Source: an optimization exercise on an open RTL-to-GDS flow (aim: small area, a short achievable clock period and few clock cycles). Production flows keep margins and buffers that such runs may drop. At most, simulation tests tie the RTL to the original design; equivalence was not proved. Not every run is shown, and edits may drop behaviour that the tests do not exercise. Function not checked in runs 4 and 5: the RTL went through the layout flow alone.

<file path="design.v">
`timescale 1ns/1ps
module mapper #(
  parameter logic signed [15:0] AMP_BPSK = 16'sd32767,  
  parameter logic signed [15:0] AMP_QPSK = 16'sd23170   
)(
  input  logic clk_bb,
  input  logic rst_n,
  input  logic        in_valid,
  output logic        in_ready,
  input  logic [7:0]  in_data,
  input  logic        in_last,
  output logic        out_valid,
  input  logic        out_ready,
  output logic [31:0] out_data,    
  output logic        out_last,
  input  logic        cfg_qpsk,     
  input  logic        cfg_bypass    
);
  typedef logic signed [15:0] iq_comp_t;
  logic ctrl_enable;
  logic ctrl_bypass;
  logic eff_qpsk;   
  assign ctrl_enable = 1'b1;
  assign ctrl_bypass = cfg_bypass;
  assign eff_qpsk    = cfg_qpsk;
  logic [7:0] bit_buf;
  logic [3:0] bits_avail;      
  logic       last_pending;    
  iq_comp_t   hold_I, hold_Q;
  logic       hold_last, hold_valid;
  logic [1:0] hold_bits_used;
  logic need2;
  logic [1:0] K;
  always_comb begin
    need2 = (ctrl_bypass) ? 1'b0 : eff_qpsk;
    K     = need2 ? 2'd2 : 2'd1;
  end
  assign in_ready  = ctrl_enable & (bits_avail == 4'd0) & (~hold_valid);
  assign out_valid = hold_valid;
  assign out_data  = {hold_I, hold_Q};   
  assign out_last  = hold_last;
  logic     b0, b1;
  iq_comp_t i_tmp, q_tmp;
  always_comb begin
    b0 = bit_buf[0];
    b1 = need2 ? bit_buf[1] : 1'b0;
    if (ctrl_bypass || !eff_qpsk) begin
      i_tmp = (b0 == 1'b0) ? AMP_BPSK : -AMP_BPSK;
      q_tmp = '0;
    end else begin
      case ({b1,b0})  
        2'b00: begin i_tmp =  AMP_QPSK; q_tmp =  AMP_QPSK; end  
        2'b01: begin i_tmp = -AMP_QPSK; q_tmp =  AMP_QPSK; end  
        2'b11: begin i_tmp = -AMP_QPSK; q_tmp = -AMP_QPSK; end  
        default: begin i_tmp =  AMP_QPSK; q_tmp = -AMP_QPSK; end  
      endcase
    end
  end
  always_ff @(posedge clk_bb or negedge rst_n) begin
    if (!rst_n) begin
      bit_buf        <= '0;
      bits_avail     <= 4'd0;
      last_pending   <= 1'b0;
      hold_I         <= '0;
      hold_Q         <= '0;
      hold_last      <= 1'b0;
      hold_valid     <= 1'b0;
      hold_bits_used <= 2'd0;
    end else begin
      if (in_valid && in_ready) begin
        bit_buf      <= in_data;    
        bits_avail   <= 4'd8;
        last_pending <= in_last;
      end
      if (!hold_valid && ctrl_enable && (bits_avail >= K)) begin
        hold_I         <= i_tmp;
        hold_Q         <= q_tmp;
        hold_bits_used <= K;
        hold_last      <= (last_pending && (bits_avail == K));
        hold_valid     <= 1'b1;
      end
      if (hold_valid && out_ready) begin
        hold_valid  <= 1'b0;
        bit_buf     <= bit_buf >> hold_bits_used;
        bits_avail  <= bits_avail - hold_bits_used;
        if (hold_last) last_pending <= 1'b0;
      end
    end
  end
endmodule
`timescale 1ns/1ps
module diff_encoder #(
  parameter logic signed [15:0] ONE_Q15 = 16'sd32767    
)(
  input  logic clk_bb,
  input  logic rst_n,
  input  logic        in_valid,
  output logic        in_ready,
  input  logic [31:0] in_data,      
  input  logic        in_last,
  output logic        out_valid,
  input  logic        out_ready,
  output logic [31:0] out_data,     
  output logic        out_last,
  input  logic        cfg_dqpsk     
);
  typedef logic signed [15:0] iq16_t;
  typedef logic signed [31:0] i32_t;
  typedef logic signed [32:0] i33_t;
  localparam i33_t ROUND_CONST = 33'sd16384;   
  logic ctrl_enable;
  assign ctrl_enable = 1'b1;
  logic eff_dqpsk;
  always_comb begin
    eff_dqpsk = cfg_dqpsk;
  end
  iq16_t prev_I;
  iq16_t prev_Q;
  iq16_t in_I_raw;
  iq16_t in_Q_raw;
  iq16_t inc_I;      
  iq16_t inc_Q;
  assign in_I_raw = in_data[31:16];
  assign in_Q_raw = in_data[15:0];
  always_comb begin
    if (eff_dqpsk) begin
      inc_I = in_I_raw;
      inc_Q = in_Q_raw;
    end else begin
      inc_I = in_I_raw[15] ? -ONE_Q15 : ONE_Q15;
      inc_Q = 16'sd0;
    end
  end
  logic inc_is_p1, inc_is_m1, inc_is_pj, inc_is_mj;
  always_comb begin
    inc_is_p1 = (inc_I ==  ONE_Q15) && (inc_Q == 16'sd0);
    inc_is_m1 = (inc_I == -ONE_Q15) && (inc_Q == 16'sd0);
    inc_is_pj = (inc_I == 16'sd0)    && (inc_Q ==  ONE_Q15);
    inc_is_mj = (inc_I == 16'sd0)    && (inc_Q == -ONE_Q15);
  end
  i32_t p_re_re;
  i32_t p_im_im;
  i32_t p_re_im;
  i32_t p_im_re;
  i33_t acc_re;
  i33_t acc_im;
  i33_t acc_re_rnd;
  i33_t acc_im_rnd;
  logic signed [16:0] out_re_17;
  logic signed [16:0] out_im_17;
  iq16_t calc_out_I_generic;
  iq16_t calc_out_Q_generic;
  always_comb begin
    p_re_re = $signed(prev_I) * $signed(inc_I);
    p_im_im = $signed(prev_Q) * $signed(inc_Q);
    p_re_im = $signed(prev_I) * $signed(inc_Q);
    p_im_re = $signed(prev_Q) * $signed(inc_I);
    acc_re = $signed(p_re_re) - $signed(p_im_im);   
    acc_im = $signed(p_re_im) + $signed(p_im_re);
    acc_re_rnd = acc_re + (acc_re[32] ? -ROUND_CONST : ROUND_CONST);
    acc_im_rnd = acc_im + (acc_im[32] ? -ROUND_CONST : ROUND_CONST);
    out_re_17 = acc_re_rnd >>> 15;   
    out_im_17 = acc_im_rnd >>> 15;
    if (out_re_17 > 17'sd32767) calc_out_I_generic = 16'sd32767;
    else if (out_re_17 < -17'sd32768) calc_out_I_generic = -16'sd32768;
    else calc_out_I_generic = out_re_17[15:0];
    if (out_im_17 > 17'sd32767) calc_out_Q_generic = 16'sd32767;
    else if (out_im_17 < -17'sd32768) calc_out_Q_generic = -16'sd32768;
    else calc_out_Q_generic = out_im_17[15:0];
  end
  iq16_t calc_out_I_fast;
  iq16_t calc_out_Q_fast;
  logic  use_fast;
  always_comb begin
    use_fast = (inc_is_p1 | inc_is_m1 | inc_is_pj | inc_is_mj);
    calc_out_I_fast = prev_I;
    calc_out_Q_fast = prev_Q;
    if (inc_is_p1) begin
      calc_out_I_fast = prev_I;
      calc_out_Q_fast = prev_Q;
    end else if (inc_is_m1) begin
      calc_out_I_fast = -prev_I;
      calc_out_Q_fast = -prev_Q;
    end else if (inc_is_pj) begin
      calc_out_I_fast = -prev_Q;
      calc_out_Q_fast =  prev_I;
    end else if (inc_is_mj) begin
      calc_out_I_fast =  prev_Q;
      calc_out_Q_fast = -prev_I;
    end
  end
  iq16_t hold_I;
  iq16_t hold_Q;
  logic  hold_last;
  logic  hold_valid;
  assign in_ready  = ctrl_enable & (~hold_valid);
  assign out_valid = hold_valid;
  assign out_data  = {hold_I, hold_Q};
  assign out_last  = hold_last;
  always_ff @(posedge clk_bb or negedge rst_n) begin
    if (!rst_n) begin
      prev_I      <= ONE_Q15;   
      prev_Q      <= 16'sd0;
      hold_I      <= '0;
      hold_Q      <= '0;
      hold_last   <= 1'b0;
      hold_valid  <= 1'b0;
    end else begin
      if (in_valid && in_ready) begin
        if (use_fast) begin
          hold_I <= calc_out_I_fast;
          hold_Q <= calc_out_Q_fast;
        end else begin
          hold_I <= calc_out_I_generic;
          hold_Q <= calc_out_Q_generic;
        end
        hold_last  <= in_last;
        hold_valid <= 1'b1;
      end
      if (hold_valid && out_ready) begin
        hold_valid <= 1'b0;
        prev_I     <= hold_I;
        prev_Q     <= hold_Q;
      end
    end
  end
endmodule
`timescale 1ns/1ps
module diff_decoder #(
  parameter logic signed [15:0] ONE_Q15 = 16'sd32767    
)(
  input  logic clk_bb,
  input  logic rst_n,
  input  logic        in_valid,
  output logic        in_ready,
  input  logic [31:0] in_data,      
  input  logic        in_last,
  output logic        out_valid,
  input  logic        out_ready,
  output logic [31:0] out_data,     
  output logic        out_last
);
  typedef logic signed [15:0] iq16_t;
  typedef logic signed [31:0] i32_t;
  typedef logic signed [32:0] i33_t;
  localparam i33_t ROUND_CONST = 33'sd16384;  
  logic ctrl_enable;
  assign ctrl_enable = 1'b1;
  iq16_t prev_I;
  iq16_t prev_Q;
  iq16_t y_I_in;
  iq16_t y_Q_in;
  assign y_I_in = in_data[31:16];
  assign y_Q_in = in_data[15:0];
  logic y_is_p1, y_is_m1, y_is_pj, y_is_mj;
  always_comb begin
    y_is_p1 = (y_I_in ==  ONE_Q15) && (y_Q_in == 16'sd0);
    y_is_m1 = (y_I_in == -ONE_Q15) && (y_Q_in == 16'sd0);
    y_is_pj = (y_I_in == 16'sd0)    && (y_Q_in ==  ONE_Q15);
    y_is_mj = (y_I_in == 16'sd0)    && (y_Q_in == -ONE_Q15);
  end
  i32_t p_yI_prevI;
  i32_t p_yQ_prevQ;
  i32_t p_yQ_prevI;
  i32_t p_yI_prevQ;
  i33_t acc_re;
  i33_t acc_im;
  i33_t acc_re_rnd;
  i33_t acc_im_rnd;
  logic signed [16:0] d_re_17;
  logic signed [16:0] d_im_17;
  iq16_t d_I_generic;
  iq16_t d_Q_generic;
  always_comb begin
    p_yI_prevI = $signed(y_I_in) * $signed(prev_I);
    p_yQ_prevQ = $signed(y_Q_in) * $signed(prev_Q);
    p_yQ_prevI = $signed(y_Q_in) * $signed(prev_I);
    p_yI_prevQ = $signed(y_I_in) * $signed(prev_Q);
    acc_re = $signed(p_yI_prevI) + $signed(p_yQ_prevQ);
    acc_im = $signed(p_yQ_prevI) - $signed(p_yI_prevQ);
    acc_re_rnd = acc_re + (acc_re[32] ? -ROUND_CONST : ROUND_CONST);
    acc_im_rnd = acc_im + (acc_im[32] ? -ROUND_CONST : ROUND_CONST);
    d_re_17 = acc_re_rnd >>> 15;
    d_im_17 = acc_im_rnd >>> 15;
    if (d_re_17 > 17'sd32767)       d_I_generic = 16'sd32767;
    else if (d_re_17 < -17'sd32768) d_I_generic = -16'sd32768;
    else                            d_I_generic = d_re_17[15:0];
    if (d_im_17 > 17'sd32767)       d_Q_generic = 16'sd32767;
    else if (d_im_17 < -17'sd32768) d_Q_generic = -16'sd32768;
    else                            d_Q_generic = d_im_17[15:0];
  end
  iq16_t d_I_fast;
  iq16_t d_Q_fast;
  logic  use_fast;
  always_comb begin
    use_fast = (y_is_p1 | y_is_m1 | y_is_pj | y_is_mj);
    d_I_fast = prev_I;  
    d_Q_fast = prev_Q;
    if (y_is_p1) begin
      d_I_fast =  prev_I;
      d_Q_fast = -prev_Q;
    end else if (y_is_m1) begin
      d_I_fast = -prev_I;
      d_Q_fast =  prev_Q;
    end else if (y_is_pj) begin
      d_I_fast =  prev_Q;
      d_Q_fast =  prev_I;
    end else if (y_is_mj) begin
      d_I_fast = -prev_Q;
      d_Q_fast = -prev_I;
    end
  end
  iq16_t hold_I;
  iq16_t hold_Q;
  logic  hold_last;
  logic  hold_valid;
  iq16_t latched_yI;
  iq16_t latched_yQ;
  assign in_ready  = ctrl_enable & (~hold_valid);
  assign out_valid = hold_valid;
  assign out_data  = {hold_I, hold_Q};
  assign out_last  = hold_last;
  always_ff @(posedge clk_bb or negedge rst_n) begin
    if (!rst_n) begin
      prev_I      <= ONE_Q15;   
      prev_Q      <= 16'sd0;
      hold_I      <= '0;
      hold_Q      <= '0;
      hold_last   <= 1'b0;
      hold_valid  <= 1'b0;
      latched_yI  <= 16'sd0;
      latched_yQ  <= 16'sd0;
    end else begin
      if (in_valid && in_ready) begin
        if (use_fast) begin
          hold_I <= d_I_fast;
          hold_Q <= d_Q_fast;
        end else begin
          hold_I <= d_I_generic;
          hold_Q <= d_Q_generic;
        end
        hold_last  <= in_last;
        hold_valid <= 1'b1;
        latched_yI <= y_I_in;
        latched_yQ <= y_Q_in;
      end
      if (hold_valid && out_ready) begin
        hold_valid <= 1'b0;
        prev_I     <= latched_yI;
        prev_Q     <= latched_yQ;
      end
    end
  end
endmodule
`timescale 1ns/1ps
module slicer (
  input  logic clk_bb,
  input  logic rst_n,
  input  logic        in_valid,
  output logic        in_ready,
  input  logic [31:0] in_data,      
  input  logic        in_last,
  output logic        out_valid,
  input  logic        out_ready,
  output logic [7:0]  out_data,
  output logic        out_last,
  input  logic        cfg_qpsk,     
  input  logic        cfg_bypass    
);
  logic        ctrl_enable;
  logic        ctrl_bypass;
  assign ctrl_enable = 1'b1;
  assign ctrl_bypass = cfg_bypass;
  logic       eff_qpsk;
  logic       need2;
  logic [1:0] K;
  always_comb begin
    eff_qpsk = cfg_qpsk;
    need2    = (~ctrl_bypass) & eff_qpsk;  
    K        = need2 ? 2'd2 : 2'd1;
  end
  logic signed [15:0] I_in;
  logic signed [15:0] Q_in;
  logic               calc_b0;
  logic               calc_b1;
  assign I_in = in_data[31:16];
  assign Q_in = in_data[15:0];
  always_comb begin
    calc_b0 = I_in[15];                
    calc_b1 = need2 ? Q_in[15] : 1'b0;
  end
  logic [7:0] byte_buf;
  logic [3:0] bits_filled;             
  logic [3:0] sum_bits;
  logic       would_make_full;
  logic       pipeline_blocked;
  logic [7:0] next_byte_fill;
  logic       frame_last_pending;
  logic       this_last_for_byte;
  always_comb begin
    sum_bits         = bits_filled + K;
    would_make_full  = (sum_bits == 4'd8);
    pipeline_blocked = (out_valid & ~out_ready);
    next_byte_fill   = byte_buf;
    next_byte_fill[bits_filled[2:0]] = calc_b0;
    if (need2) next_byte_fill[bits_filled[2:0] + 3'd1] = calc_b1;
    this_last_for_byte = would_make_full & (in_last | frame_last_pending);
  end
  assign in_ready = ctrl_enable &
                    ( (sum_bits < 4'd8) | ( (sum_bits == 4'd8) & ~pipeline_blocked ) );
  always_ff @(posedge clk_bb or negedge rst_n) begin
    if (!rst_n) begin
      byte_buf            <= 8'h00;
      bits_filled         <= 4'd0;
      frame_last_pending  <= 1'b0;
      out_valid           <= 1'b0;
      out_data            <= 8'h00;
      out_last            <= 1'b0;
    end else begin
      if (out_valid && out_ready) begin
        out_valid  <= 1'b0;
      end
      if (in_valid && in_ready) begin
        if (in_last) frame_last_pending <= 1'b1;
        if (would_make_full) begin
          out_data            <= next_byte_fill;
          out_valid           <= 1'b1;
          out_last            <= this_last_for_byte;
          byte_buf            <= 8'h00;
          bits_filled         <= 4'd0;
          frame_last_pending  <= 1'b0;  
        end else begin
          byte_buf    <= next_byte_fill;
          bits_filled <= bits_filled + K;
        end
      end
    end
  end
endmodule
`timescale 1ns/1ps
module dpsk_modem (
  input  logic        clk,
  input  logic        rst_n,
  input  logic        cfg_qpsk,      
  input  logic        cfg_bypass,    
  input  logic        tx_in_valid,
  output logic        tx_in_ready,
  input  logic [7:0]  tx_in_data,
  input  logic        tx_in_last,
  output logic        tx_out_valid,
  input  logic        tx_out_ready,
  output logic [31:0] tx_out_data,
  output logic        tx_out_last,
  input  logic        rx_in_valid,
  output logic        rx_in_ready,
  input  logic [31:0] rx_in_data,
  input  logic        rx_in_last,
  output logic        rx_out_valid,
  input  logic        rx_out_ready,
  output logic [7:0]  rx_out_data,
  output logic        rx_out_last
);
  logic        map_valid, map_ready, map_last;
  logic [31:0] map_data;
  mapper u_mapper (
    .clk_bb    (clk),
    .rst_n     (rst_n),
    .in_valid  (tx_in_valid),
    .in_ready  (tx_in_ready),
    .in_data   (tx_in_data),
    .in_last   (tx_in_last),
    .out_valid (map_valid),
    .out_ready (map_ready),
    .out_data  (map_data),
    .out_last  (map_last),
    .cfg_qpsk  (cfg_qpsk),
    .cfg_bypass(cfg_bypass)
  );
  diff_encoder u_denc (
    .clk_bb    (clk),
    .rst_n     (rst_n),
    .in_valid  (map_valid),
    .in_ready  (map_ready),
    .in_data   (map_data),
    .in_last   (map_last),
    .out_valid (tx_out_valid),
    .out_ready (tx_out_ready),
    .out_data  (tx_out_data),
    .out_last  (tx_out_last),
    .cfg_dqpsk (cfg_qpsk)
  );
  logic        dd_valid, dd_ready, dd_last;
  logic [31:0] dd_data;
  diff_decoder u_ddec (
    .clk_bb    (clk),
    .rst_n     (rst_n),
    .in_valid  (rx_in_valid),
    .in_ready  (rx_in_ready),
    .in_data   (rx_in_data),
    .in_last   (rx_in_last),
    .out_valid (dd_valid),
    .out_ready (dd_ready),
    .out_data  (dd_data),
    .out_last  (dd_last)
  );
  slicer u_slicer (
    .clk_bb    (clk),
    .rst_n     (rst_n),
    .in_valid  (dd_valid),
    .in_ready  (dd_ready),
    .in_data   (dd_data),
    .in_last   (dd_last),
    .out_valid (rx_out_valid),
    .out_ready (rx_out_ready),
    .out_data  (rx_out_data),
    .out_last  (rx_out_last),
    .cfg_qpsk  (cfg_qpsk),
    .cfg_bypass(cfg_bypass)
  );
endmodule
</file>
<file path="run.sh">
#!/bin/bash
# synth_recipe.tcl (not shown) runs the flow's synth.tcl, then flattens the netlist and writes it again
# the make line also repeats each setting of config.mk as NAME=value (left out here)
make -C /OpenROAD-flow-scripts/flow DESIGN_CONFIG=/design/flow/config.mk WORK_HOME=/design/flow/orfs CLKGATE_MAP_FILE= SYNTH_SCRIPT=/design/flow/synth_recipe.tcl finish
</file>
<file path="config.mk">
export PLATFORM = sky130hd
export DESIGN_NAME = dpsk_modem
export DESIGN_NICKNAME = dpsk_modem
export VERILOG_FILES = /design/flow/design.v
export SDC_FILE = /design/flow/constraint.sdc
export NUM_CORES = 4
export LEC_CHECK = 0
export CAP_MARGIN = 20
export CORE_MARGIN = 2
export CORE_UTILIZATION = 40
export SLEW_MARGIN = 20
</file>
<file path="constraint.sdc">
create_clock -name core_clock -period 14.0 [get_ports {clk}]
set_input_delay 2.8000 -clock core_clock [delete_from_list [all_inputs] [get_ports {clk}]]
set_output_delay 2.8000 -clock core_clock [all_outputs]
set_load 0.01 [all_outputs]
</file>
Figure 1. Power grid (run 1).
Pins as bars on the die edge.
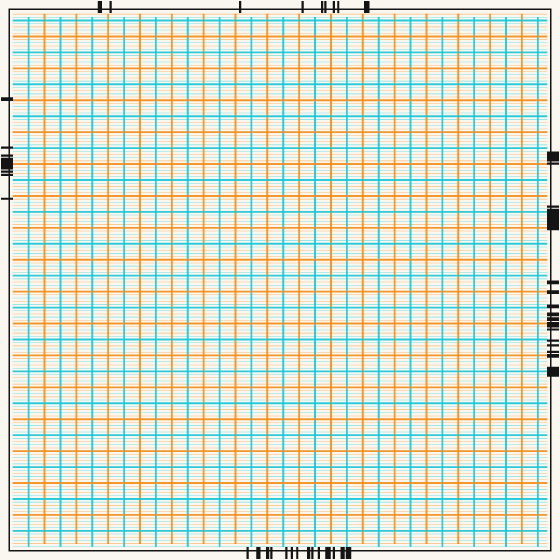
[orange] VDD
[cyan] VSS
rows: 167
signal pins: 96
met1 rails: 168
met5 straps: 33
met4 straps: 33
Die Height: 460.5 um
Core Region: 207,100 um^2

Figure 2. Cell classes on the final placement (run 1).
Scale bar: 100 um. Fill, decap, tap and diode cells in grey.
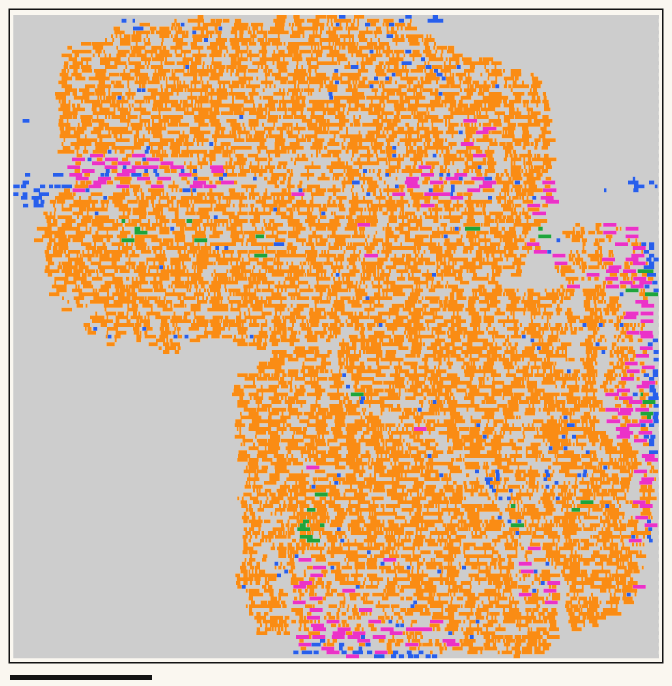
[blue] other buffers and delay cells | cells: 302 | share of their area: 3.1%
[magenta] flip-flops | cells: 180 | share of their area: 5.3%
[green] clock drivers and dummy loads | cells: 32 | share of their area: 0.70%
[orange] all other logic | cells: 7,989 | share of their area: 91%

Figure 3. Routed clock nets over the placement (run 1).
Scale bar: 100 um.
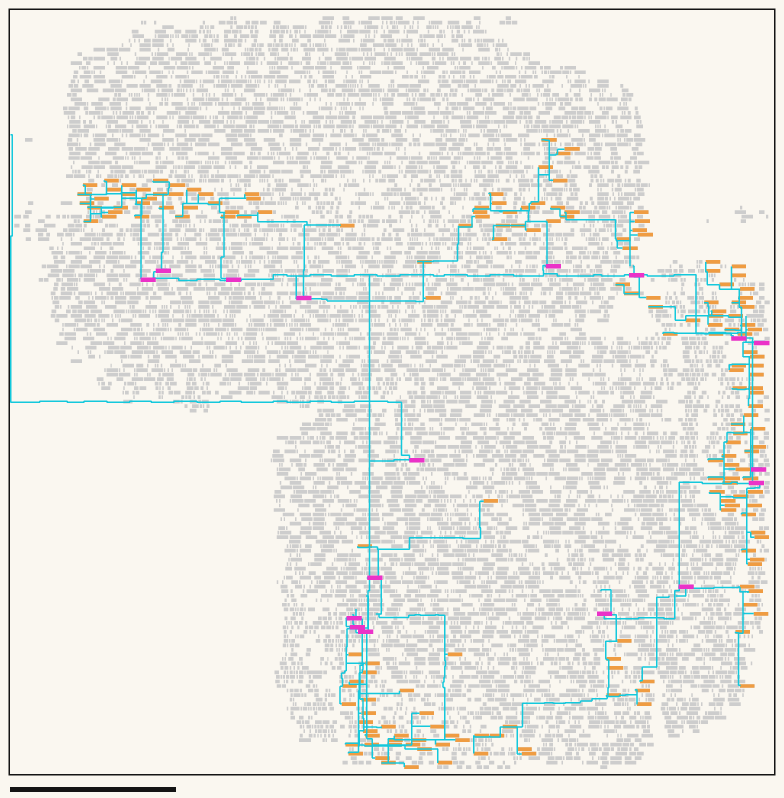
[orange] flip-flops | count: 180
[cyan] clock wires | length: 4,490 um
[magenta] cells driving clock nets | count: 17
routed clock nets: 18

==> summary.md, run 1 <==
| Metric | Value |
|---|---|
| Die area | 212,000 um^2 |
| Dpl cell area | between 80,000 and 90,000 um^2 |
| CTS Sinks | 180 |
| Setup TNS | 0 ns |
| Met1 usage | 31.84% |
| Critical Path RT | around 14 ns |
| Vias per std cell | 4.961 |
| Slowest stage cell, crit path | clkdlybuf4s50_1 |
| Synth Net Count | ~11,000 |
| CTS H-tree depth | 4 |
| Initial antenna violation count | 8 |
| Hold Crit Class | reg2reg |
| Top sig layer | met5 |
| Slew @ Worst Pin | between 1 and 1.5 ns |
| Final Max Tran Viols | 0 |
| Global-route wire length before repair | 366,500 um |
| Starting density of the core | 40.25% |
| Multi-input combinational area share | 76.86% |
| Area grow syn2layout | 6.598% |
| Routed wl met3 | 14,670 um |
| Layout clock area frac | 0.6745% |
| GRT Overall Usage | between 20% and 30% |
| Status | finished clean |
| CTS Buffer Depth | 2 |
| Synth Flop Type | dfrtp_1 |
| Number of nets in the layout | 11,460 |
| Synthesized area | 83,350 um^2 |
| CP Launch Type | input pin |
| Num rows | 167 |
| Critical R2R Launch | u_mapper.hold_I[15] |
| Number of flops mapped to enable cells by yosys | 0 |
| Gpl congestion | 0.9589 |
| Delay-heaviest family, CP | adder cells |
| Comb_multi_in | 5,519 |
| Post-synthesis sequential area ratio | 5.449% |
| Cell taking the most area after synthesis | fa_1 |
| Relative slew slack | around 25% |
| Syn_area_per_cell | around 9.8 um^2 |
| IO Count | 96 |
| Max-Cap Viols | 0 |
| Met2 wire len | ~110,000 um |
| Placed cell count | 11,260 |
| Unrepaired setup endpoints after global routing | no |
| Horiz. Die Dim | 460.5 um |
| Cells on worst reg2reg path | 48 |
| Top cell type's share of synthesized area | between 50% and 60% |
| Non-Filler Instances | around 11,000 |
| Crit path max fanout | 20 |
| Largest net degree at the start of global routing | 68 |
| Count of non-CTS buffers in the layout | around 300 |
| Clk_buf instances | 18 |
Testbench counts for the RTL of run 1, summed over its fixed seeds: cycles 5,104.
[run 1: synthesized netlist by cell type, drive strengths merged, types with 26 or more instances]
cell	count
clkbuf	342
mux2	101
nor2	187
nand2	874
nand4	27
ha	688
nor3	38
a21o	53
nor2b	30
a21oi	127
dfrtp	150
nand2b	78
xor2	70
and3	48
xnor2	165
nand3	26
and2	403
o21ai	105
fa	2228
dfstp	30
inv	2466
[run 1: logic make-up after synthesis]
kind of cell | count (synthesis) | synth area share [%]
adders and majority gates | 2916 | 63.84
muxes | 113 | 1.509
DFF | 180 | 5.449
xor gates and xnor gates | 237 | 2.586
AOI/OAI and AO/OA | 486 | 3.798
buffers and inverters | 2826 | 12.76
and+or+nand+nor | 1767 | 10.06
[run 1: registers in the layout, summed over array words and instances (netlist names), 2 cells and up]
signal / cells
u_mapper.bit_buf: 8
u_ddec.latched_yQ: 16
u_ddec.prev_Q: 16
u_denc.hold_I: 16
u_mapper.hold_bits_used: 2
u_denc.prev_Q: 16
u_denc.prev_I: 16
u_slicer.byte_buf: 8
u_slicer.bits_filled: 4
u_ddec.prev_I: 16
u_ddec.latched_yI: 16
u_mapper.hold_I: 4
u_denc.hold_Q: 16
u_mapper.bits_avail: 4
u_mapper.hold_Q: 2
u_slicer.out_data: 8
[run 1: repair_timing]
item,CTS,global route
resized for setup,2,22
setup endpoints to repair,1,16
setup buffers,1,1
pin swaps,1,2
[run 1: worst min-delay path by stage]
| stage | slack (ns) | startpoint | endpoint |
|---|---|---|---|
| finish | 0.45 | u_mapper.hold_last | u_mapper.last_pending |
| CTS | 0.45 | u_mapper.hold_last | u_mapper.last_pending |
| floorplan | 0.42 | u_mapper.hold_last | u_mapper.last_pending |
| detailed placement | 0.45 | u_mapper.hold_last | u_mapper.last_pending |
| global placement | 0.43 | u_mapper.hold_last | u_mapper.last_pending |
| global route | 0.47 | u_mapper.hold_last | u_mapper.last_pending |
[run 1: placed cells by master, fill, tap and decap left out, types with 101 or more instances in the layout]
cell        n
nand2_1   870
xnor2_1   159
buf_4     191
a21oi_1   124
nor2_1    184
ha_1      688
inv_1    2465
dfrtp_1   150
and2_1    401
fa_1     2228
mux2_2    101
Figure 4. Metal layers overlaid (run 1).
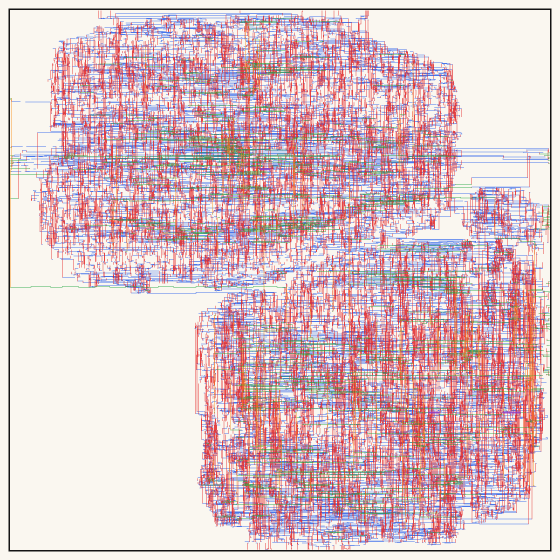

## Run 2: files that changed since run 1, shown whole
==> design.v <==
`timescale 1ns/1ps
module tx_rnd (
  input  logic signed [17:0] s,
  output logic signed [15:0] y
);
  logic signed [33:0] m;
  logic signed [33:0] r;
  always_comb begin
    m = s * 34'sd23170;
    r = m + (s[17] ? -34'sd16384 : 34'sd16384);
    if (s >= 18'sd46342)       y = 16'sd32767;
    else if (s <= -18'sd46342) y = -16'sd32768;
    else                       y = r[30:15];
  end
endmodule
module tx_path (
  input  logic        clk,
  input  logic        rst_n,
  input  logic        cfg_qpsk,
  input  logic        cfg_bypass,
  input  logic        in_valid,
  output logic        in_ready,
  input  logic [7:0]  in_data,
  input  logic        in_last,
  output logic        out_valid,
  input  logic        out_ready,
  output logic [31:0] out_data,
  output logic        out_last
);
  logic qpsk;                          
  assign qpsk = cfg_qpsk & ~cfg_bypass;
  logic [7:0] cur;
  logic [3:0] ccnt;                    
  logic       clast;
  logic [7:0] nxt;
  logic       nv, nlast;
  logic signed [15:0] pI, pQ;
  logic               ov, olast;
  assign in_ready  = ~nv;
  assign out_valid = ov;
  assign out_data  = {pI, pQ};
  assign out_last  = olast;
  logic adv, cur_free, acc;
  assign adv      = (ccnt != 4'd0) & (~ov | out_ready);
  assign cur_free = (ccnt == 4'd0) | (adv & (ccnt == 4'd1));
  assign acc      = in_valid & ~nv;
  logic b0, b1;
  assign b0 = cur[0];
  assign b1 = cur[1];
  logic signed [17:0] eI, eQ, sI, sQ;
  always_comb begin
    eI = pI;
    eQ = pQ;
    sI = (b0 ? -eI : eI) + (b1 ? eQ : -eQ);
    sQ = (b1 ? -eI : eI) + (b0 ? -eQ : eQ);
  end
  logic signed [15:0] qI, qQ;
  tx_rnd u_rI (.s(sI), .y(qI));
  tx_rnd u_rQ (.s(sQ), .y(qQ));
  logic signed [15:0] nI, nQ;
  always_comb begin
    if (qpsk) begin
      nI = qI;
      nQ = qQ;
    end else if (b0) begin
      nI = -pI;
      nQ = -pQ;
    end else begin
      nI = pI;
      nQ = pQ;
    end
  end
  always_ff @(posedge clk or negedge rst_n) begin
    if (!rst_n) begin
      pI    <= 16'sd32767;
      pQ    <= 16'sd0;
      ov    <= 1'b0;
      olast <= 1'b0;
      ccnt  <= 4'd0;
      clast <= 1'b0;
      nv    <= 1'b0;
      nlast <= 1'b0;
    end else begin
      if (adv) begin
        pI    <= nI;
        pQ    <= nQ;
        ov    <= 1'b1;
        olast <= clast & (ccnt == 4'd1);
      end else if (out_ready) begin
        ov    <= 1'b0;
      end
      if (cur_free) begin
        if (nv) begin
          ccnt  <= qpsk ? 4'd4 : 4'd8;
          clast <= nlast;
        end else if (acc) begin
          ccnt  <= qpsk ? 4'd4 : 4'd8;
          clast <= in_last;
        end else begin
          ccnt  <= 4'd0;
        end
      end else if (adv) begin
        ccnt <= ccnt - 4'd1;
      end
      if (cur_free & nv) nv <= 1'b0;
      else if (acc & ~cur_free) begin
        nv    <= 1'b1;
        nlast <= in_last;
      end
    end
  end
  always_ff @(posedge clk) begin
    if (cur_free & nv)       cur <= nxt;
    else if (cur_free & acc) cur <= in_data;
    else if (adv)            cur <= qpsk ? {2'b00, cur[7:2]} : {1'b0, cur[7:1]};
    if (acc & ~cur_free) nxt <= in_data;
  end
endmodule
`timescale 1ns/1ps
module rx_path (
  input  logic        clk,
  input  logic        rst_n,
  input  logic        cfg_qpsk,
  input  logic        cfg_bypass,
  input  logic        in_valid,
  output logic        in_ready,
  input  logic [31:0] in_data,
  input  logic        in_last,
  output logic        out_valid,
  input  logic        out_ready,
  output logic [7:0]  out_data,
  output logic        out_last
);
  logic qpsk;                          
  assign qpsk = cfg_qpsk & ~cfg_bypass;
  logic signed [15:0] yI, yQ, pI, pQ;
  logic               v1, l1;
  logic               rdy;
  logic               acc;
  assign in_ready = rdy;
  assign acc      = in_valid & rdy;
  logic signed [31:0] re, im;
  always_comb begin
    re = yI * pI + yQ * pQ;
    im = yQ * pI - yI * pQ;
  end
  logic signed [15:0] npI, npQ;
  assign npI = -pI;
  assign npQ = -pQ;
  logic y_p1, y_m1, y_pj, y_mj;
  assign y_p1 = (yI ==  16'sd32767) && (yQ == 16'sd0);
  assign y_m1 = (yI == -16'sd32767) && (yQ == 16'sd0);
  assign y_pj = (yI == 16'sd0) && (yQ ==  16'sd32767);
  assign y_mj = (yI == 16'sd0) && (yQ == -16'sd32767);
  logic b0, b1;
  always_comb begin
    if (y_p1)      begin b0 = pI[15];  b1 = npQ[15]; end
    else if (y_m1) begin b0 = npI[15]; b1 = pQ[15];  end
    else if (y_pj) begin b0 = pQ[15];  b1 = pI[15];  end
    else if (y_mj) begin b0 = npQ[15]; b1 = npI[15]; end
    else           begin b0 = re[31];  b1 = im[31];  end
  end
  logic [7:0] pk;                      
  logic [3:0] fill;                    
  logic       plast;
  logic [7:0] ob;
  logic       obv, oblast;
  assign out_valid = obv;
  assign out_data  = ob;
  assign out_last  = oblast;
  logic [3:0] K;
  assign K = qpsk ? 4'd2 : 4'd1;
  logic [7:0] pk_sh;
  assign pk_sh = qpsk ? {b1, b0, pk[7:2]} : {b0, pk[7:1]};
  logic obfree, pend, done;
  assign obfree = ~obv | out_ready;
  assign pend   = (fill == 4'd8);
  assign done   = v1 & (fill + K == 4'd8);
  logic [3:0] fill_n;
  logic       obv_n, plast_n, oblast_n, ob_load;
  always_comb begin
    fill_n   = fill;
    obv_n    = obv & ~out_ready;
    plast_n  = plast;
    oblast_n = oblast;
    ob_load  = 1'b0;
    if (pend) begin
      if (obfree) begin
        ob_load  = 1'b1;
        obv_n    = 1'b1;
        oblast_n = plast;
        fill_n   = v1 ? K : 4'd0;
        plast_n  = v1 & l1;
      end
    end else if (v1) begin
      if (done) begin
        if (obfree) begin
          ob_load  = 1'b1;
          obv_n    = 1'b1;
          oblast_n = plast | l1;
          fill_n   = 4'd0;
          plast_n  = 1'b0;
        end else begin
          fill_n   = 4'd8;
          plast_n  = plast | l1;
        end
      end else begin
        fill_n  = fill + K;
        plast_n = plast | l1;
      end
    end
  end
  logic [4:0] occ_n;
  assign occ_n = (acc ? {1'b0, K} : 5'd0) + {1'b0, fill_n} + (obv_n ? 5'd8 : 5'd0);
  always_ff @(posedge clk or negedge rst_n) begin
    if (!rst_n) begin
      yI     <= 16'sd32767;
      yQ     <= 16'sd0;
      v1     <= 1'b0;
      l1     <= 1'b0;
      rdy    <= 1'b1;
      fill   <= 4'd0;
      plast  <= 1'b0;
      obv    <= 1'b0;
      oblast <= 1'b0;
    end else begin
      v1 <= acc;
      if (acc) begin
        yI <= in_data[31:16];
        yQ <= in_data[15:0];
        l1 <= in_last;
      end
      rdy    <= (occ_n + {1'b0, K}) <= 5'd16;
      fill   <= fill_n;
      plast  <= plast_n;
      obv    <= obv_n;
      oblast <= oblast_n;
    end
  end
  always_ff @(posedge clk) begin
    if (acc) begin
      pI <= yI;
      pQ <= yQ;
    end
    if (v1 & ~(pend & ~obfree)) pk <= pk_sh;
    if (ob_load) ob <= pend ? pk : pk_sh;
  end
endmodule
`timescale 1ns/1ps
module dpsk_modem (
  input  logic        clk,
  input  logic        rst_n,
  input  logic        cfg_qpsk,      
  input  logic        cfg_bypass,    
  input  logic        tx_in_valid,
  output logic        tx_in_ready,
  input  logic [7:0]  tx_in_data,
  input  logic        tx_in_last,
  output logic        tx_out_valid,
  input  logic        tx_out_ready,
  output logic [31:0] tx_out_data,
  output logic        tx_out_last,
  input  logic        rx_in_valid,
  output logic        rx_in_ready,
  input  logic [31:0] rx_in_data,
  input  logic        rx_in_last,
  output logic        rx_out_valid,
  input  logic        rx_out_ready,
  output logic [7:0]  rx_out_data,
  output logic        rx_out_last
);
  tx_path u_tx (
    .clk       (clk),
    .rst_n     (rst_n),
    .cfg_qpsk  (cfg_qpsk),
    .cfg_bypass(cfg_bypass),
    .in_valid  (tx_in_valid),
    .in_ready  (tx_in_ready),
    .in_data   (tx_in_data),
    .in_last   (tx_in_last),
    .out_valid (tx_out_valid),
    .out_ready (tx_out_ready),
    .out_data  (tx_out_data),
    .out_last  (tx_out_last)
  );
  rx_path u_rx (
    .clk       (clk),
    .rst_n     (rst_n),
    .cfg_qpsk  (cfg_qpsk),
    .cfg_bypass(cfg_bypass),
    .in_valid  (rx_in_valid),
    .in_ready  (rx_in_ready),
    .in_data   (rx_in_data),
    .in_last   (rx_in_last),
    .out_valid (rx_out_valid),
    .out_ready (rx_out_ready),
    .out_data  (rx_out_data),
    .out_last  (rx_out_last)
  );
endmodule
Figure 5. Metal layers overlaid (run 2).
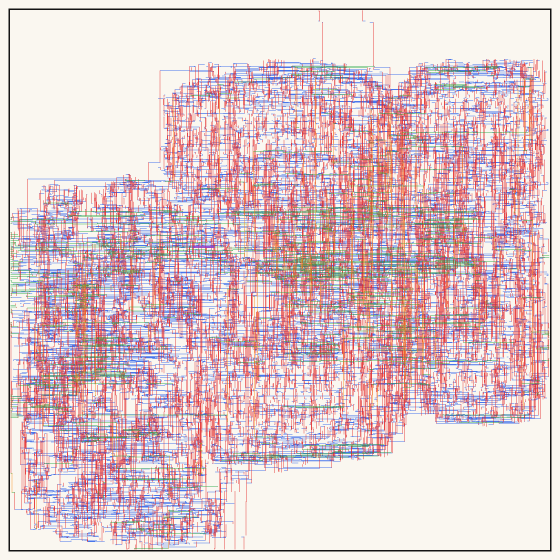
[red] met2 | wire length: 79.1 mm
[purple] met5 | wire length: 13.8 um
[orange] met4 | wire length: 5,270 um
[green] met3 | wire length: 11,100 um
[blue] met1 | wire length: 67.4 mm

Figure 6. Routed clock nets over the placement (run 2).
Scale bar: 100 um.
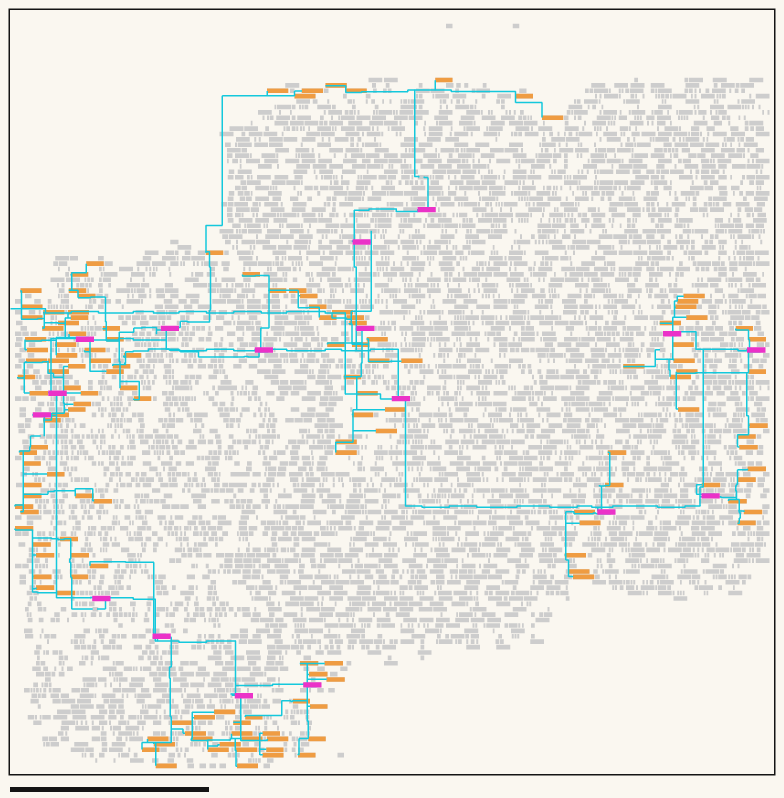
[cyan] clock wires | length: 3,600 um
[magenta] cells driving clock nets | count: 17
[orange] flip-flops | count: 147
routed clock nets: 18

Figure 7. Clock tree branches (run 2).
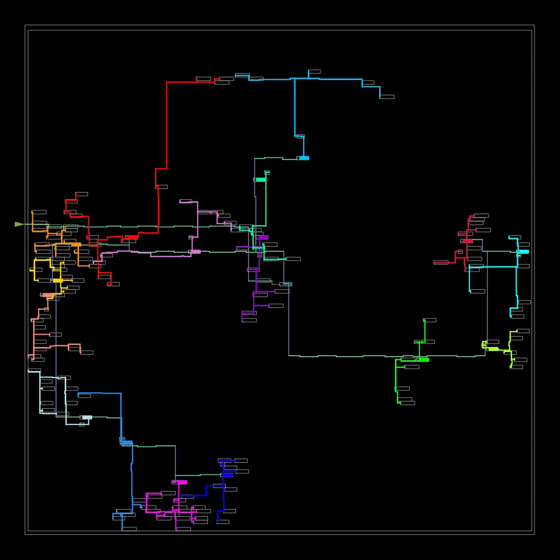
CTS H-tree depth: 4
clock buffer count from CTS: 17
num sequential: 147
CTS Sinks: 147

==> summary.md, run 2 <==
| Metric | Value |
|---|---|
| Starting density of the core | 40.32% (+0.067 points) |
| Area grow syn2layout | 6.166% |
| Setup TNS | 0 ns (unchanged) |
| Slew @ Worst Pin | 1.115 ns (-0.01163 ns) |
| Initial antenna violation count | 8 (unchanged) |
| Syn_area_per_cell | 9.419 um^2 (-3.7%) |
| Core Region | 143,800 um^2 (-31%) |
| Commonest cells in the netlist | 1,349 x inv_1, 1,284 x fa_1, 768 x nand2_1 |
| Status | finished clean |
| Met2 wire len | 79,130 um (-26%) |
| IO Count | 96 (unchanged) |
| Number of nets in the layout | 8,023 (-30%) |
| Non-Filler Instances | 7,991 (-29%) |
| Routed len/inst | 20.38 um |
| Critical Path RT | 14.44 ns (-0.03 ns) |
| Largest cells by area after synthesis | fa_1 44%, ha_1 13%, inv_1 8.7% |
| Synth Flop Type | edfxtp_1 |
| Top sig layer | met5 |
| Placed cell count | 7,956 (-29%) |
| Hold Crit Class | reg2reg |
| Num rows | 139 (-17%) |
| Synth cell types | roughly 110 |
| Post-route antenna net violation count | 0 |
| Clock slew at reported path FFs | 0.08 ns |
| Number of synthesized register bits | 147 |
| Routed wl met3 | 11,050 um (-25%) |
| Global-route wire length before repair | 264,000 um (-28%) |
| Cell taking the most area after synthesis | fa_1 |
| First-pass DRT Iterations | 6 |
| Die area | 148,000 um^2 (-30%) |
| Cells on worst reg2reg path | 38 (-21%) |
| Number of flops mapped to enable cells by yosys | 64 (+64) |
| Unrepaired setup endpoints after global routing | no |
| Hold Path Origin | u_tx.clast |
| Post-CTS Resized | 0 (-2) |
| Post-CTS setup buffer count | 0 (-1) |
| GRT Overall Usage | 23.19% (+0.66 points) |
| Crit Path Category | reg2reg |
| Synth Net Count | 8,107 (-29%) |
| CP Launch Type | flip-flop |
| Vias per std cell | 5.273 (+6.3%) |
| Commonest non-fill, non-tap cell in the layout | inv_1 |
| Clk root buf | clkbuf_16 |
| Fmax | 0.09278 GHz |
| CP arrival | 11.21 ns |
| Critical R2R Launch | u_tx.pI[1] |
| Total number of vias | 42,130 |
| Post-synthesis sequential area ratio | 6.963% (+1.5 points) |
| Top cell type's share of synthesized area | 44.33% (-9.2 points) |
| Cell repeated most along the worst path | ha_1 |
| Largest net degree at the start of global routing | 51 (-25%) |
| Final Max Tran Viols | 0 (unchanged) |
| CTS Buffer Depth | 2 (unchanged) |
| Synthesized area | 57,990 um^2 (-30%) |
| Most frequent cells in the layout | 1,348 x inv_1, 1,284 x fa_1, 768 x nand2_1 |
| Relative slew slack | 25.47% (+0.60 points) |
| Dpl cell area | 60,940 um^2 (-31%) |
| Most common cell in the netlist | inv_1 |
| Crit path max fanout | 23 (+15%) |
| Worst Skew | 0.02368 ns |
| Gpl congestion | 0.9115 (-4.9%) |
| Slowest stage cell, crit path | inv_1 |
| Die Height | 384.8 um (-16%) |
| Max-Cap Viols | 0 (unchanged) |
| Horiz. Die Dim | 384.8 um (-16%) |
Testbench counts for the RTL of run 2, summed over its fixed seeds: cycles 2,336.
-- run 2: cell count changes after synthesis, sizes merged, moves of 67 or more --
cell and delta:
fa -944, inv -1116, nand2 -106, ha -72, clkbuf -75, dfrtp -98, mux2 -67
-- run 2: cell type report --
type | instances | area, um^2
repair buffers | 192 | 1712
multi-input cells | 4364 | 47740
clock buffers | 17 | 425.4
inverters | 1351 | 5076
diodes | 2 | 5.005
clock inverters | 15 | 186.4
fillers | 14130 | 82260
flip-flops and latches | 147 | 4038
well taps | 1903 | 2381
-- run 2: routing by layer --
metal / up-vias / track usage (%)
li1: 18570 / -
met1: 21830 / 30.67
met2: 1448 / 39.29
met3: 286 / 3.568
met4: 2 / 6.814
met5: - / 0
-- run 2: worst max-delay path, delay by kind of cell (launching register included) --
| kind | cells | cell delay, ns |
|---|---|---|
| DFF | 1 | 0.40 |
| and+or+nand+nor | 16 | 3.87 |
| xor gates and xnor gates | 3 | 0.39 |
| adders and majority gates | 10 | 3.80 |
| AOI/OAI and AO/OA | 5 | 1.35 |
| buffers and inverters | 4 | 0.86 |
-- run 2: logic make-up (layout without fill, tap and decap cells) --
logic type | count (synthesis) | count (layout) | share of synthesized area [%]
adders and majority gates | 1901 | 1901 | 57.64
and+or+nand+nor | 1651 | 1651 | 13.76
buffers and inverters | 1646 | 1575 | 10.74
AOI/OAI and AO/OA | 543 | 543 | 6.609
xor gates and xnor gates | 227 | 227 | 3.500
DFF | 147 | 147 | 6.963
muxes | 42 | 42 | 0.7983
other | 0 | 2 | 0
-- run 2: worst paths after layout --
| check | to |
|---|---|
| setup / recovery | u_tx.pQ[14] |
| hold / removal | u_tx.clast |
| setup reg to reg | u_tx.pQ[14] |
| hold reg to reg | u_tx.clast |
| max in group asynchronous | u_rx.yQ[3] |
| min in group asynchronous | u_rx.oblast |
-- run 2: through the flow --
stage                     utilization (%)
after detailed placement            42.37
after global routing                42.80
after CTS                           42.79
after global placement              42.33
after floorplan                         -
final                               42.81
Figure 8. Power grid (run 2).
Pins as bars on the die edge.
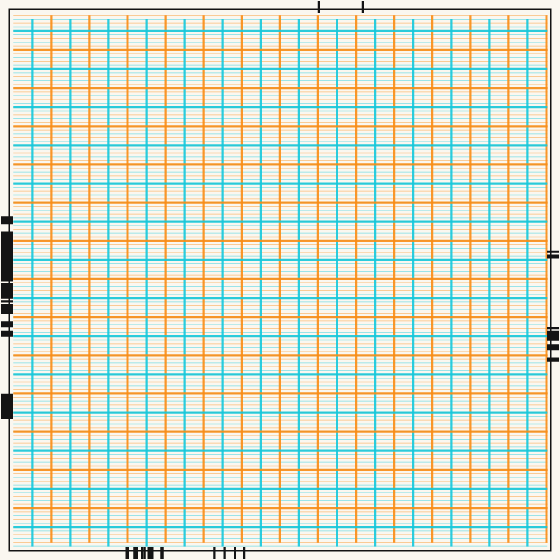

==> run 3: too many edits to list; what changed since run 2 <==
design.v: 300 -> 3249 lines; modules unchanged: 1
  tx_path: edited, 103 -> 96 lines
  tx_calc: new, 282 lines
  rx_path: edited, 129 -> 146 lines
  rx_sign: new, 2671 lines
  removed: tx_rnd
==> module tx_calc as of run 3 <==
module tx_calc (
  input  logic [15:0] pI, pQ,
  input  logic        nA, nB,       
  output logic [15:0] y
);
  wire [17:0] A = {{2{pI[15]}}, pI} ^ {18{nA}};
  wire [17:0] B = {{2{pQ[15]}}, pQ} ^ {18{nB}};
  wire        c2 = nA & nB;
  wire [18:0] ss = {A, 1'b1} + {B, nA | nB};
  wire [17:0] s = ss[18:1];
  wire        neg = s[17] & ~(c2 & (&s));
  wire        sat_p = c2 ? ($signed(s) >= 18'sd46341) : ($signed(s) >= 18'sd46342);
  wire        sat_n = c2 ? ($signed(s) <= -18'sd46343) : ($signed(s) <= -18'sd46342);
  wire t_s0, t_c0;
  assign t_s0 = 1'b1 ^ c2 ^ s[13];
  assign t_c0 = (1'b1 & c2) | (1'b1 & s[13]) | (c2 & s[13]);
  wire t_s1, t_c1;
  assign t_s1 = 1'b1 ^ s[14] ^ s[8];
  assign t_c1 = (1'b1 & s[14]) | (1'b1 & s[8]) | (s[14] & s[8]);
  wire t_h0, t_k0;
  assign t_h0 = s[6] ^ s[4];
  assign t_k0 = s[6] & s[4];
  wire t_s2, t_c2;
  assign t_s2 = 1'b1 ^ s[15] ^ s[9];
  assign t_c2 = (1'b1 & s[15]) | (1'b1 & s[9]) | (s[15] & s[9]);
  wire t_h1, t_k1;
  assign t_h1 = s[7] ^ s[5];
  assign t_k1 = s[7] & s[5];
  wire t_s3, t_c3;
  assign t_s3 = 1'b1 ^ s[16] ^ s[10];
  assign t_c3 = (1'b1 & s[16]) | (1'b1 & s[10]) | (s[16] & s[10]);
  wire t_h2, t_k2;
  assign t_h2 = s[8] ^ s[6];
  assign t_k2 = s[8] & s[6];
  wire t_s4, t_c4;
  assign t_s4 = ~s[17] ^ s[11] ^ s[9];
  assign t_c4 = (~s[17] & s[11]) | (~s[17] & s[9]) | (s[11] & s[9]);
  wire t_h3, t_k3;
  assign t_h3 = 1'b1 ^ s[12];
  assign t_k3 = 1'b1 & s[12];
  wire t_h4, t_k4;
  assign t_h4 = 1'b1 ^ s[13];
  assign t_k4 = 1'b1 & s[13];
  wire t_h5, t_k5;
  assign t_h5 = 1'b1 ^ s[14];
  assign t_k5 = 1'b1 & s[14];
  wire t_h6, t_k6;
  assign t_h6 = 1'b1 ^ s[15];
  assign t_k6 = 1'b1 & s[15];
  wire t_h7, t_k7;
  assign t_h7 = 1'b1 ^ s[16];
  assign t_k7 = 1'b1 & s[16];
  wire t_h8, t_k8;
  assign t_h8 = c2 ^ s[10];
  assign t_k8 = c2 & s[10];
  wire t_s5, t_c5;
  assign t_s5 = c2 ^ s[11] ^ s[5];
  assign t_c5 = (c2 & s[11]) | (c2 & s[5]) | (s[11] & s[5]);
  wire t_h9, t_k9;
  assign t_h9 = s[3] ^ s[1];
  assign t_k9 = s[3] & s[1];
  wire t_s6, t_c6;
  assign t_s6 = s[12] ^ s[6] ^ s[4];
  assign t_c6 = (s[12] & s[6]) | (s[12] & s[4]) | (s[6] & s[4]);
  wire t_h10, t_k10;
  assign t_h10 = s[2] ^ s[1];
  assign t_k10 = s[2] & s[1];
  wire t_s7, t_c7;
  assign t_s7 = s[7] ^ s[5] ^ s[3];
  assign t_c7 = (s[7] & s[5]) | (s[7] & s[3]) | (s[5] & s[3]);
  wire t_s8, t_c8;
  assign t_s8 = s[2] ^ s[0] ^ t_s0;
  assign t_c8 = (s[2] & s[0]) | (s[2] & t_s0) | (s[0] & t_s0);
  wire t_s9, t_c9;
  assign t_s9 = s[3] ^ s[1] ^ t_h0;
  assign t_c9 = (s[3] & s[1]) | (s[3] & t_h0) | (s[1] & t_h0);
  wire t_s10, t_c10;
  assign t_s10 = t_c0 ^ t_s1 ^ ~neg;
  assign t_c10 = (t_c0 & t_s1) | (t_c0 & ~neg) | (t_s1 & ~neg);
  wire t_s11, t_c11;
  assign t_s11 = s[4] ^ s[2] ^ t_k0;
  assign t_c11 = (s[4] & s[2]) | (s[4] & t_k0) | (s[2] & t_k0);
  wire t_s12, t_c12;
  assign t_s12 = t_h1 ^ t_c1 ^ t_s2;
  assign t_c12 = (t_h1 & t_c1) | (t_h1 & t_s2) | (t_c1 & t_s2);
  wire t_s13, t_c13;
  assign t_s13 = s[5] ^ s[3] ^ t_k1;
  assign t_c13 = (s[5] & s[3]) | (s[5] & t_k1) | (s[3] & t_k1);
  wire t_s14, t_c14;
  assign t_s14 = t_h2 ^ t_c2 ^ t_s3;
  assign t_c14 = (t_h2 & t_c2) | (t_h2 & t_s3) | (t_c2 & t_s3);
  wire t_s15, t_c15;
  assign t_s15 = s[7] ^ s[6] ^ s[4];
  assign t_c15 = (s[7] & s[6]) | (s[7] & s[4]) | (s[6] & s[4]);
  wire t_s16, t_c16;
  assign t_s16 = t_k2 ^ t_c3 ^ t_s4;
  assign t_c16 = (t_k2 & t_c3) | (t_k2 & t_s4) | (t_c3 & t_s4);
  wire t_s17, t_c17;
  assign t_s17 = s[10] ^ s[8] ^ s[7];
  assign t_c17 = (s[10] & s[8]) | (s[10] & s[7]) | (s[8] & s[7]);
  wire t_s18, t_c18;
  assign t_s18 = s[5] ^ t_h3 ^ t_c4;
  assign t_c18 = (s[5] & t_h3) | (s[5] & t_c4) | (t_h3 & t_c4);
  wire t_s19, t_c19;
  assign t_s19 = s[11] ^ s[9] ^ s[8];
  assign t_c19 = (s[11] & s[9]) | (s[11] & s[8]) | (s[9] & s[8]);
  wire t_s20, t_c20;
  assign t_s20 = s[6] ^ t_k3 ^ t_h4;
  assign t_c20 = (s[6] & t_k3) | (s[6] & t_h4) | (t_k3 & t_h4);
  wire t_s21, t_c21;
  assign t_s21 = s[12] ^ s[10] ^ s[9];
  assign t_c21 = (s[12] & s[10]) | (s[12] & s[9]) | (s[10] & s[9]);
  wire t_s22, t_c22;
  assign t_s22 = s[7] ^ t_k4 ^ t_h5;
  assign t_c22 = (s[7] & t_k4) | (s[7] & t_h5) | (t_k4 & t_h5);
  wire t_s23, t_c23;
  assign t_s23 = s[13] ^ s[11] ^ s[10];
  assign t_c23 = (s[13] & s[11]) | (s[13] & s[10]) | (s[11] & s[10]);
  wire t_s24, t_c24;
  assign t_s24 = s[8] ^ t_k5 ^ t_h6;
  assign t_c24 = (s[8] & t_k5) | (s[8] & t_h6) | (t_k5 & t_h6);
  wire t_s25, t_c25;
  assign t_s25 = s[14] ^ s[12] ^ s[11];
  assign t_c25 = (s[14] & s[12]) | (s[14] & s[11]) | (s[12] & s[11]);
  wire t_s26, t_c26;
  assign t_s26 = s[9] ^ t_k6 ^ t_h7;
  assign t_c26 = (s[9] & t_k6) | (s[9] & t_h7) | (t_k6 & t_h7);
  wire t_s27, t_c27;
  assign t_s27 = ~s[17] ^ s[15] ^ s[13];
  assign t_c27 = (~s[17] & s[15]) | (~s[17] & s[13]) | (s[15] & s[13]);
  wire t_s28, t_c28;
  assign t_s28 = s[12] ^ s[10] ^ t_k7;
  assign t_c28 = (s[12] & s[10]) | (s[12] & t_k7) | (s[10] & t_k7);
  wire t_s29, t_c29;
  assign t_s29 = 1'b1 ^ s[16] ^ s[14];
  assign t_c29 = (1'b1 & s[16]) | (1'b1 & s[14]) | (s[16] & s[14]);
  wire t_h11, t_k11;
  assign t_h11 = s[13] ^ s[11];
  assign t_k11 = s[13] & s[11];
  wire t_s30, t_c30;
  assign t_s30 = ~s[17] ^ s[15] ^ s[14];
  assign t_c30 = (~s[17] & s[15]) | (~s[17] & s[14]) | (s[15] & s[14]);
  wire t_h12, t_k12;
  assign t_h12 = 1'b1 ^ s[16];
  assign t_k12 = 1'b1 & s[16];
  wire t_h13, t_k13;
  assign t_h13 = c2 ^ s[8];
  assign t_k13 = c2 & s[8];
  wire t_h14, t_k14;
  assign t_h14 = s[9] ^ s[3];
  assign t_k14 = s[9] & s[3];
  wire t_s31, t_c31;
  assign t_s31 = s[4] ^ s[2] ^ s[0];
  assign t_c31 = (s[4] & s[2]) | (s[4] & s[0]) | (s[2] & s[0]);
  wire t_s32, t_c32;
  assign t_s32 = s[0] ^ t_k8 ^ t_h9;
  assign t_c32 = (s[0] & t_k8) | (s[0] & t_h9) | (t_k8 & t_h9);
  wire t_s33, t_c33;
  assign t_s33 = t_k9 ^ t_h10 ^ t_c5;
  assign t_c33 = (t_k9 & t_h10) | (t_k9 & t_c5) | (t_h10 & t_c5);
  wire t_s34, t_c34;
  assign t_s34 = t_k10 ^ t_c6 ^ t_s7;
  assign t_c34 = (t_k10 & t_c6) | (t_k10 & t_s7) | (t_c6 & t_s7);
  wire t_s35, t_c35;
  assign t_s35 = t_c7 ^ t_s9 ^ t_c8;
  assign t_c35 = (t_c7 & t_s9) | (t_c7 & t_c8) | (t_s9 & t_c8);
  wire t_s36, t_c36;
  assign t_s36 = t_s11 ^ t_c9 ^ t_c10;
  assign t_c36 = (t_s11 & t_c9) | (t_s11 & t_c10) | (t_c9 & t_c10);
  wire t_s37, t_c37;
  assign t_s37 = t_c11 ^ t_s13 ^ t_c12;
  assign t_c37 = (t_c11 & t_s13) | (t_c11 & t_c12) | (t_s13 & t_c12);
  wire t_s38, t_c38;
  assign t_s38 = t_s15 ^ t_c13 ^ t_c14;
  assign t_c38 = (t_s15 & t_c13) | (t_s15 & t_c14) | (t_c13 & t_c14);
  wire t_s39, t_c39;
  assign t_s39 = t_c15 ^ t_s17 ^ t_s18;
  assign t_c39 = (t_c15 & t_s17) | (t_c15 & t_s18) | (t_s17 & t_s18);
  wire t_s40, t_c40;
  assign t_s40 = t_c17 ^ t_s19 ^ t_s20;
  assign t_c40 = (t_c17 & t_s19) | (t_c17 & t_s20) | (t_s19 & t_s20);
  wire t_s41, t_c41;
  assign t_s41 = t_c19 ^ t_s21 ^ t_c20;
  assign t_c41 = (t_c19 & t_s21) | (t_c19 & t_c20) | (t_s21 & t_c20);
  wire t_s42, t_c42;
  assign t_s42 = t_c21 ^ t_s23 ^ t_c22;
  assign t_c42 = (t_c21 & t_s23) | (t_c21 & t_c22) | (t_s23 & t_c22);
  wire t_s43, t_c43;
  assign t_s43 = t_c23 ^ t_s25 ^ t_c24;
  assign t_c43 = (t_c23 & t_s25) | (t_c23 & t_c24) | (t_s25 & t_c24);
  wire t_s44, t_c44;
  assign t_s44 = t_c25 ^ t_s27 ^ t_s28;
  assign t_c44 = (t_c25 & t_s27) | (t_c25 & t_s28) | (t_s27 & t_s28);
  wire t_s45, t_c45;
  assign t_s45 = t_h11 ^ t_c27 ^ t_s29;
  assign t_c45 = (t_h11 & t_c27) | (t_h11 & t_s29) | (t_c27 & t_s29);
  wire t_s46, t_c46;
  assign t_s46 = s[12] ^ t_k11 ^ t_c29;
  assign t_c46 = (s[12] & t_k11) | (s[12] & t_c29) | (t_k11 & t_c29);
  wire t_s47, t_c47;
  assign t_s47 = s[15] ^ s[13] ^ t_h12;
  assign t_c47 = (s[15] & s[13]) | (s[15] & t_h12) | (s[13] & t_h12);
  wire t_s48, t_c48;
  assign t_s48 = ~s[17] ^ s[16] ^ s[14];
  assign t_c48 = (~s[17] & s[16]) | (~s[17] & s[14]) | (s[16] & s[14]);
  wire t_h15, t_k15;
  assign t_h15 = c2 ^ s[6];
  assign t_k15 = c2 & s[6];
  wire t_h16, t_k16;
  assign t_h16 = s[7] ^ s[1];
  assign t_k16 = s[7] & s[1];
  wire t_s49, t_c49;
  assign t_s49 = s[2] ^ s[0] ^ t_h13;
  assign t_c49 = (s[2] & s[0]) | (s[2] & t_h13) | (s[0] & t_h13);
  wire t_s50, t_c50;
  assign t_s50 = s[1] ^ t_k13 ^ t_h14;
  assign t_c50 = (s[1] & t_k13) | (s[1] & t_h14) | (t_k13 & t_h14);
  wire t_s51, t_c51;
  assign t_s51 = t_k14 ^ t_h8 ^ t_s31;
  assign t_c51 = (t_k14 & t_h8) | (t_k14 & t_s31) | (t_h8 & t_s31);
  wire t_s52, t_c52;
  assign t_s52 = t_c31 ^ t_s5 ^ t_s32;
  assign t_c52 = (t_c31 & t_s5) | (t_c31 & t_s32) | (t_s5 & t_s32);
  wire t_s53, t_c53;
  assign t_s53 = t_s6 ^ t_c32 ^ t_s33;
  assign t_c53 = (t_s6 & t_c32) | (t_s6 & t_s33) | (t_c32 & t_s33);
  wire t_s54, t_c54;
  assign t_s54 = t_c33 ^ t_s34 ^ t_s8;
  assign t_c54 = (t_c33 & t_s34) | (t_c33 & t_s8) | (t_s34 & t_s8);
  wire t_s55, t_c55;
  assign t_s55 = t_c34 ^ t_s10 ^ t_s35;
  assign t_c55 = (t_c34 & t_s10) | (t_c34 & t_s35) | (t_s10 & t_s35);
  wire t_s56, t_c56;
  assign t_s56 = t_s12 ^ t_c35 ^ t_s36;
  assign t_c56 = (t_s12 & t_c35) | (t_s12 & t_s36) | (t_c35 & t_s36);
  wire t_s57, t_c57;
  assign t_s57 = t_s14 ^ t_c36 ^ t_s37;
  assign t_c57 = (t_s14 & t_c36) | (t_s14 & t_s37) | (t_c36 & t_s37);
  wire t_s58, t_c58;
  assign t_s58 = t_s16 ^ t_c37 ^ t_s38;
  assign t_c58 = (t_s16 & t_c37) | (t_s16 & t_s38) | (t_c37 & t_s38);
  wire t_s59, t_c59;
  assign t_s59 = t_c16 ^ t_c38 ^ t_s39;
  assign t_c59 = (t_c16 & t_c38) | (t_c16 & t_s39) | (t_c38 & t_s39);
  wire t_s60, t_c60;
  assign t_s60 = t_c18 ^ t_s40 ^ t_c39;
  assign t_c60 = (t_c18 & t_s40) | (t_c18 & t_c39) | (t_s40 & t_c39);
  wire t_s61, t_c61;
  assign t_s61 = t_s22 ^ t_c40 ^ t_s41;
  assign t_c61 = (t_s22 & t_c40) | (t_s22 & t_s41) | (t_c40 & t_s41);
  wire t_s62, t_c62;
  assign t_s62 = t_s24 ^ t_c41 ^ t_s42;
  assign t_c62 = (t_s24 & t_c41) | (t_s24 & t_s42) | (t_c41 & t_s42);
  wire t_s63, t_c63;
  assign t_s63 = t_s26 ^ t_c42 ^ t_s43;
  assign t_c63 = (t_s26 & t_c42) | (t_s26 & t_s43) | (t_c42 & t_s43);
  wire t_s64, t_c64;
  assign t_s64 = t_c26 ^ t_c43 ^ t_s44;
  assign t_c64 = (t_c26 & t_c43) | (t_c26 & t_s44) | (t_c43 & t_s44);
  wire t_s65, t_c65;
  assign t_s65 = t_c28 ^ t_s45 ^ t_c44;
  assign t_c65 = (t_c28 & t_s45) | (t_c28 & t_c44) | (t_s45 & t_c44);
  wire t_s66, t_c66;
  assign t_s66 = t_s30 ^ t_s46 ^ t_c45;
  assign t_c66 = (t_s30 & t_s46) | (t_s30 & t_c45) | (t_s46 & t_c45);
  wire t_s67, t_c67;
  assign t_s67 = t_c30 ^ t_s47 ^ t_c46;
  assign t_c67 = (t_c30 & t_s47) | (t_c30 & t_c46) | (t_s47 & t_c46);
  wire t_s68, t_c68;
  assign t_s68 = t_k12 ^ t_s48 ^ t_c47;
  assign t_c68 = (t_k12 & t_s48) | (t_k12 & t_c47) | (t_s48 & t_c47);
  wire t_s69, t_c69;
  assign t_s69 = ~s[17] ^ s[15] ^ t_c48;
  assign t_c69 = (~s[17] & s[15]) | (~s[17] & t_c48) | (s[15] & t_c48);
  wire t_h17, t_k17;
  assign t_h17 = 1'b1 ^ s[16];
  assign t_k17 = 1'b1 & s[16];
  wire [29:0] ta = {t_c69, t_c68, t_c67, t_c66, t_c65, t_c64, t_c63, t_c62, t_c61, t_c60, t_c59, t_c58, t_c57, t_c56, t_c55, t_c54, t_c53, t_c52, t_c51, t_c50, t_c49, t_k16, t_k15, t_h15, s[5], s[4], s[3], s[2], s[1], c2};
  wire [29:0] tb = {t_h17, t_s69, t_s68, t_s67, t_s66, t_s65, t_s64, t_s63, t_s62, t_s61, t_s60, t_s59, t_s58, t_s57, t_s56, t_s55, t_s54, t_s53, t_s52, t_s51, t_s50, t_s49, t_h16, s[0], 1'b0, 1'b0, 1'b0, 1'b0, 1'b0, s[0]};
  wire [29:0] T = ta + tb;
  assign y = sat_p ? 16'h7fff : sat_n ? 16'h8000 : T[29:14];
endmodule
Figure 9. Power grid (run 3).
Pins as bars on the die edge.
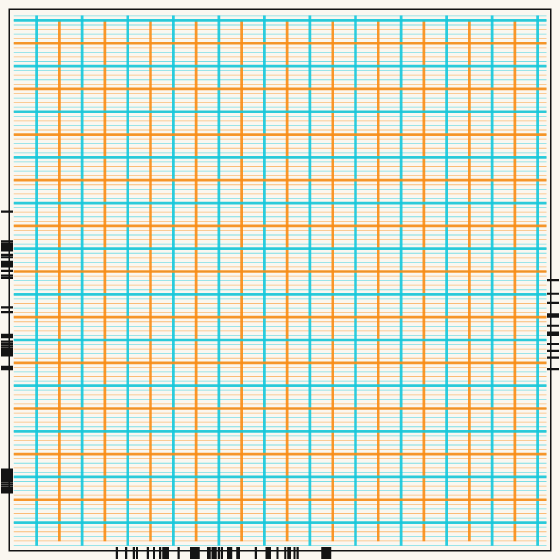
[cyan] VSS
[orange] VDD
signal pins: 96
rows: 116
Die Height: 321.7 um
Horiz. Die Dim: 321.7 um
Core Region: 100,100 um^2

Figure 10. Cell classes on the final placement (run 3).
Scale bar: 100 um. Fill, decap, tap and diode cells in grey.
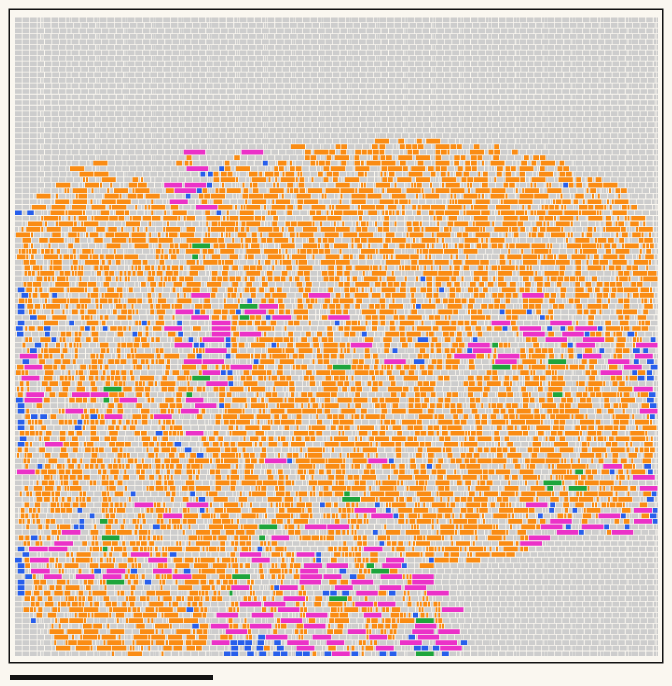
[green] clock drivers and dummy loads | cells: 32 | share of their area: 1.4%
[orange] all other logic | cells: 3,914 | share of their area: 83%
[magenta] flip-flops | cells: 165 | share of their area: 11%
[blue] other buffers and delay cells | cells: 198 | share of their area: 4.2%

Figure 11. Clock tree branches (run 3).
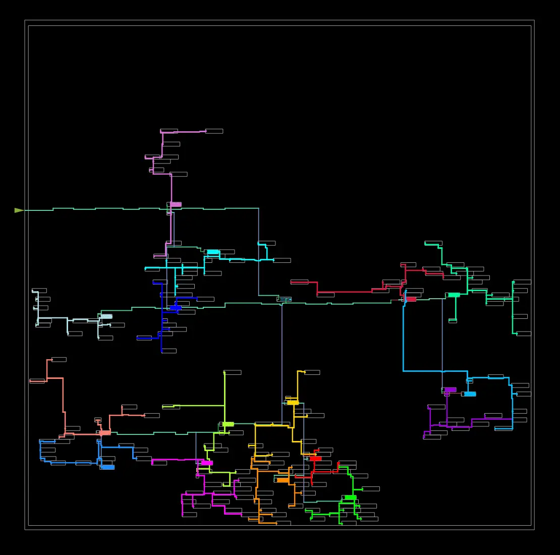
CTS Sinks: 165
num sequential: 165

==> summary.md, run 3 <==
| Metric | Value |
|---|---|
| Status | finished clean |
| Largest cells by area after synthesis | fa_1 29%, xnor2_1 12%, a22oi_1 9.1% |
| Setup TNS | 0 ns (unchanged) |
| Antenna diode count | 0 (-2) |
| CP Launch Type | flip-flop |
| Crit path max fanout | 25 (+8.7%) |
| Max-Cap Viols | 0 (unchanged) |
| CTS Buffer Depth | 2 (unchanged) |
| Vias per std cell | 5.960 (+13%) |
| Most frequent cells in the layout | 720 x inv_1, 586 x fa_1, 533 x xnor2_1 |
| Non-Filler Instances | 5,607 (-30%) |
| Unrepaired setup endpoints after global routing | no |
| Clock buffer count from CTS | 17 (unchanged) |
| Hold Crit Class | reg2reg |
| Starting density of the core | 40.32% (about the same) |
| Commonest cells in the netlist | 720 x inv_1, 586 x fa_1, 533 x xnor2_1 |
| Crit path to | u_rx.ob[6] |
| Initial antenna violation count | 2 (-6) |
| Number of flops mapped to enable cells by yosys | 82 (+28%) |
| Number of synthesized register bits | 165 (+12%) |
| Clk root buf | clkbuf_16 |
| Relative slew slack | 25.04% (-0.42 points) |
| CTS H-tree depth | 4 (unchanged) |
| Commonest non-fill, non-tap cell in the layout | inv_1 |
| Final Max Tran Viols | 0 (unchanged) |
| Fmax | 0.1230 GHz (+33%) |
| Synth cell types | 100 (-8.3%) |
| Total number of vias | 33,420 (-21%) |
| Routed len/inst | 23.92 um (+17%) |
| Fill count | 9,977 (-29%) |
| Critical R2R Launch | u_rx.pIn[6] |
| Post-CTS Resized | 0 (unchanged) |
| Synth Flop Type | edfxtp_1 |
| Crit Path Category | reg2reg |
| Synthesized area | 40,380 um^2 (-30%) |
| CP arrival | 8.39 ns (-2.82 ns) |
| Area grow syn2layout | 6.377% |
| Top cell type's share of synthesized area | 29.05% (-15 points) |
| Post-route antenna net violation count | 0 (unchanged) |
| Largest net degree at the start of global routing | 60 (+18%) |
| IO Count | 96 (unchanged) |
| Worst Skew | 0.01653 ns (-0.007154 ns) |
| Global-route wire length before repair | 207,600 um (-21%) |
| Cells on worst reg2reg path | 23 (-39%) |
Testbench counts for the RTL of run 3, summed over its fixed seeds: cycles 2,336.
-- run 3: changes by cell type after synthesis, sizes merged, moves of 94 or more --
cell   previous run  this run
inv            1350       734
buf              28       137
and2            382        24
xnor2           166       534
fa             1284       586
nand2           768       153
xor2             61       155
a22oi             2       487
ha              616       259
-- run 3: worst min-delay path by stage --
| stage | start | end |
|---|---|---|
| floorplan | u_rx.yI[15] | u_rx.pIn[7] |
| global placement | u_rx.yQ[13] | u_rx.yQ[13] |
| detailed placement | u_rx.yQ[9] | u_rx.yQ[9] |
| CTS | u_rx.yQ[9] | u_rx.yQ[9] |
| global route | u_rx.yQ[9] | u_rx.yQ[9] |
| finish | u_rx.yQ[9] | u_rx.yQ[9] |
-- run 3: critical path, cell delays in order (launching register included) --
cell       delay [ns]
edfxtp_1         1.04
inv_2            0.66
xnor2_1          0.32
fa_1             0.43
fa_1             0.57
inv_1            0.06
fa_1             0.48
inv_1            0.05
fa_1             0.36
inv_1            0.08
fa_1             0.42
fa_1             0.44
ha_1             0.32
a21o_1           0.18
a21oi_1          0.13
nor2b_1          0.06
o21ai_0          0.13
a21oi_1          0.13
a2111oi_0        0.58
o21ai_0          0.26
xnor2_1          0.51
o21a_1           0.25
o21ai_0          0.13
mux2_2           0.28
-- run 3: cells by family (layout without fill, tap and decap cells) --
logic type | Yosys count | count (layout) | share of synthesized area, %
mux | 48 | 48 | 1.298
xor+xnor | 689 | 689 | 14.98
fa+ha+maj | 845 | 845 | 37.08
buf+inv | 1098 | 964 | 10.30
simple gates | 576 | 576 | 7.210
compound gates | 1022 | 1022 | 17.80
flops | 165 | 165 | 11.34
-- run 3: layout make-up --
cell class	count	area [um^2]	share of cell area (%)
inverter	734	2755	6.414
sequential	165	4578	10.66
clock buffer	20	478.0	1.113
multi-input combinational	3180	31680	73.74
timing repair buffer	198	1737	4.043
tap	1298	1624	3.781
clock inverter	12	107.6	0.2505
-- run 3: metrics by stage --
step | area (um^2) | worst slack (ns)
finish | 42960 | 5.867
global placement | 42330 | 6.144
detailed placement | 42360 | 5.920
CTS | 42950 | 5.875
global route | 42960 | 5.322
floorplan | 40380 | 6.540
-- run 3: layer usage --
layer  up-vias  part of all wire [%]  global-route usage (%)
met4         0                   5.0                   11.60
met1     16760                    39                   33.92
li1      14420                     -                       -
met2      1822                    47                   43.10
met5         -                     0                       0
met3       417                   9.3                   4.502
Figure 12. Routed clock nets over the placement (run 3).
Scale bar: 100 um.
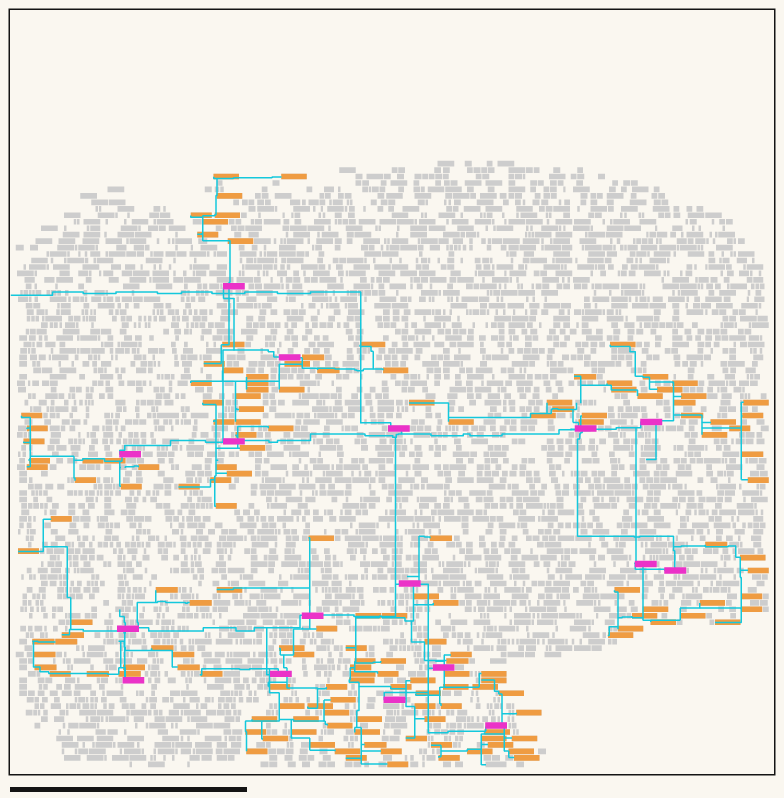

==> run 4: too many edits to list; what changed since run 3 <==
design.v: 3249 -> 3661 lines; modules unchanged: 0
  tx_path: edited, 96 -> 94 lines
  tx_rnd_u: new, 311 lines
  tx_rnd_w: new, 311 lines
  rx_path: edited, 146 -> 186 lines
  rx_sign: edited, 2671 -> 2705 lines
  dpsk_modem: edited, 51 -> 51 lines
  removed: tx_calc
==> module dpsk_modem as of run 4 <==
module dpsk_modem (
  input  logic        clk,
  input  logic        rst_n,
  input  logic        cfg_qpsk,      
  input  logic        cfg_bypass,    
  input  logic        tx_in_valid,
  output logic        tx_in_ready,
  input  logic [7:0]  tx_in_data,
  input  logic        tx_in_last,
  output logic        tx_out_valid,
  input  logic        tx_out_ready,
  output logic [31:0] tx_out_data,
  output logic        tx_out_last,
  input  logic        rx_in_valid,
  output logic        rx_in_ready,
  input  logic [31:0] rx_in_data,
  input  logic        rx_in_last,
  output logic        rx_out_valid,
  input  logic        rx_out_ready,
  output logic [7:0]  rx_out_data,
  output logic        rx_out_last
);
  logic qpsk;
  always_ff @(posedge clk) qpsk <= cfg_qpsk & ~cfg_bypass;
  tx_path u_tx (
    .clk       (clk),
    .rst_n     (rst_n),
    .qpsk      (qpsk),
    .in_valid  (tx_in_valid),
    .in_ready  (tx_in_ready),
    .in_data   (tx_in_data),
    .in_last   (tx_in_last),
    .out_valid (tx_out_valid),
    .out_ready (tx_out_ready),
    .out_data  (tx_out_data),
    .out_last  (tx_out_last)
  );
  rx_path u_rx (
    .clk       (clk),
    .rst_n     (rst_n),
    .qpsk      (qpsk),
    .in_valid  (rx_in_valid),
    .in_ready  (rx_in_ready),
    .in_data   (rx_in_data),
    .in_last   (rx_in_last),
    .out_valid (rx_out_valid),
    .out_ready (rx_out_ready),
    .out_data  (rx_out_data),
    .out_last  (rx_out_last)
  );
endmodule
==> module tx_path as of run 4 <==
module tx_path (
  input  logic        clk,
  input  logic        rst_n,
  input  logic        qpsk,          
  input  logic        in_valid,
  output logic        in_ready,
  input  logic [7:0]  in_data,
  input  logic        in_last,
  output logic        out_valid,
  input  logic        out_ready,
  output logic [31:0] out_data,
  output logic        out_last
);
  logic [7:0] cur;
  logic [3:0] ccnt;                    
  logic       clast;
  logic [7:0] nxt;
  logic       nv, nlast;
  logic signed [15:0] pI, pQ;
  logic               ov, olast;
  assign in_ready  = ~nv;
  assign out_valid = ov;
  assign out_data  = {pI, pQ};
  assign out_last  = olast;
  logic adv, cur_free, acc;
  assign adv      = (ccnt != 4'd0) & (~ov | out_ready);
  assign cur_free = (ccnt == 4'd0) | (adv & (ccnt == 4'd1));
  assign acc      = in_valid & ~nv;
  logic b0, b1;
  assign b0 = cur[0];
  assign b1 = cur[1];
  logic [15:0] ru, rnu, rw, rnw;
  tx_rnd_u u_ru (.pI(pI), .pQ(pQ), .r(ru), .rn(rnu));
  tx_rnd_w u_rw (.pI(pI), .pQ(pQ), .r(rw), .rn(rnw));
  logic signed [15:0] nI, nQ;
  always_comb begin
    if (qpsk) begin
      case ({b1, b0})
        2'b00: begin nI = rw;  nQ = ru;  end
        2'b01: begin nI = rnu; nQ = rw;  end
        2'b11: begin nI = rnw; nQ = rnu; end
        default: begin nI = ru; nQ = rnw; end
      endcase
    end else begin
      nI = b0 ? (pI ^ 16'hfffe) : pI;
      nQ = pQ;
    end
  end
  always_ff @(posedge clk or negedge rst_n) begin
    if (!rst_n) begin
      pI    <= 16'sd32767;
      pQ    <= 16'sd0;
      ov    <= 1'b0;
      olast <= 1'b0;
      ccnt  <= 4'd0;
      clast <= 1'b0;
      nv    <= 1'b0;
      nlast <= 1'b0;
    end else begin
      if (adv) begin
        pI    <= nI;
        pQ    <= nQ;
        ov    <= 1'b1;
        olast <= clast & (ccnt == 4'd1);
      end else if (out_ready) begin
        ov    <= 1'b0;
      end
      if (cur_free) begin
        if (nv) begin
          ccnt  <= qpsk ? 4'd4 : 4'd8;
          clast <= nlast;
        end else if (acc) begin
          ccnt  <= qpsk ? 4'd4 : 4'd8;
          clast <= in_last;
        end else begin
          ccnt  <= 4'd0;
        end
      end else if (adv) begin
        ccnt <= ccnt - 4'd1;
      end
      if (cur_free & nv) nv <= 1'b0;
      else if (acc & ~cur_free) begin
        nv    <= 1'b1;
        nlast <= in_last;
      end
    end
  end
  always_ff @(posedge clk) begin
    if (cur_free & nv)       cur <= nxt;
    else if (cur_free & acc) cur <= in_data;
    else if (adv)            cur <= qpsk ? {2'b00, cur[7:2]} : {1'b0, cur[7:1]};
    if (acc & ~cur_free) nxt <= in_data;
  end
endmodule
==> module rx_path as of run 4 <==
module rx_path (
  input  logic        clk,
  input  logic        rst_n,
  input  logic        qpsk,          
  input  logic        in_valid,
  output logic        in_ready,
  input  logic [31:0] in_data,
  input  logic        in_last,
  output logic        out_valid,
  input  logic        out_ready,
  output logic [7:0]  out_data,
  output logic        out_last
);
  logic [3:0] K;
  assign K = qpsk ? 4'd2 : 4'd1;
  logic signed [15:0] yI, yQ;
  logic [7:0]         pIn, pIo, pIt, pQn, pQo, pQt;
  logic               nsI, nsQ;      
  logic               v1, l1;
  logic               rdy;
  logic               acc;
  assign in_ready = rdy;
  assign acc      = in_valid & rdy;
  logic [7:0] eIn, eIo, eIt, eQn, eQo, eQt;
  logic [16:0] yIx, yQx;
  assign yIx = {yI, 1'b0};
  assign yQx = {yQ, 1'b0};
  always_comb begin
    for (int i = 0; i < 8; i++) begin
      eIn[i] = yIx[2*i+2];
      eIo[i] = yIx[2*i+1] ^ yIx[2*i];
      eIt[i] = (yIx[2*i+2] & ~yIx[2*i+1] & ~yIx[2*i]) | (~yIx[2*i+2] & yIx[2*i+1] & yIx[2*i]);
      eQn[i] = yQx[2*i+2];
      eQo[i] = yQx[2*i+1] ^ yQx[2*i];
      eQt[i] = (yQx[2*i+2] & ~yQx[2*i+1] & ~yQx[2*i]) | (~yQx[2*i+2] & yQx[2*i+1] & yQx[2*i]);
    end
  end
  logic [7:0] reG, imG;
  logic [7:1] reP, imP;
  logic       reX, imX;
  rx_sign u_sign (
    .yI(yI), .yQ(yQ),
    .pIn(pIn), .pIo(pIo), .pIt(pIt),
    .pQn(pQn), .pQo(pQo), .pQt(pQt),
    .reG(reG), .reP(reP), .reX(reX),
    .imG(imG), .imP(imP), .imX(imX)
  );
  logic y_p1, y_m1, y_pj, y_mj;
  assign y_p1 = (yI ==  16'sd32767) && (yQ == 16'sd0);
  assign y_m1 = (yI == -16'sd32767) && (yQ == 16'sd0);
  assign y_pj = (yI == 16'sd0) && (yQ ==  16'sd32767);
  assign y_mj = (yI == 16'sd0) && (yQ == -16'sd32767);
  logic fast, fb0, fb1;
  always_comb begin
    fast = y_p1 | y_m1 | y_pj | y_mj;
    if (y_p1)      begin fb0 = pIn[7]; fb1 = nsQ;    end
    else if (y_m1) begin fb0 = nsI;    fb1 = pQn[7]; end
    else if (y_pj) begin fb0 = pQn[7]; fb1 = pIn[7]; end
    else           begin fb0 = nsQ;    fb1 = nsI;    end
  end
  logic [7:0] reG2, imG2;
  logic [7:1] reP2, imP2;
  logic       reX2, imX2;
  logic       fast2, fb02, fb12;
  logic       v2, l2;
  logic cre, cim;
  always_comb begin
    cre = reG2[0];
    cim = imG2[0];
    for (int i = 1; i < 8; i++) begin
      cre = reG2[i] | (reP2[i] & cre);
      cim = imG2[i] | (imP2[i] & cim);
    end
  end
  logic b0, b1;
  assign b0 = fast2 ? fb02 : (reX2 ^ cre);
  assign b1 = fast2 ? fb12 : (imX2 ^ cim);
  logic [7:0] pk;                      
  logic [3:0] fill;                    
  logic       plast;
  logic [7:0] ob;
  logic       obv, oblast;
  assign out_valid = obv;
  assign out_data  = ob;
  assign out_last  = oblast;
  logic [7:0] pk_sh;
  assign pk_sh = qpsk ? {b1, b0, pk[7:2]} : {b0, pk[7:1]};
  logic pend, done;
  assign pend = (fill == 4'd8);
  assign done = v2 & (fill + K == 4'd8);
  logic [3:0] fill_n, fill_w;
  logic       obv_n, obv_w, plast_n, oblast_n, ob_load;
  always_comb begin
    fill_n   = fill;
    obv_n    = obv & ~out_ready;
    plast_n  = plast;
    oblast_n = oblast;
    ob_load  = 1'b0;
    if (pend) begin
      if (~obv | out_ready) begin
        ob_load  = 1'b1;
        obv_n    = 1'b1;
        oblast_n = plast;
        fill_n   = v2 ? K : 4'd0;
        plast_n  = v2 & l2;
      end
    end else if (v2) begin
      if (done) begin
        if (~obv | out_ready) begin
          ob_load  = 1'b1;
          obv_n    = 1'b1;
          oblast_n = plast | l2;
          fill_n   = 4'd0;
          plast_n  = 1'b0;
        end else begin
          fill_n   = 4'd8;
          plast_n  = plast | l2;
        end
      end else begin
        fill_n  = fill + K;
        plast_n = plast | l2;
      end
    end
    fill_w = fill;
    obv_w  = obv;
    if (pend) begin
      if (~obv) begin
        obv_w  = 1'b1;
        fill_w = v2 ? K : 4'd0;
      end
    end else if (v2) begin
      if (done) begin
        if (~obv) begin
          obv_w  = 1'b1;
          fill_w = 4'd0;
        end else begin
          fill_w = 4'd8;
        end
      end else begin
        fill_w = fill + K;
      end
    end
  end
  logic [4:0] occ_w;
  assign occ_w = {1'b0, K} + (v1 ? {1'b0, K} : 5'd0) + {1'b0, fill_w} + (obv_w ? 5'd8 : 5'd0);
  always_ff @(posedge clk or negedge rst_n) begin
    if (!rst_n) begin
      yI     <= 16'sd32767;
      yQ     <= 16'sd0;
      v1     <= 1'b0;
      v2     <= 1'b0;
      rdy    <= 1'b1;
      fill   <= 4'd0;
      plast  <= 1'b0;
      obv    <= 1'b0;
      oblast <= 1'b0;
    end else begin
      v1 <= acc;
      v2 <= v1;
      if (acc) begin
        yI <= in_data[31:16];
        yQ <= in_data[15:0];
      end
      rdy    <= (occ_w + {1'b0, K}) <= 5'd16;
      fill   <= fill_n;
      plast  <= plast_n;
      obv    <= obv_n;
      oblast <= oblast_n;
    end
  end
  always_ff @(posedge clk) begin
    if (acc) begin
      l1  <= in_last;
      pIn <= eIn; pIo <= eIo; pIt <= eIt;
      pQn <= eQn; pQo <= eQo; pQt <= eQt;
      nsI <= ((yI != 16'sd0) & ~yI[15]) | (yI == -16'sd32768);
      nsQ <= ((yQ != 16'sd0) & ~yQ[15]) | (yQ == -16'sd32768);
    end
    l2    <= l1;
    reG2  <= reG;  reP2 <= reP;  reX2 <= reX;
    imG2  <= imG;  imP2 <= imP;  imX2 <= imX;
    fast2 <= fast; fb02 <= fb0;  fb12 <= fb1;
    if (v2 & ~(pend & obv & ~out_ready)) pk <= pk_sh;
    if (ob_load) ob <= pend ? pk : pk_sh;
  end
endmodule
==> flow/run.sh (new file) <==
#!/bin/bash
set -e
cd "$(dirname "$0")/.."
export SETUP_SLACK_MARGIN=${SETUP_SLACK_MARGIN:-8.5}
bash standard.sh > standard.log 2>&1
==> standard.sh (new file) <==
#!/bin/bash
# synth_recipe.tcl (not shown) runs the flow's synth.tcl, then flattens the netlist and writes it again
# the make line also repeats each setting of config.mk as NAME=value (left out here)
make -C /OpenROAD-flow-scripts/flow DESIGN_CONFIG=/design/flow/config.mk WORK_HOME=/design/flow/orfs CLKGATE_MAP_FILE= SYNTH_SCRIPT=/design/flow/synth_recipe.tcl "${@:-finish}"
removed: run.sh
Figure 13. Routed clock nets over the placement (run 4).
Scale bar: 100 um.
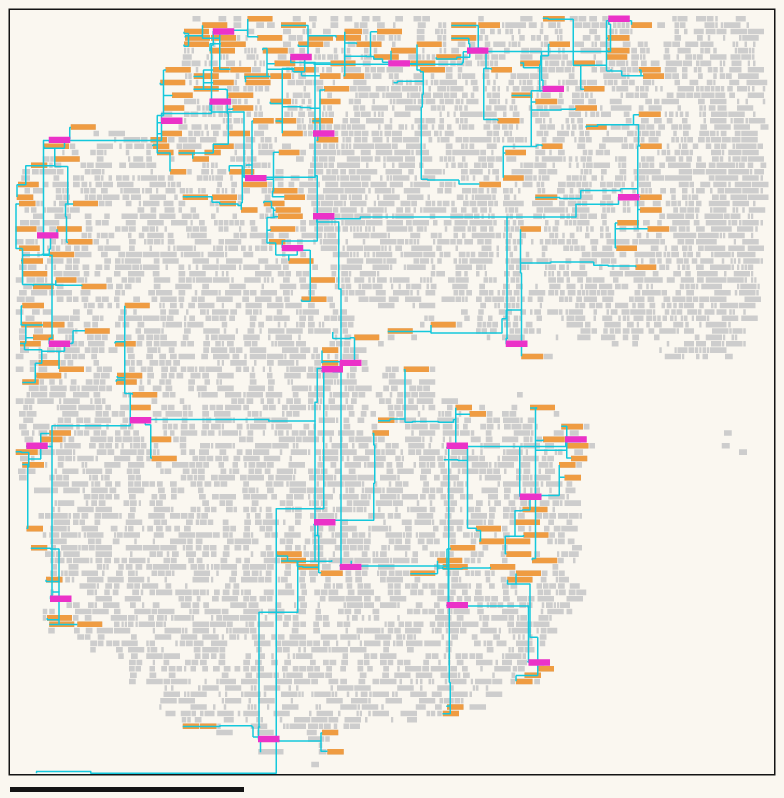
[magenta] cells driving clock nets | count: 30
[cyan] clock wires | length: 4,630 um
[orange] flip-flops | count: 203
flops lie: widely spread
routed clock nets: 31

Figure 14. Clock tree branches (run 4).
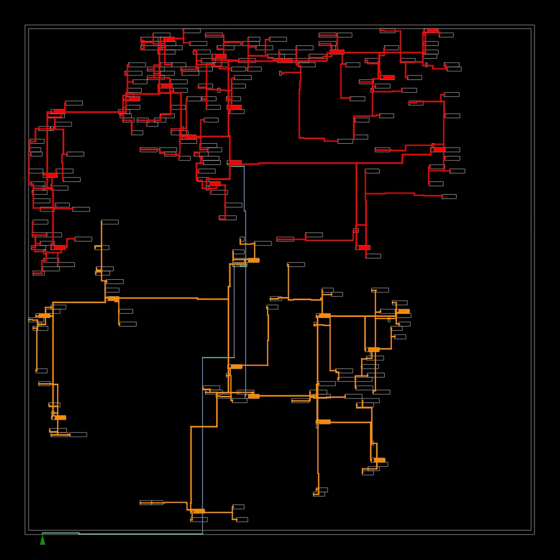
clock buffer count from CTS: 30
CTS H-tree depth: 1

==> summary.md, run 4 <==
| Metric | Value |
|---|---|
| Final Max Tran Viols | 0 (unchanged) |
| Compound-cell area share of the yosys netlist | 18.64% (+0.84 points) |
| Yosys warns | 5 |
| Hold Crit Class | reg2reg |
| Setup TNS | 0 ns (unchanged) |
| Grt met2 use | 43.91% (+0.81 points) |
| Commonest non-fill, non-tap cell in the layout | inv_1 |
| Cells on worst reg2reg path | 30 (+30%) |
| First-pass DRT Iterations | 9 |
| Worst Skew | 0.02777 ns (+0.01124 ns) |
| Initial antenna violation count | 0 (-2) |
| Clk root buf | clkbuf_16 |
| Met1 usage | 35.59% (+1.7 points) |
| Starting density of the core | 40.20% (-0.12 points) |
| Metal-1 WL | 58,050 um (+11%) |
| Post-synthesis sequential area ratio | 12.89% |
| Fmax | 0.1434 GHz (+17%) |
| Die Height | 326.0 um (+1.3%) |
| CTS tree | built |
| Critical R2R Launch | u_tx.pI[0] |
| Synth Net Count | 5,426 |
| Top sig layer | met4 |
| Slew @ Worst Pin | 1.079 ns |
| Most common cell in the netlist | inv_1 |
| Vias per std cell | 5.942 (-0.30%) |
| Number of flops mapped to enable cells by yosys | 83 (+1.2%) |
| Period minus WS final | 6.974 ns |
| M3 GR Usage | 4.920% (+0.42 points) |
| Non-Filler Instances | 5,970 (+6.5%) |
| Commonest cells in the netlist | 721 x inv_1, 567 x fa_1, 513 x xnor2_1 |
| Synth cell types | 117 (+17%) |
| Vias in the first global route | about 37,000 |
| Global-route wire length before repair | 223,600 um (+7.7%) |
| IO Count | 96 (unchanged) |
| Met2 wire len | 67,960 um (+8.4%) |
| Critical Path RT | 14.55 ns |
| Crit Path Category | reg2reg |
| DR DRC count | 0 |
| CP Launch Type | flip-flop |
| Routed len/inst | 24.44 um (+2.2%) |
| CP endpoint kind | flip-flop |
| Routed wl met3 | 13,350 um (+7.5%) |
| Critical Path Start | u_tx.pI[0] |
| Post-route antenna net violation count | 0 (unchanged) |
| Clock slew at reported path FFs | 0.07 ns |
| Delay-heaviest family, CP | adder cells |
| Antenna diode count | 0 (unchanged) |
| Dpl hpwl | 98,680 um |
| Crit path max fanout | 4 (-84%) |
| Crit path to | u_tx.pQ[11] |
| Cells after Synth | 4,551 |
| Clock latency on the worst-skew pair | 0.66 ns |
| Placed cell count | 5,768 |
| Synth Flop Type | edfxtp_1 |
| GRT Overall Usage | 27.04% |
| Post-synthesis mux area share | 1.644% (+0.35 points) |
| Largest family of logic cells by synthesized area | adder cells |
| Total number of vias | 35,480 (+6.2%) |
| Hold_buf cts | 0 |
| Syn_area_per_cell | 9.116 um^2 |
| Area grow syn2layout | 14.95% |
| Number of synthesized register bits | 203 (+23%) |
| Share of layout cells above drive strength 1 | 15.93% |
| Final setup fails | 0 |
| Slowest stage cell, crit path | dfstp_2 |
| Synth Area in Simple Gates | 8.002% (+0.79 points) |
| Top cell type's share of synthesized area | 27.36% (-1.7 points) |
| Buf/Inv on CP | 6 (+2) |
| GR peak layer | met2 |
| Relative slew slack | 28.04% (+3.0 points) |
| Synthesized area | 41,480 um^2 (+2.7%) |
| Number of nets in the layout | 5,441 |
| Hold Crit Depth | 0 |
| Largest net degree at the start of global routing | 49 (-18%) |
| CTS Buffer Depth | 3 (+1) |
| Post-Synth XOR/XNOR Area | 13.44% (-1.5 points) |
| Unrepaired setup endpoints after global routing | yes |
| Horiz. Die Dim | 326.0 um (+1.3%) |
| Async SR Flop Fraction | around 40% |
| Largest cells by area after synthesis | fa_1 27%, xnor2_1 11%, a22oi_1 8.7% |
| Reg2reg setup slack | about 7.0 ns |
| CP max stage delay | 0.60 ns (-0.44 ns) |
| Die area | roughly 110,000 um^2 |
| Worst path depth | 30 (+30%) |
| Status | finished clean |
| Max-Cap Viols | 0 (unchanged) |
| CP arrival | 7.52 ns (-0.87 ns) |
| Post-synthesis adder-cell area fraction | 35.17% (-1.9 points) |
| Most frequent cells in the layout | 694 x inv_1, 557 x fa_1, 498 x xnor2_1 |
| CTS Sinks | 203 (+23%) |
Figure 15. Cell classes on the final placement (run 4).
Scale bar: 100 um. Fill, decap, tap and diode cells in grey.
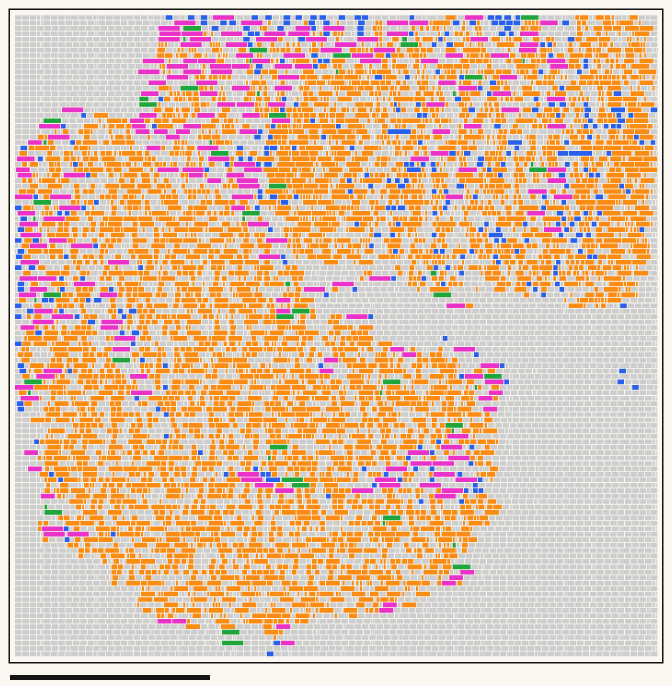
[green] clock drivers and dummy loads | cells: 56 | share of their area: 2.0%
[magenta] flip-flops | cells: 203 | share of their area: 12%
[orange] all other logic | cells: 3,977 | share of their area: 80%
[blue] other buffers and delay cells | cells: 354 | share of their area: 6.7%
Core Region: 103,200 um^2
final instance area: 47,690 um^2
Seq/total area: 11.24%
num rows: 118

run 4: changes by cell type in the layout (fill, tap and decap cells not counted), sizes merged, moves of 13 or more:
cell,previous run,this run
a21oi,150,134
a221oi,6,22
buf,104,258
clkbuf,20,39
clkinv,5,20
dfxtp,0,37
fa,586,567
inv,740,727
nand2b,25,52
nor2,123,148
nor2b,19,35
xnor2,534,517
xor2,155,115
run 4: cell type report:
type                       instances  area [um^2]
fill                            9816        55510
multi-input combinational       3237        33760
sequential                       203         5361
timing repair buffer             354         3070
inverter                         740         2836
tap                             1380         1727
clock buffer                      39        794.5
clock inverter                    17        138.9
run 4: cells by family after synthesis:
logic type / after synthesis
AND/OR/NAND/NOR: 641
XOR/XNOR: 632
multiplexers: 61
buffers and inverters: 1111
adder cells (fa/ha/maj): 826
AO/OA/AOI/OAI: 1077
flip-flops: 203
run 4: worst min-delay path by stage:
stage                 start  endpoint  slack, ns
finish              u_rx.l1   u_rx.l2       0.34
detailed placement  u_rx.l1   u_rx.l2       0.33
floorplan           u_rx.l1   u_rx.l2       0.32
global route        u_rx.l1   u_rx.l2       0.35
CTS                 u_rx.l1   u_rx.l2       0.34
global placement    u_rx.l1   u_rx.l2       0.33
run 4: metrics by stage:
| stage | worst slack [ns] | util [%] | hold WS (ns) | cell area [um^2] |
|---|---|---|---|---|
| after floorplan | 7.327 | - | 0.3233 | 42020 |
| after global placement | 6.166 | 42.71 | 0.3252 | 44070 |
| after detailed placement | 5.999 | 42.71 | 0.3299 | 44080 |
| after CTS | 7.025 | 45.34 | 0.3436 | 46790 |
| after global routing | 6.786 | 46.21 | 0.3509 | 47690 |
| final | 7.026 | 46.21 | 0.3414 | 47690 |
run 4: worst reg2reg max path: cells and delay by family, from the launching register on:
family / cells / cell delay, ns
buffers and inverters: 6 / 0.68
AND/OR/NAND/NOR: 6 / 0.76
AO/OA/AOI/OAI: 9 / 1.89
XOR/XNOR: 2 / 0.34
adder cells (fa/ha/maj): 7 / 2.60
flip-flops: 1 / 0.60
run 4: what timing repair did:
action                     in CTS  in global routing
gates cloned                    3                  0
setup buffers                  96                 47
gates resized for setup       197                102
pin swaps                     102                 60
setup endpoints to repair      37                 34
Figure 16. Power grid (run 4).
Pins as bars on the die edge.
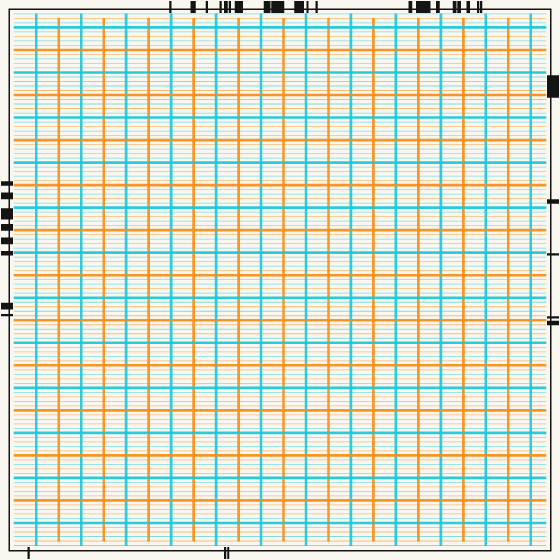

--- run 5 (diff from run 4) ---
--- a/design.v
+++ b/design.v
@@ -776,23 +776,18 @@
     else if (y_pj) begin fb0 = pQn[7]; fb1 = pIn[7]; end
     else           begin fb0 = nsQ;    fb1 = nsI;    end
   end
-  logic [7:0] reG2, imG2;
-  logic [7:1] reP2, imP2;
-  logic       reX2, imX2;
-  logic       fast2, fb02, fb12;
-  logic       v2, l2;
   logic cre, cim;
   always_comb begin
-    cre = reG2[0];
-    cim = imG2[0];
+    cre = reG[0];
+    cim = imG[0];
     for (int i = 1; i < 8; i++) begin
-      cre = reG2[i] | (reP2[i] & cre);
-      cim = imG2[i] | (imP2[i] & cim);
+      cre = reG[i] | (reP[i] & cre);
+      cim = imG[i] | (imP[i] & cim);
     end
   end
   logic b0, b1;
-  assign b0 = fast2 ? fb02 : (reX2 ^ cre);
-  assign b1 = fast2 ? fb12 : (imX2 ^ cim);
+  assign b0 = fast ? fb0 : (reX ^ cre);
+  assign b1 = fast ? fb1 : (imX ^ cim);
   logic [7:0] pk;                      
   logic [3:0] fill;                    
   logic       plast;
@@ -805,7 +800,7 @@
   assign pk_sh = qpsk ? {b1, b0, pk[7:2]} : {b0, pk[7:1]};
   logic pend, done;
   assign pend = (fill == 4'd8);
-  assign done = v2 & (fill + K == 4'd8);
+  assign done = v1 & (fill + K == 4'd8);
   logic [3:0] fill_n, fill_w;
   logic       obv_n, obv_w, plast_n, oblast_n, ob_load;
   always_comb begin
@@ -819,24 +814,24 @@
         ob_load  = 1'b1;
         obv_n    = 1'b1;
         oblast_n = plast;
-        fill_n   = v2 ? K : 4'd0;
-        plast_n  = v2 & l2;
+        fill_n   = v1 ? K : 4'd0;
+        plast_n  = v1 & l1;
       end
-    end else if (v2) begin
+    end else if (v1) begin
       if (done) begin
         if (~obv | out_ready) begin
           ob_load  = 1'b1;
           obv_n    = 1'b1;
-          oblast_n = plast | l2;
+          oblast_n = plast | l1;
           fill_n   = 4'd0;
           plast_n  = 1'b0;
         end else begin
           fill_n   = 4'd8;
-          plast_n  = plast | l2;
+          plast_n  = plast | l1;
         end
       end else begin
         fill_n  = fill + K;
-        plast_n = plast | l2;
+        plast_n = plast | l1;
       end
     end
     fill_w = fill;
@@ -844,9 +839,9 @@
     if (pend) begin
       if (~obv) begin
         obv_w  = 1'b1;
-        fill_w = v2 ? K : 4'd0;
+        fill_w = v1 ? K : 4'd0;
       end
-    end else if (v2) begin
+    end else if (v1) begin
       if (done) begin
         if (~obv) begin
           obv_w  = 1'b1;
@@ -860,13 +855,12 @@
     end
   end
   logic [4:0] occ_w;
-  assign occ_w = {1'b0, K} + (v1 ? {1'b0, K} : 5'd0) + {1'b0, fill_w} + (obv_w ? 5'd8 : 5'd0);
+  assign occ_w = {1'b0, K} + {1'b0, fill_w} + (obv_w ? 5'd8 : 5'd0);
   always_ff @(posedge clk or negedge rst_n) begin
     if (!rst_n) begin
       yI     <= 16'sd32767;
       yQ     <= 16'sd0;
       v1     <= 1'b0;
-      v2     <= 1'b0;
       rdy    <= 1'b1;
       fill   <= 4'd0;
       plast  <= 1'b0;
@@ -874,7 +868,6 @@
       oblast <= 1'b0;
     end else begin
       v1 <= acc;
-      v2 <= v1;
       if (acc) begin
         yI <= in_data[31:16];
         yQ <= in_data[15:0];
@@ -894,11 +887,7 @@
       nsI <= ((yI != 16'sd0) & ~yI[15]) | (yI == -16'sd32768);
       nsQ <= ((yQ != 16'sd0) & ~yQ[15]) | (yQ == -16'sd32768);
     end
-    l2    <= l1;
-    reG2  <= reG;  reP2 <= reP;  reX2 <= reX;
-    imG2  <= imG;  imP2 <= imP;  imX2 <= imX;
-    fast2 <= fast; fb02 <= fb0;  fb12 <= fb1;
-    if (v2 & ~(pend & obv & ~out_ready)) pk <= pk_sh;
+    if (v1 & ~(pend & obv & ~out_ready)) pk <= pk_sh;
     if (ob_load) ob <= pend ? pk : pk_sh;
   end
 endmodule
==> flow/run.sh (replaced) <==
#!/bin/bash
set -e
cd "$(dirname "$0")/.."
export SETUP_SLACK_MARGIN=${SETUP_SLACK_MARGIN:-7.5}
bash standard.sh > standard.log 2>&1
Figure 17. Power grid (run 5).
Pins as bars on the die edge.
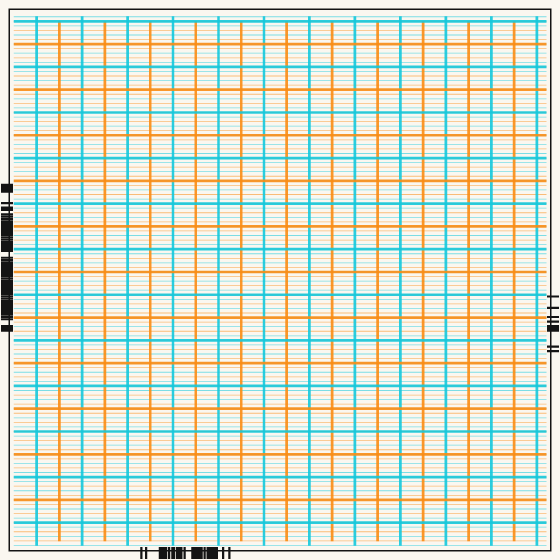
[orange] VDD
[cyan] VSS
met4 straps: 23
met5 straps: 23
signal pins: 96
rows: 116
Die Height: 322.3 um
Horiz. Die Dim: 322.3 um
Core Region: 100,300 um^2

Figure 18. Congestion heat map (run 5).
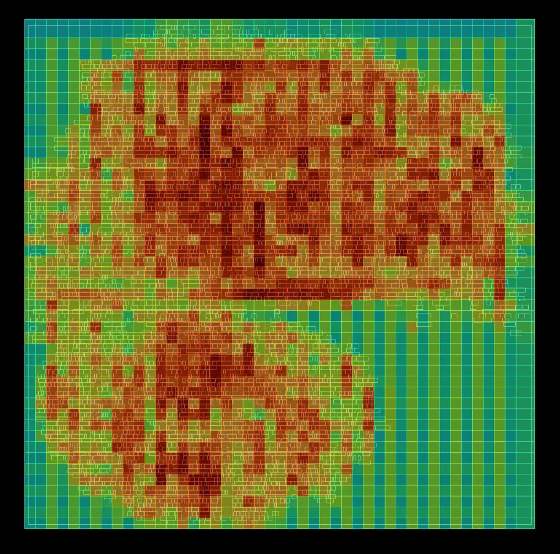
Util after Layout: 48.41%
routed len/inst: 25.55 um
GRT Overall Usage: 28.90%

==> summary.md, run 5 <==
| Metric | Value |
|---|---|
| Dpl cell area | 42,590 um^2 (-3.4%) |
| Hold_buf cts | 0 (unchanged) |
| Placed cell count | 5,673 (-1.6%) |
| Post-CTS Resized | 399 (+100%) |
| Fmax | 0.1445 GHz (+0.75%) |
| Slew @ Worst Pin | 1.296 ns (+0.2161 ns) |
| First-pass DRT Iterations | 7 (-2) |
| CTS Buffer Depth | 2 (-1) |
| Area grow syn2layout | 19.81% |
| Slowest stage cell, crit path | fa_1 |
| Hold Slack | 0.4876 ns (+0.1461 ns) |
| Critical Path Start | u_tx.pQ[2] |
| Synth Net Count | 5,355 (-1.3%) |
| Clock buffer count from CTS | 17 (-43%) |
| Syn_area_per_cell | 9.025 um^2 (-1.0%) |
| IO Count | 96 (unchanged) |
| DP Worst Slack | 5.869 ns (-0.1301 ns) |
| Setup TNS | 0 ns (unchanged) |
| Register area | 4678 um^2 (-13%) |
| Max-Cap Viols | 0 (unchanged) |
| Top cell type's share of synthesized area | 27.67% (+0.31 points) |
| Unrepaired setup endpoints after global routing | yes |
| Non-Filler Instances | 5,960 (-0.17%) |
| Clock slew at reported path FFs | 0.08 ns (about the same) |
| Hold Path Origin | u_tx.clast |
| Crit path max fanout | 8 (+4) |
| Period minus WS final | 6.922 ns (-0.05221 ns) |
| Most common cell in the netlist | inv_1 |
| Synth Flop Type | edfxtp_1 |
| Hold Crit Class | reg2reg |
| CP arrival | 7.30 ns (-0.22 ns) |
| Largest net degree at the start of global routing | 53 (+8.2%) |
| Reg2reg setup slack | 7.08 ns (+0.05 ns) |
| Number of synthesized register bits | 166 (-18%) |
| Clock latency on the worst-skew pair | 0.46 ns (-0.20 ns) |
| Post-CTS setup buffer count | 169 (+76%) |
| Antenna diode count | 0 (unchanged) |
| Status | finished clean |
| Largest cells by area after synthesis | fa_1 28%, xnor2_1 12%, a22oi_1 9.0% |
| Die area | 103,900 um^2 (-2.3%) |
| CP max stage delay | 0.55 ns (-0.05 ns) |
| Post-route antenna net violation count | 0 (unchanged) |
| Worst Skew | 0.01495 ns (-0.01282 ns) |
Figure 19. Metal layers overlaid (run 5).
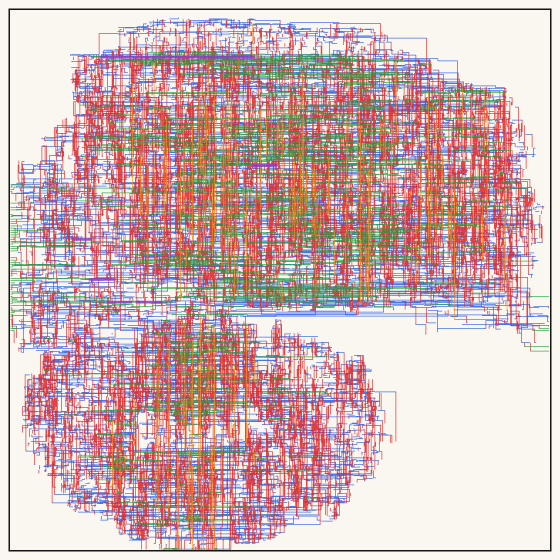
[purple] met5 | wire length: 156 um
[orange] met4 | wire length: 7,760 um
[green] met3 | wire length: 18,700 um
[blue] met1 | wire length: 60.2 mm
[red] met2 | wire length: 65.4 mm
total number of vias: 35,990
Routed WL: 152,300 um

-- run 5: cell types whose count changed after synthesis, sizes merged, moves of 10 or more --
| cell | previous run | this run |
|---|---|---|
| nand3 | 47 | 35 |
| nand2 | 146 | 178 |
| nand2b | 52 | 34 |
| nand3b | 15 | 5 |
| xor2 | 115 | 101 |
| nor2 | 148 | 178 |
| inv | 733 | 709 |
| a21o | 42 | 32 |
| o21ai | 142 | 153 |
| a31oi | 30 | 18 |
| xnor2 | 517 | 545 |
| dfxtp | 37 | 1 |
-- run 5: worst max-delay path: cells and delay by family (launching register included) --
| kind | cells | cell delay, ns |
|---|---|---|
| DFF | 1 | 0.48 |
| xor gates and xnor gates | 2 | 0.29 |
| AOI/OAI and AO/OA | 12 | 2.35 |
| adders and majority gates | 6 | 2.41 |
| and+or+nand+nor | 4 | 0.93 |
| buffers and inverters | 4 | 0.37 |
-- run 5: cell type report --
cell class / instances / share of cell area (%)
repair buffers: 453 / 10.10
clock buffers: 17 / 0.8763
well taps: 1357 / 3.497
inverters: 714 / 5.760
clock inverters: 15 / 0.4175
flip-flops and latches: 166 / 9.636
multi-input cells: 3238 / 69.71
-- run 5: layer usage --
layer / vias to the layer above / track usage [%] / wire length [um]
li1: 15200 / - / -
met1: 17890 / 39.37 / 60210
met2: 2411 / 43.72 / 65440
met3: 481 / 7.352 / 18700
met4: 12 / 11.72 / 7756
met5: - / 0 / 155
-- run 5: kinds of logic (layout without fill, tap and decap cells) --
family                     count (synthesis)  in the layout  share of synthesized area, %
xor gates and xnor gates                 646            646                         14.07
AOI/OAI and AO/OA                       1078           1078                         19.15
buffers and inverters                   1086           1199                         10.34
and+or+nand+nor                          641            641                         7.954
muxes                                     57             57                         1.569
adders and majority gates                816            816                         35.57
DFF                                      166            166                         11.36
-- run 5: worst max path at each step --
stage,depth (start not counted),endpoint
after global routing,27,u_tx.pQ[15]
after floorplan,29,u_tx.pQ[15]
after global placement,23,u_rx.ob[7]
after CTS,23,u_rx.ob[7]
after detailed placement,23,u_rx.ob[7]
final,28,u_tx.pQ[15]
Figure 20. Clock tree branches (run 5).
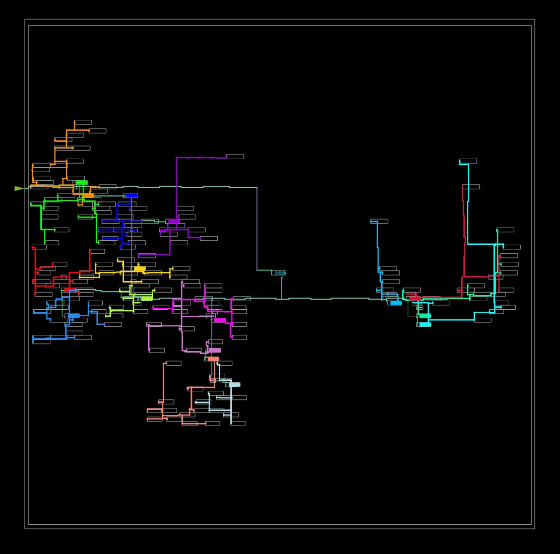

--- run 6 (diff from run 5) ---
--- a/design.v
+++ b/design.v
@@ -858,8 +858,14 @@
   assign occ_w = {1'b0, K} + {1'b0, fill_w} + (obv_w ? 5'd8 : 5'd0);
   always_ff @(posedge clk or negedge rst_n) begin
     if (!rst_n) begin
-      yI     <= 16'sd32767;
-      yQ     <= 16'sd0;
+      pIn    <= 8'h7f;
+      pIo    <= 8'h01;
+      pIt    <= 8'h80;
+      pQn    <= 8'h00;
+      pQo    <= 8'h00;
+      pQt    <= 8'h00;
+      nsI    <= 1'b1;
+      nsQ    <= 1'b0;
       v1     <= 1'b0;
       rdy    <= 1'b1;
       fill   <= 4'd0;
@@ -868,9 +874,11 @@
       oblast <= 1'b0;
     end else begin
       v1 <= acc;
-      if (acc) begin
-        yI <= in_data[31:16];
-        yQ <= in_data[15:0];
+      if (v1) begin
+        pIn <= eIn; pIo <= eIo; pIt <= eIt;
+        pQn <= eQn; pQo <= eQo; pQt <= eQt;
+        nsI <= ((yI != 16'sd0) & ~yI[15]) | (yI == -16'sd32768);
+        nsQ <= ((yQ != 16'sd0) & ~yQ[15]) | (yQ == -16'sd32768);
       end
       rdy    <= (occ_w + {1'b0, K}) <= 5'd16;
       fill   <= fill_n;
@@ -880,13 +888,9 @@
     end
   end
   always_ff @(posedge clk) begin
-    if (acc) begin
-      l1  <= in_last;
-      pIn <= eIn; pIo <= eIo; pIt <= eIt;
-      pQn <= eQn; pQo <= eQo; pQt <= eQt;
-      nsI <= ((yI != 16'sd0) & ~yI[15]) | (yI == -16'sd32768);
-      nsQ <= ((yQ != 16'sd0) & ~yQ[15]) | (yQ == -16'sd32768);
-    end
+    yI <= in_data[31:16];
+    yQ <= in_data[15:0];
+    l1 <= in_last;
     if (v1 & ~(pend & obv & ~out_ready)) pk <= pk_sh;
     if (ob_load) ob <= pend ? pk : pk_sh;
   end
Figure 21. Clock tree branches (run 6).
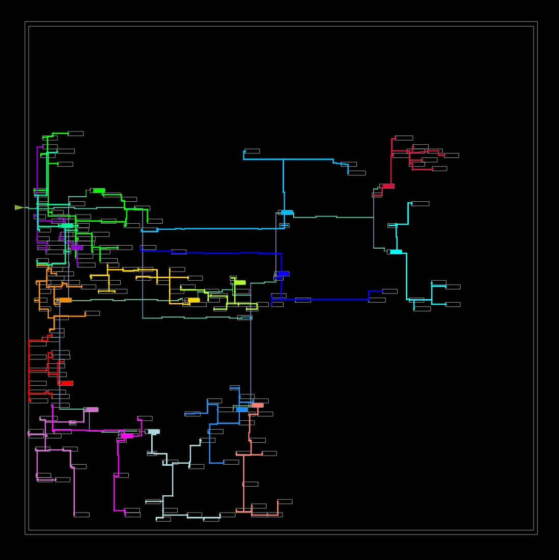
clk root buf: clkbuf_16
clock buffer count from CTS: 17
CTS H-tree depth: 4

Figure 22. Cell classes on the final placement (run 6).
Scale bar: 100 um. Fill, decap, tap and diode cells in grey.
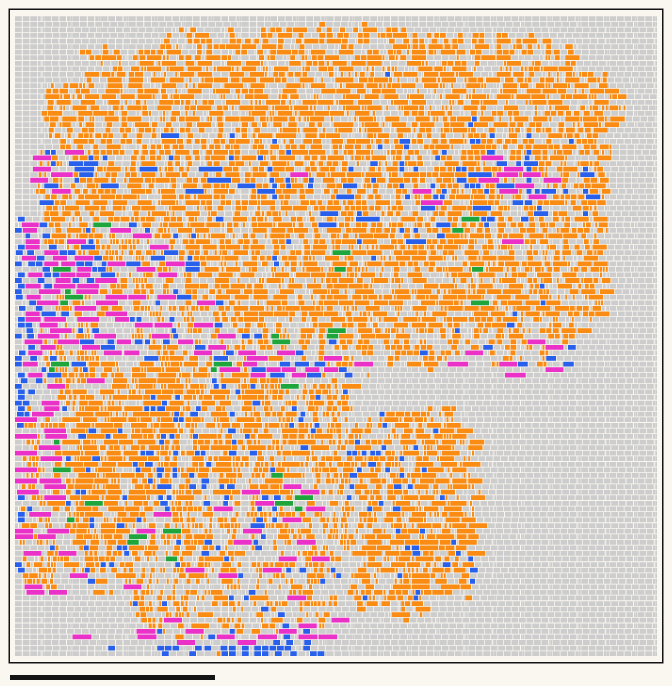
[magenta] flip-flops | cells: 166 | share of their area: 9.3%
[blue] other buffers and delay cells | cells: 439 | share of their area: 10%
[orange] all other logic | cells: 3,914 | share of their area: 79%
[green] clock drivers and dummy loads | cells: 32 | share of their area: 1.4%

==> summary.md, run 6 <==
| Metric | Value |
|---|---|
| Status | finished clean |
| Core Region | 98,130 um^2 (-2.2%) |
| First-pass DRT Iterations | 9 (+2) |
| Unrepaired setup endpoints after global routing | yes |
| Clock latency on the worst-skew pair | 0.51 ns (+0.05 ns) |
| CTS Buffer Depth | 2 (unchanged) |
| Grt met2 use | 42.48% (-1.2 points) |
| GRT Overall Usage | 27.46% (-1.4 points) |
| Crit path max fanout | 4 (-4) |
| Commonest non-fill, non-tap cell in the layout | inv_1 |
| CP Launch Type | flip-flop |
| CTS Sinks | between 150 and 200 |
| Die Height | 318.4 um (-1.2%) |
| Syn_area_per_cell | 8.855 um^2 (-1.9%) |
| Relative slew slack | 22.72% |
| Number of synthesized register bits | 166 (unchanged) |
| Setup TNS | 0 ns (unchanged) |
| Cell taking the most area after synthesis | fa_1 |
| Post-route antenna net violation count | 0 (unchanged) |
| Synthesized area | 39,550 um^2 |
| Share of layout cells above drive strength 1 | 18.24% |
| Top cell type's share of synthesized area | 28.75% (+1.1 points) |
| Global-route wire length before repair | 215,500 um |
| Hold Crit Class | reg2reg |
| Routed len/inst | 24.64 um (-3.6%) |
| IO Count | 96 (unchanged) |
| Most common cell in the netlist | inv_1 |
| Final Cycle Share | between 40% and 50% |
| Slowest stage cell, crit path | dfstp_2 |
| Die area | 101,400 um^2 (-2.4%) |
| Horiz. Die Dim | 318.4 um (-1.2%) |
| M3 GR Usage | 5.635% (-1.7 points) |
| Synth Flop Type | dfrtp_1 |
| Top sig layer | met5 |
| CP max stage delay | 0.58 ns (+0.03 ns) |
| Hold Slack | 0.5006 ns (+0.01302 ns) |
| Total number of vias | 35,080 (-2.5%) |
| Initial antenna violation count | 1 |
| Hold_buf cts | 0 (unchanged) |
| Slew @ Worst Pin | 1.151 ns (-0.1442 ns) |
| Async SR Flop Fraction | between 60% and 70% |
| Fmax | 0.1452 GHz (+0.49%) |
| Largest cells by area after synthesis | fa_1 29%, xnor2_1 12%, a22oi_1 9.2% |
| CP arrival | 7.27 ns (-0.03 ns) |
| Vias per std cell | 6.007 |
| Met1 usage | 37.59% (-1.8 points) |
| Clock slew at reported path FFs | 0.08 ns (about the same) |
| Metal-1 WL | 57,840 um (-3.9%) |
| Cells after Synth | roughly 4,500 |
| Area grow syn2layout | 19.72% (about the same) |
| Gpl congestion | 0.9800 |
| Max-Cap Viols | 0 (unchanged) |
| Most frequent cells in the layout | 660 x inv_1, 543 x fa_1, 523 x xnor2_1 |
| Met2 wire len | 63,670 um (-2.7%) |
| CTS tree | built |
| Number of nets in the layout | 5,411 |
| Synth Net Count | 5,339 (-0.30%) |
| Vias in the first global route | 35,250 |
| Largest net degree at the start of global routing | 58 (+9.4%) |
| Routed WL | 143,800 um (-5.5%) |
| Routed wl met3 | 15,880 um (-15%) |
| Period minus WS final | 6.888 ns (-0.03378 ns) |
| GR peak layer | met2 |
Testbench counts for the RTL of run 6, summed over its fixed seeds: cycles 2,336.
Figure 23. Routed clock nets over the placement (run 6).
Scale bar: 100 um.
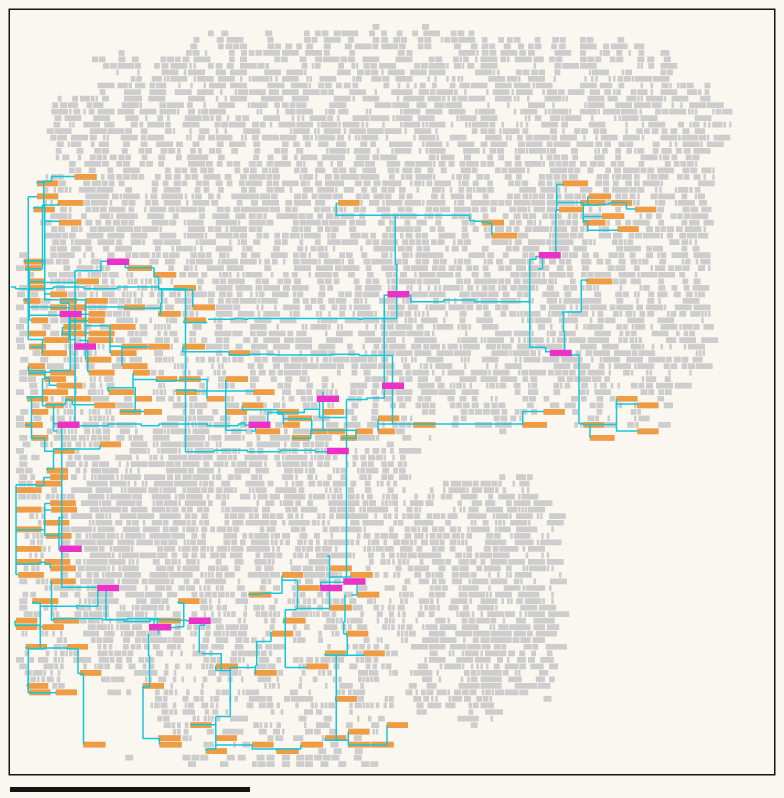
[orange] flip-flops | count: 166
[cyan] clock wires | length: 3,390 um
[magenta] cells driving clock nets | count: 17
routed clock nets: 18
Worst Skew: 0.03199 ns

==> run 6: cell count changes in the layout (fill, tap and decap cells not counted), sizes merged, moves of 10 or more <==
cell	previous run	this run
edfxtp	83	32
dfxtp	1	34
a21oi	136	160
dfrtp	51	74
mux2	42	20
xor2	101	81
a21o	32	48
a211oi	38	23
nor2	178	193
nor3	57	44
a31oi	18	28
nor2b	29	19
o21ai	153	143
==> run 6: critical path, delay by kind of cell, from the launching register on <==
family / cells / cell delay (ns)
AOI/OAI and AO/OA: 13 / 2.34
buffers and inverters: 5 / 0.53
xor gates and xnor gates: 1 / 0.15
adders and majority gates: 7 / 2.45
DFF: 1 / 0.58
and+or+nand+nor: 4 / 0.72
==> run 6: cell families after synthesis <==
group,Yosys count,share of synthesized area [%]
simple gates,638,7.973
fa+ha+maj,823,36.82
buf+inv,1089,10.48
mux,37,0.9998
xor+xnor,630,13.99
compound gates,1083,19.18
flops,166,10.56
==> run 6: through the flow <==
stage | area, um^2 | instances | utilization [%] | setup WS [ns]
final | 47340 | 5839 | 48.25 | 7.112
after global routing | 47340 | 5838 | 48.24 | 6.843
after CTS | 45250 | 5726 | 46.11 | 7.244
after detailed placement | 41590 | 5568 | 42.38 | 5.655
after global placement | 41580 | 5568 | 42.38 | 5.775
after floorplan | 39720 | 4466 | - | 7.451
==> run 6: what timing repair did <==
item / CTS / global route
gates cloned: 4 / 11
endpoints found under the setup margin: 36 / 32
gates resized for setup: 414 / 242
setup buffers: 122 / 101
pin swaps: 141 / 140
==> run 6: final cells by class <==
cell class	count	area, um^2
clock buffers	17	425.4
clock inverters	15	193.9
well taps	1287	1610
fillers	9231	50790
multi-input cells	3211	33520
inverters	703	2734
repair buffers	439	4607
flip-flops and latches	166	4252
diodes	1	2.502
==> run 6: path summary, 6_finish.rpt <==
check	endpoint	slack [ns]	startpoint	depth (start not counted)
min in group asynchronous	u_rx.pIo[7]	2.38	rst_n	1
min reg2reg	u_rx.plast	0.50	u_rx.l1	2
min	u_rx.plast	0.50	u_rx.l1	2
max reg2reg	u_tx.pQ[12]	7.11	u_tx.pI[0]	30
max	u_tx.pQ[12]	7.11	u_tx.pI[0]	30
max in group asynchronous	u_tx.pQ[0]	10.20	rst_n	2

## Gallery

Congestion heat map.
(a)
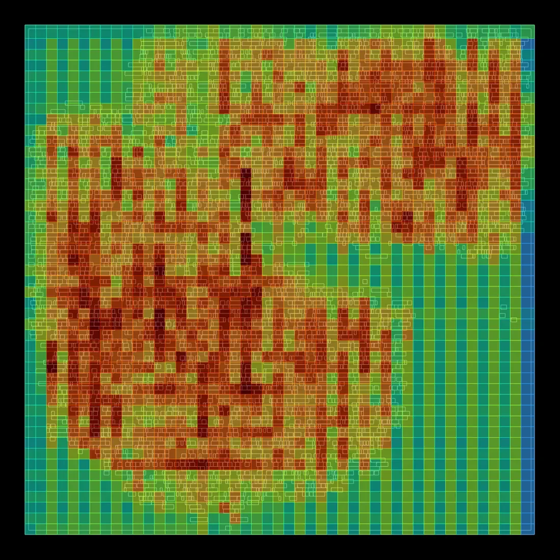
(b)
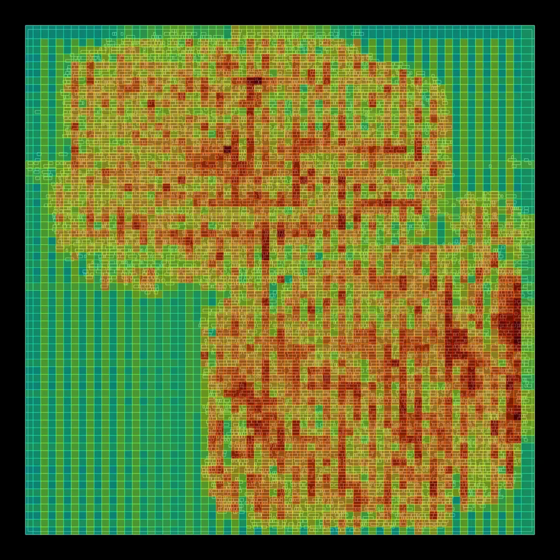
(c)
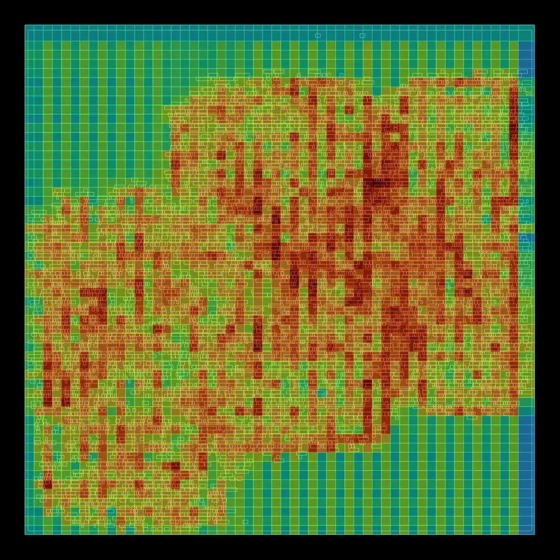
(d)
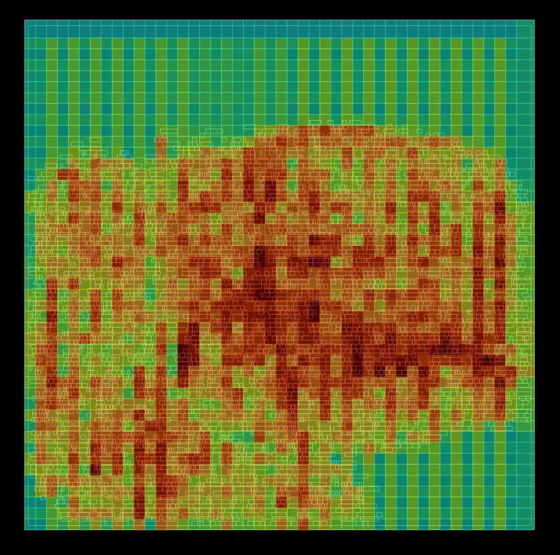
(e)
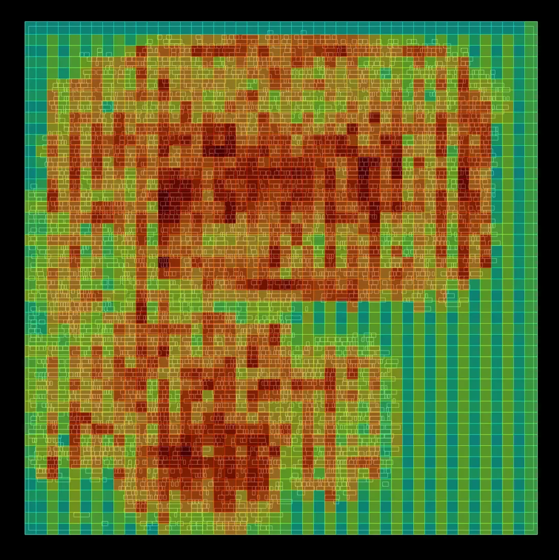
(a) is run 4.
(e) is run 6.
(b) is run 1.
(c) is run 2.
(d) is run 3.

==> static timing again, ports no longer ideal <==
In the flow no input, the clock included, has a driving cell. The finished layouts below were timed again as built, in two steps. Step 1: set_driving_cell puts a clkbuf_16 on clk and a buf_2 on each other input, an assumption about the parent block. Step 2 moves the port delays by t, midway between the first and last clock arrival at a register: inputs arrive t later, outputs are due t later. That takes back most of the time a late clock gives input paths. a / b / c = ideal ports / drivers / drivers and shift; a / b = the first two.
| run | t, ns | setup slack, ns | worst data-port slew with drivers (ns) | pins driven straight from the clock port |
|---|---|---|---|---|
| run 1 | 0.629 | 0.569 / 0.574 / -0.055 | 0.12 | 1 |
| run 2 | 0.607 | 3.222 / 3.222 / 3.222 | 0.14 | 1 |
| run 3 | 0.572 | 5.867 / 5.867 / 5.867 | 0.07 | 1 |
| run 4 | 0.711 | 7.026 / 7.026 / 7.026 | 0.11 | 1 |
| run 5 | 0.522 | 7.078 / 7.078 / 7.078 | 0.11 | 1 |
| run 6 | 0.557 | 7.112 / 7.112 / 7.112 | 0.08 | 1 |
Met with ideal ports but missed after step 2: setup timing in run 1. For run 1, which loses most, drivers alone change the setup slack by +0.005 ns; drivers and shift together by -0.624 ns.
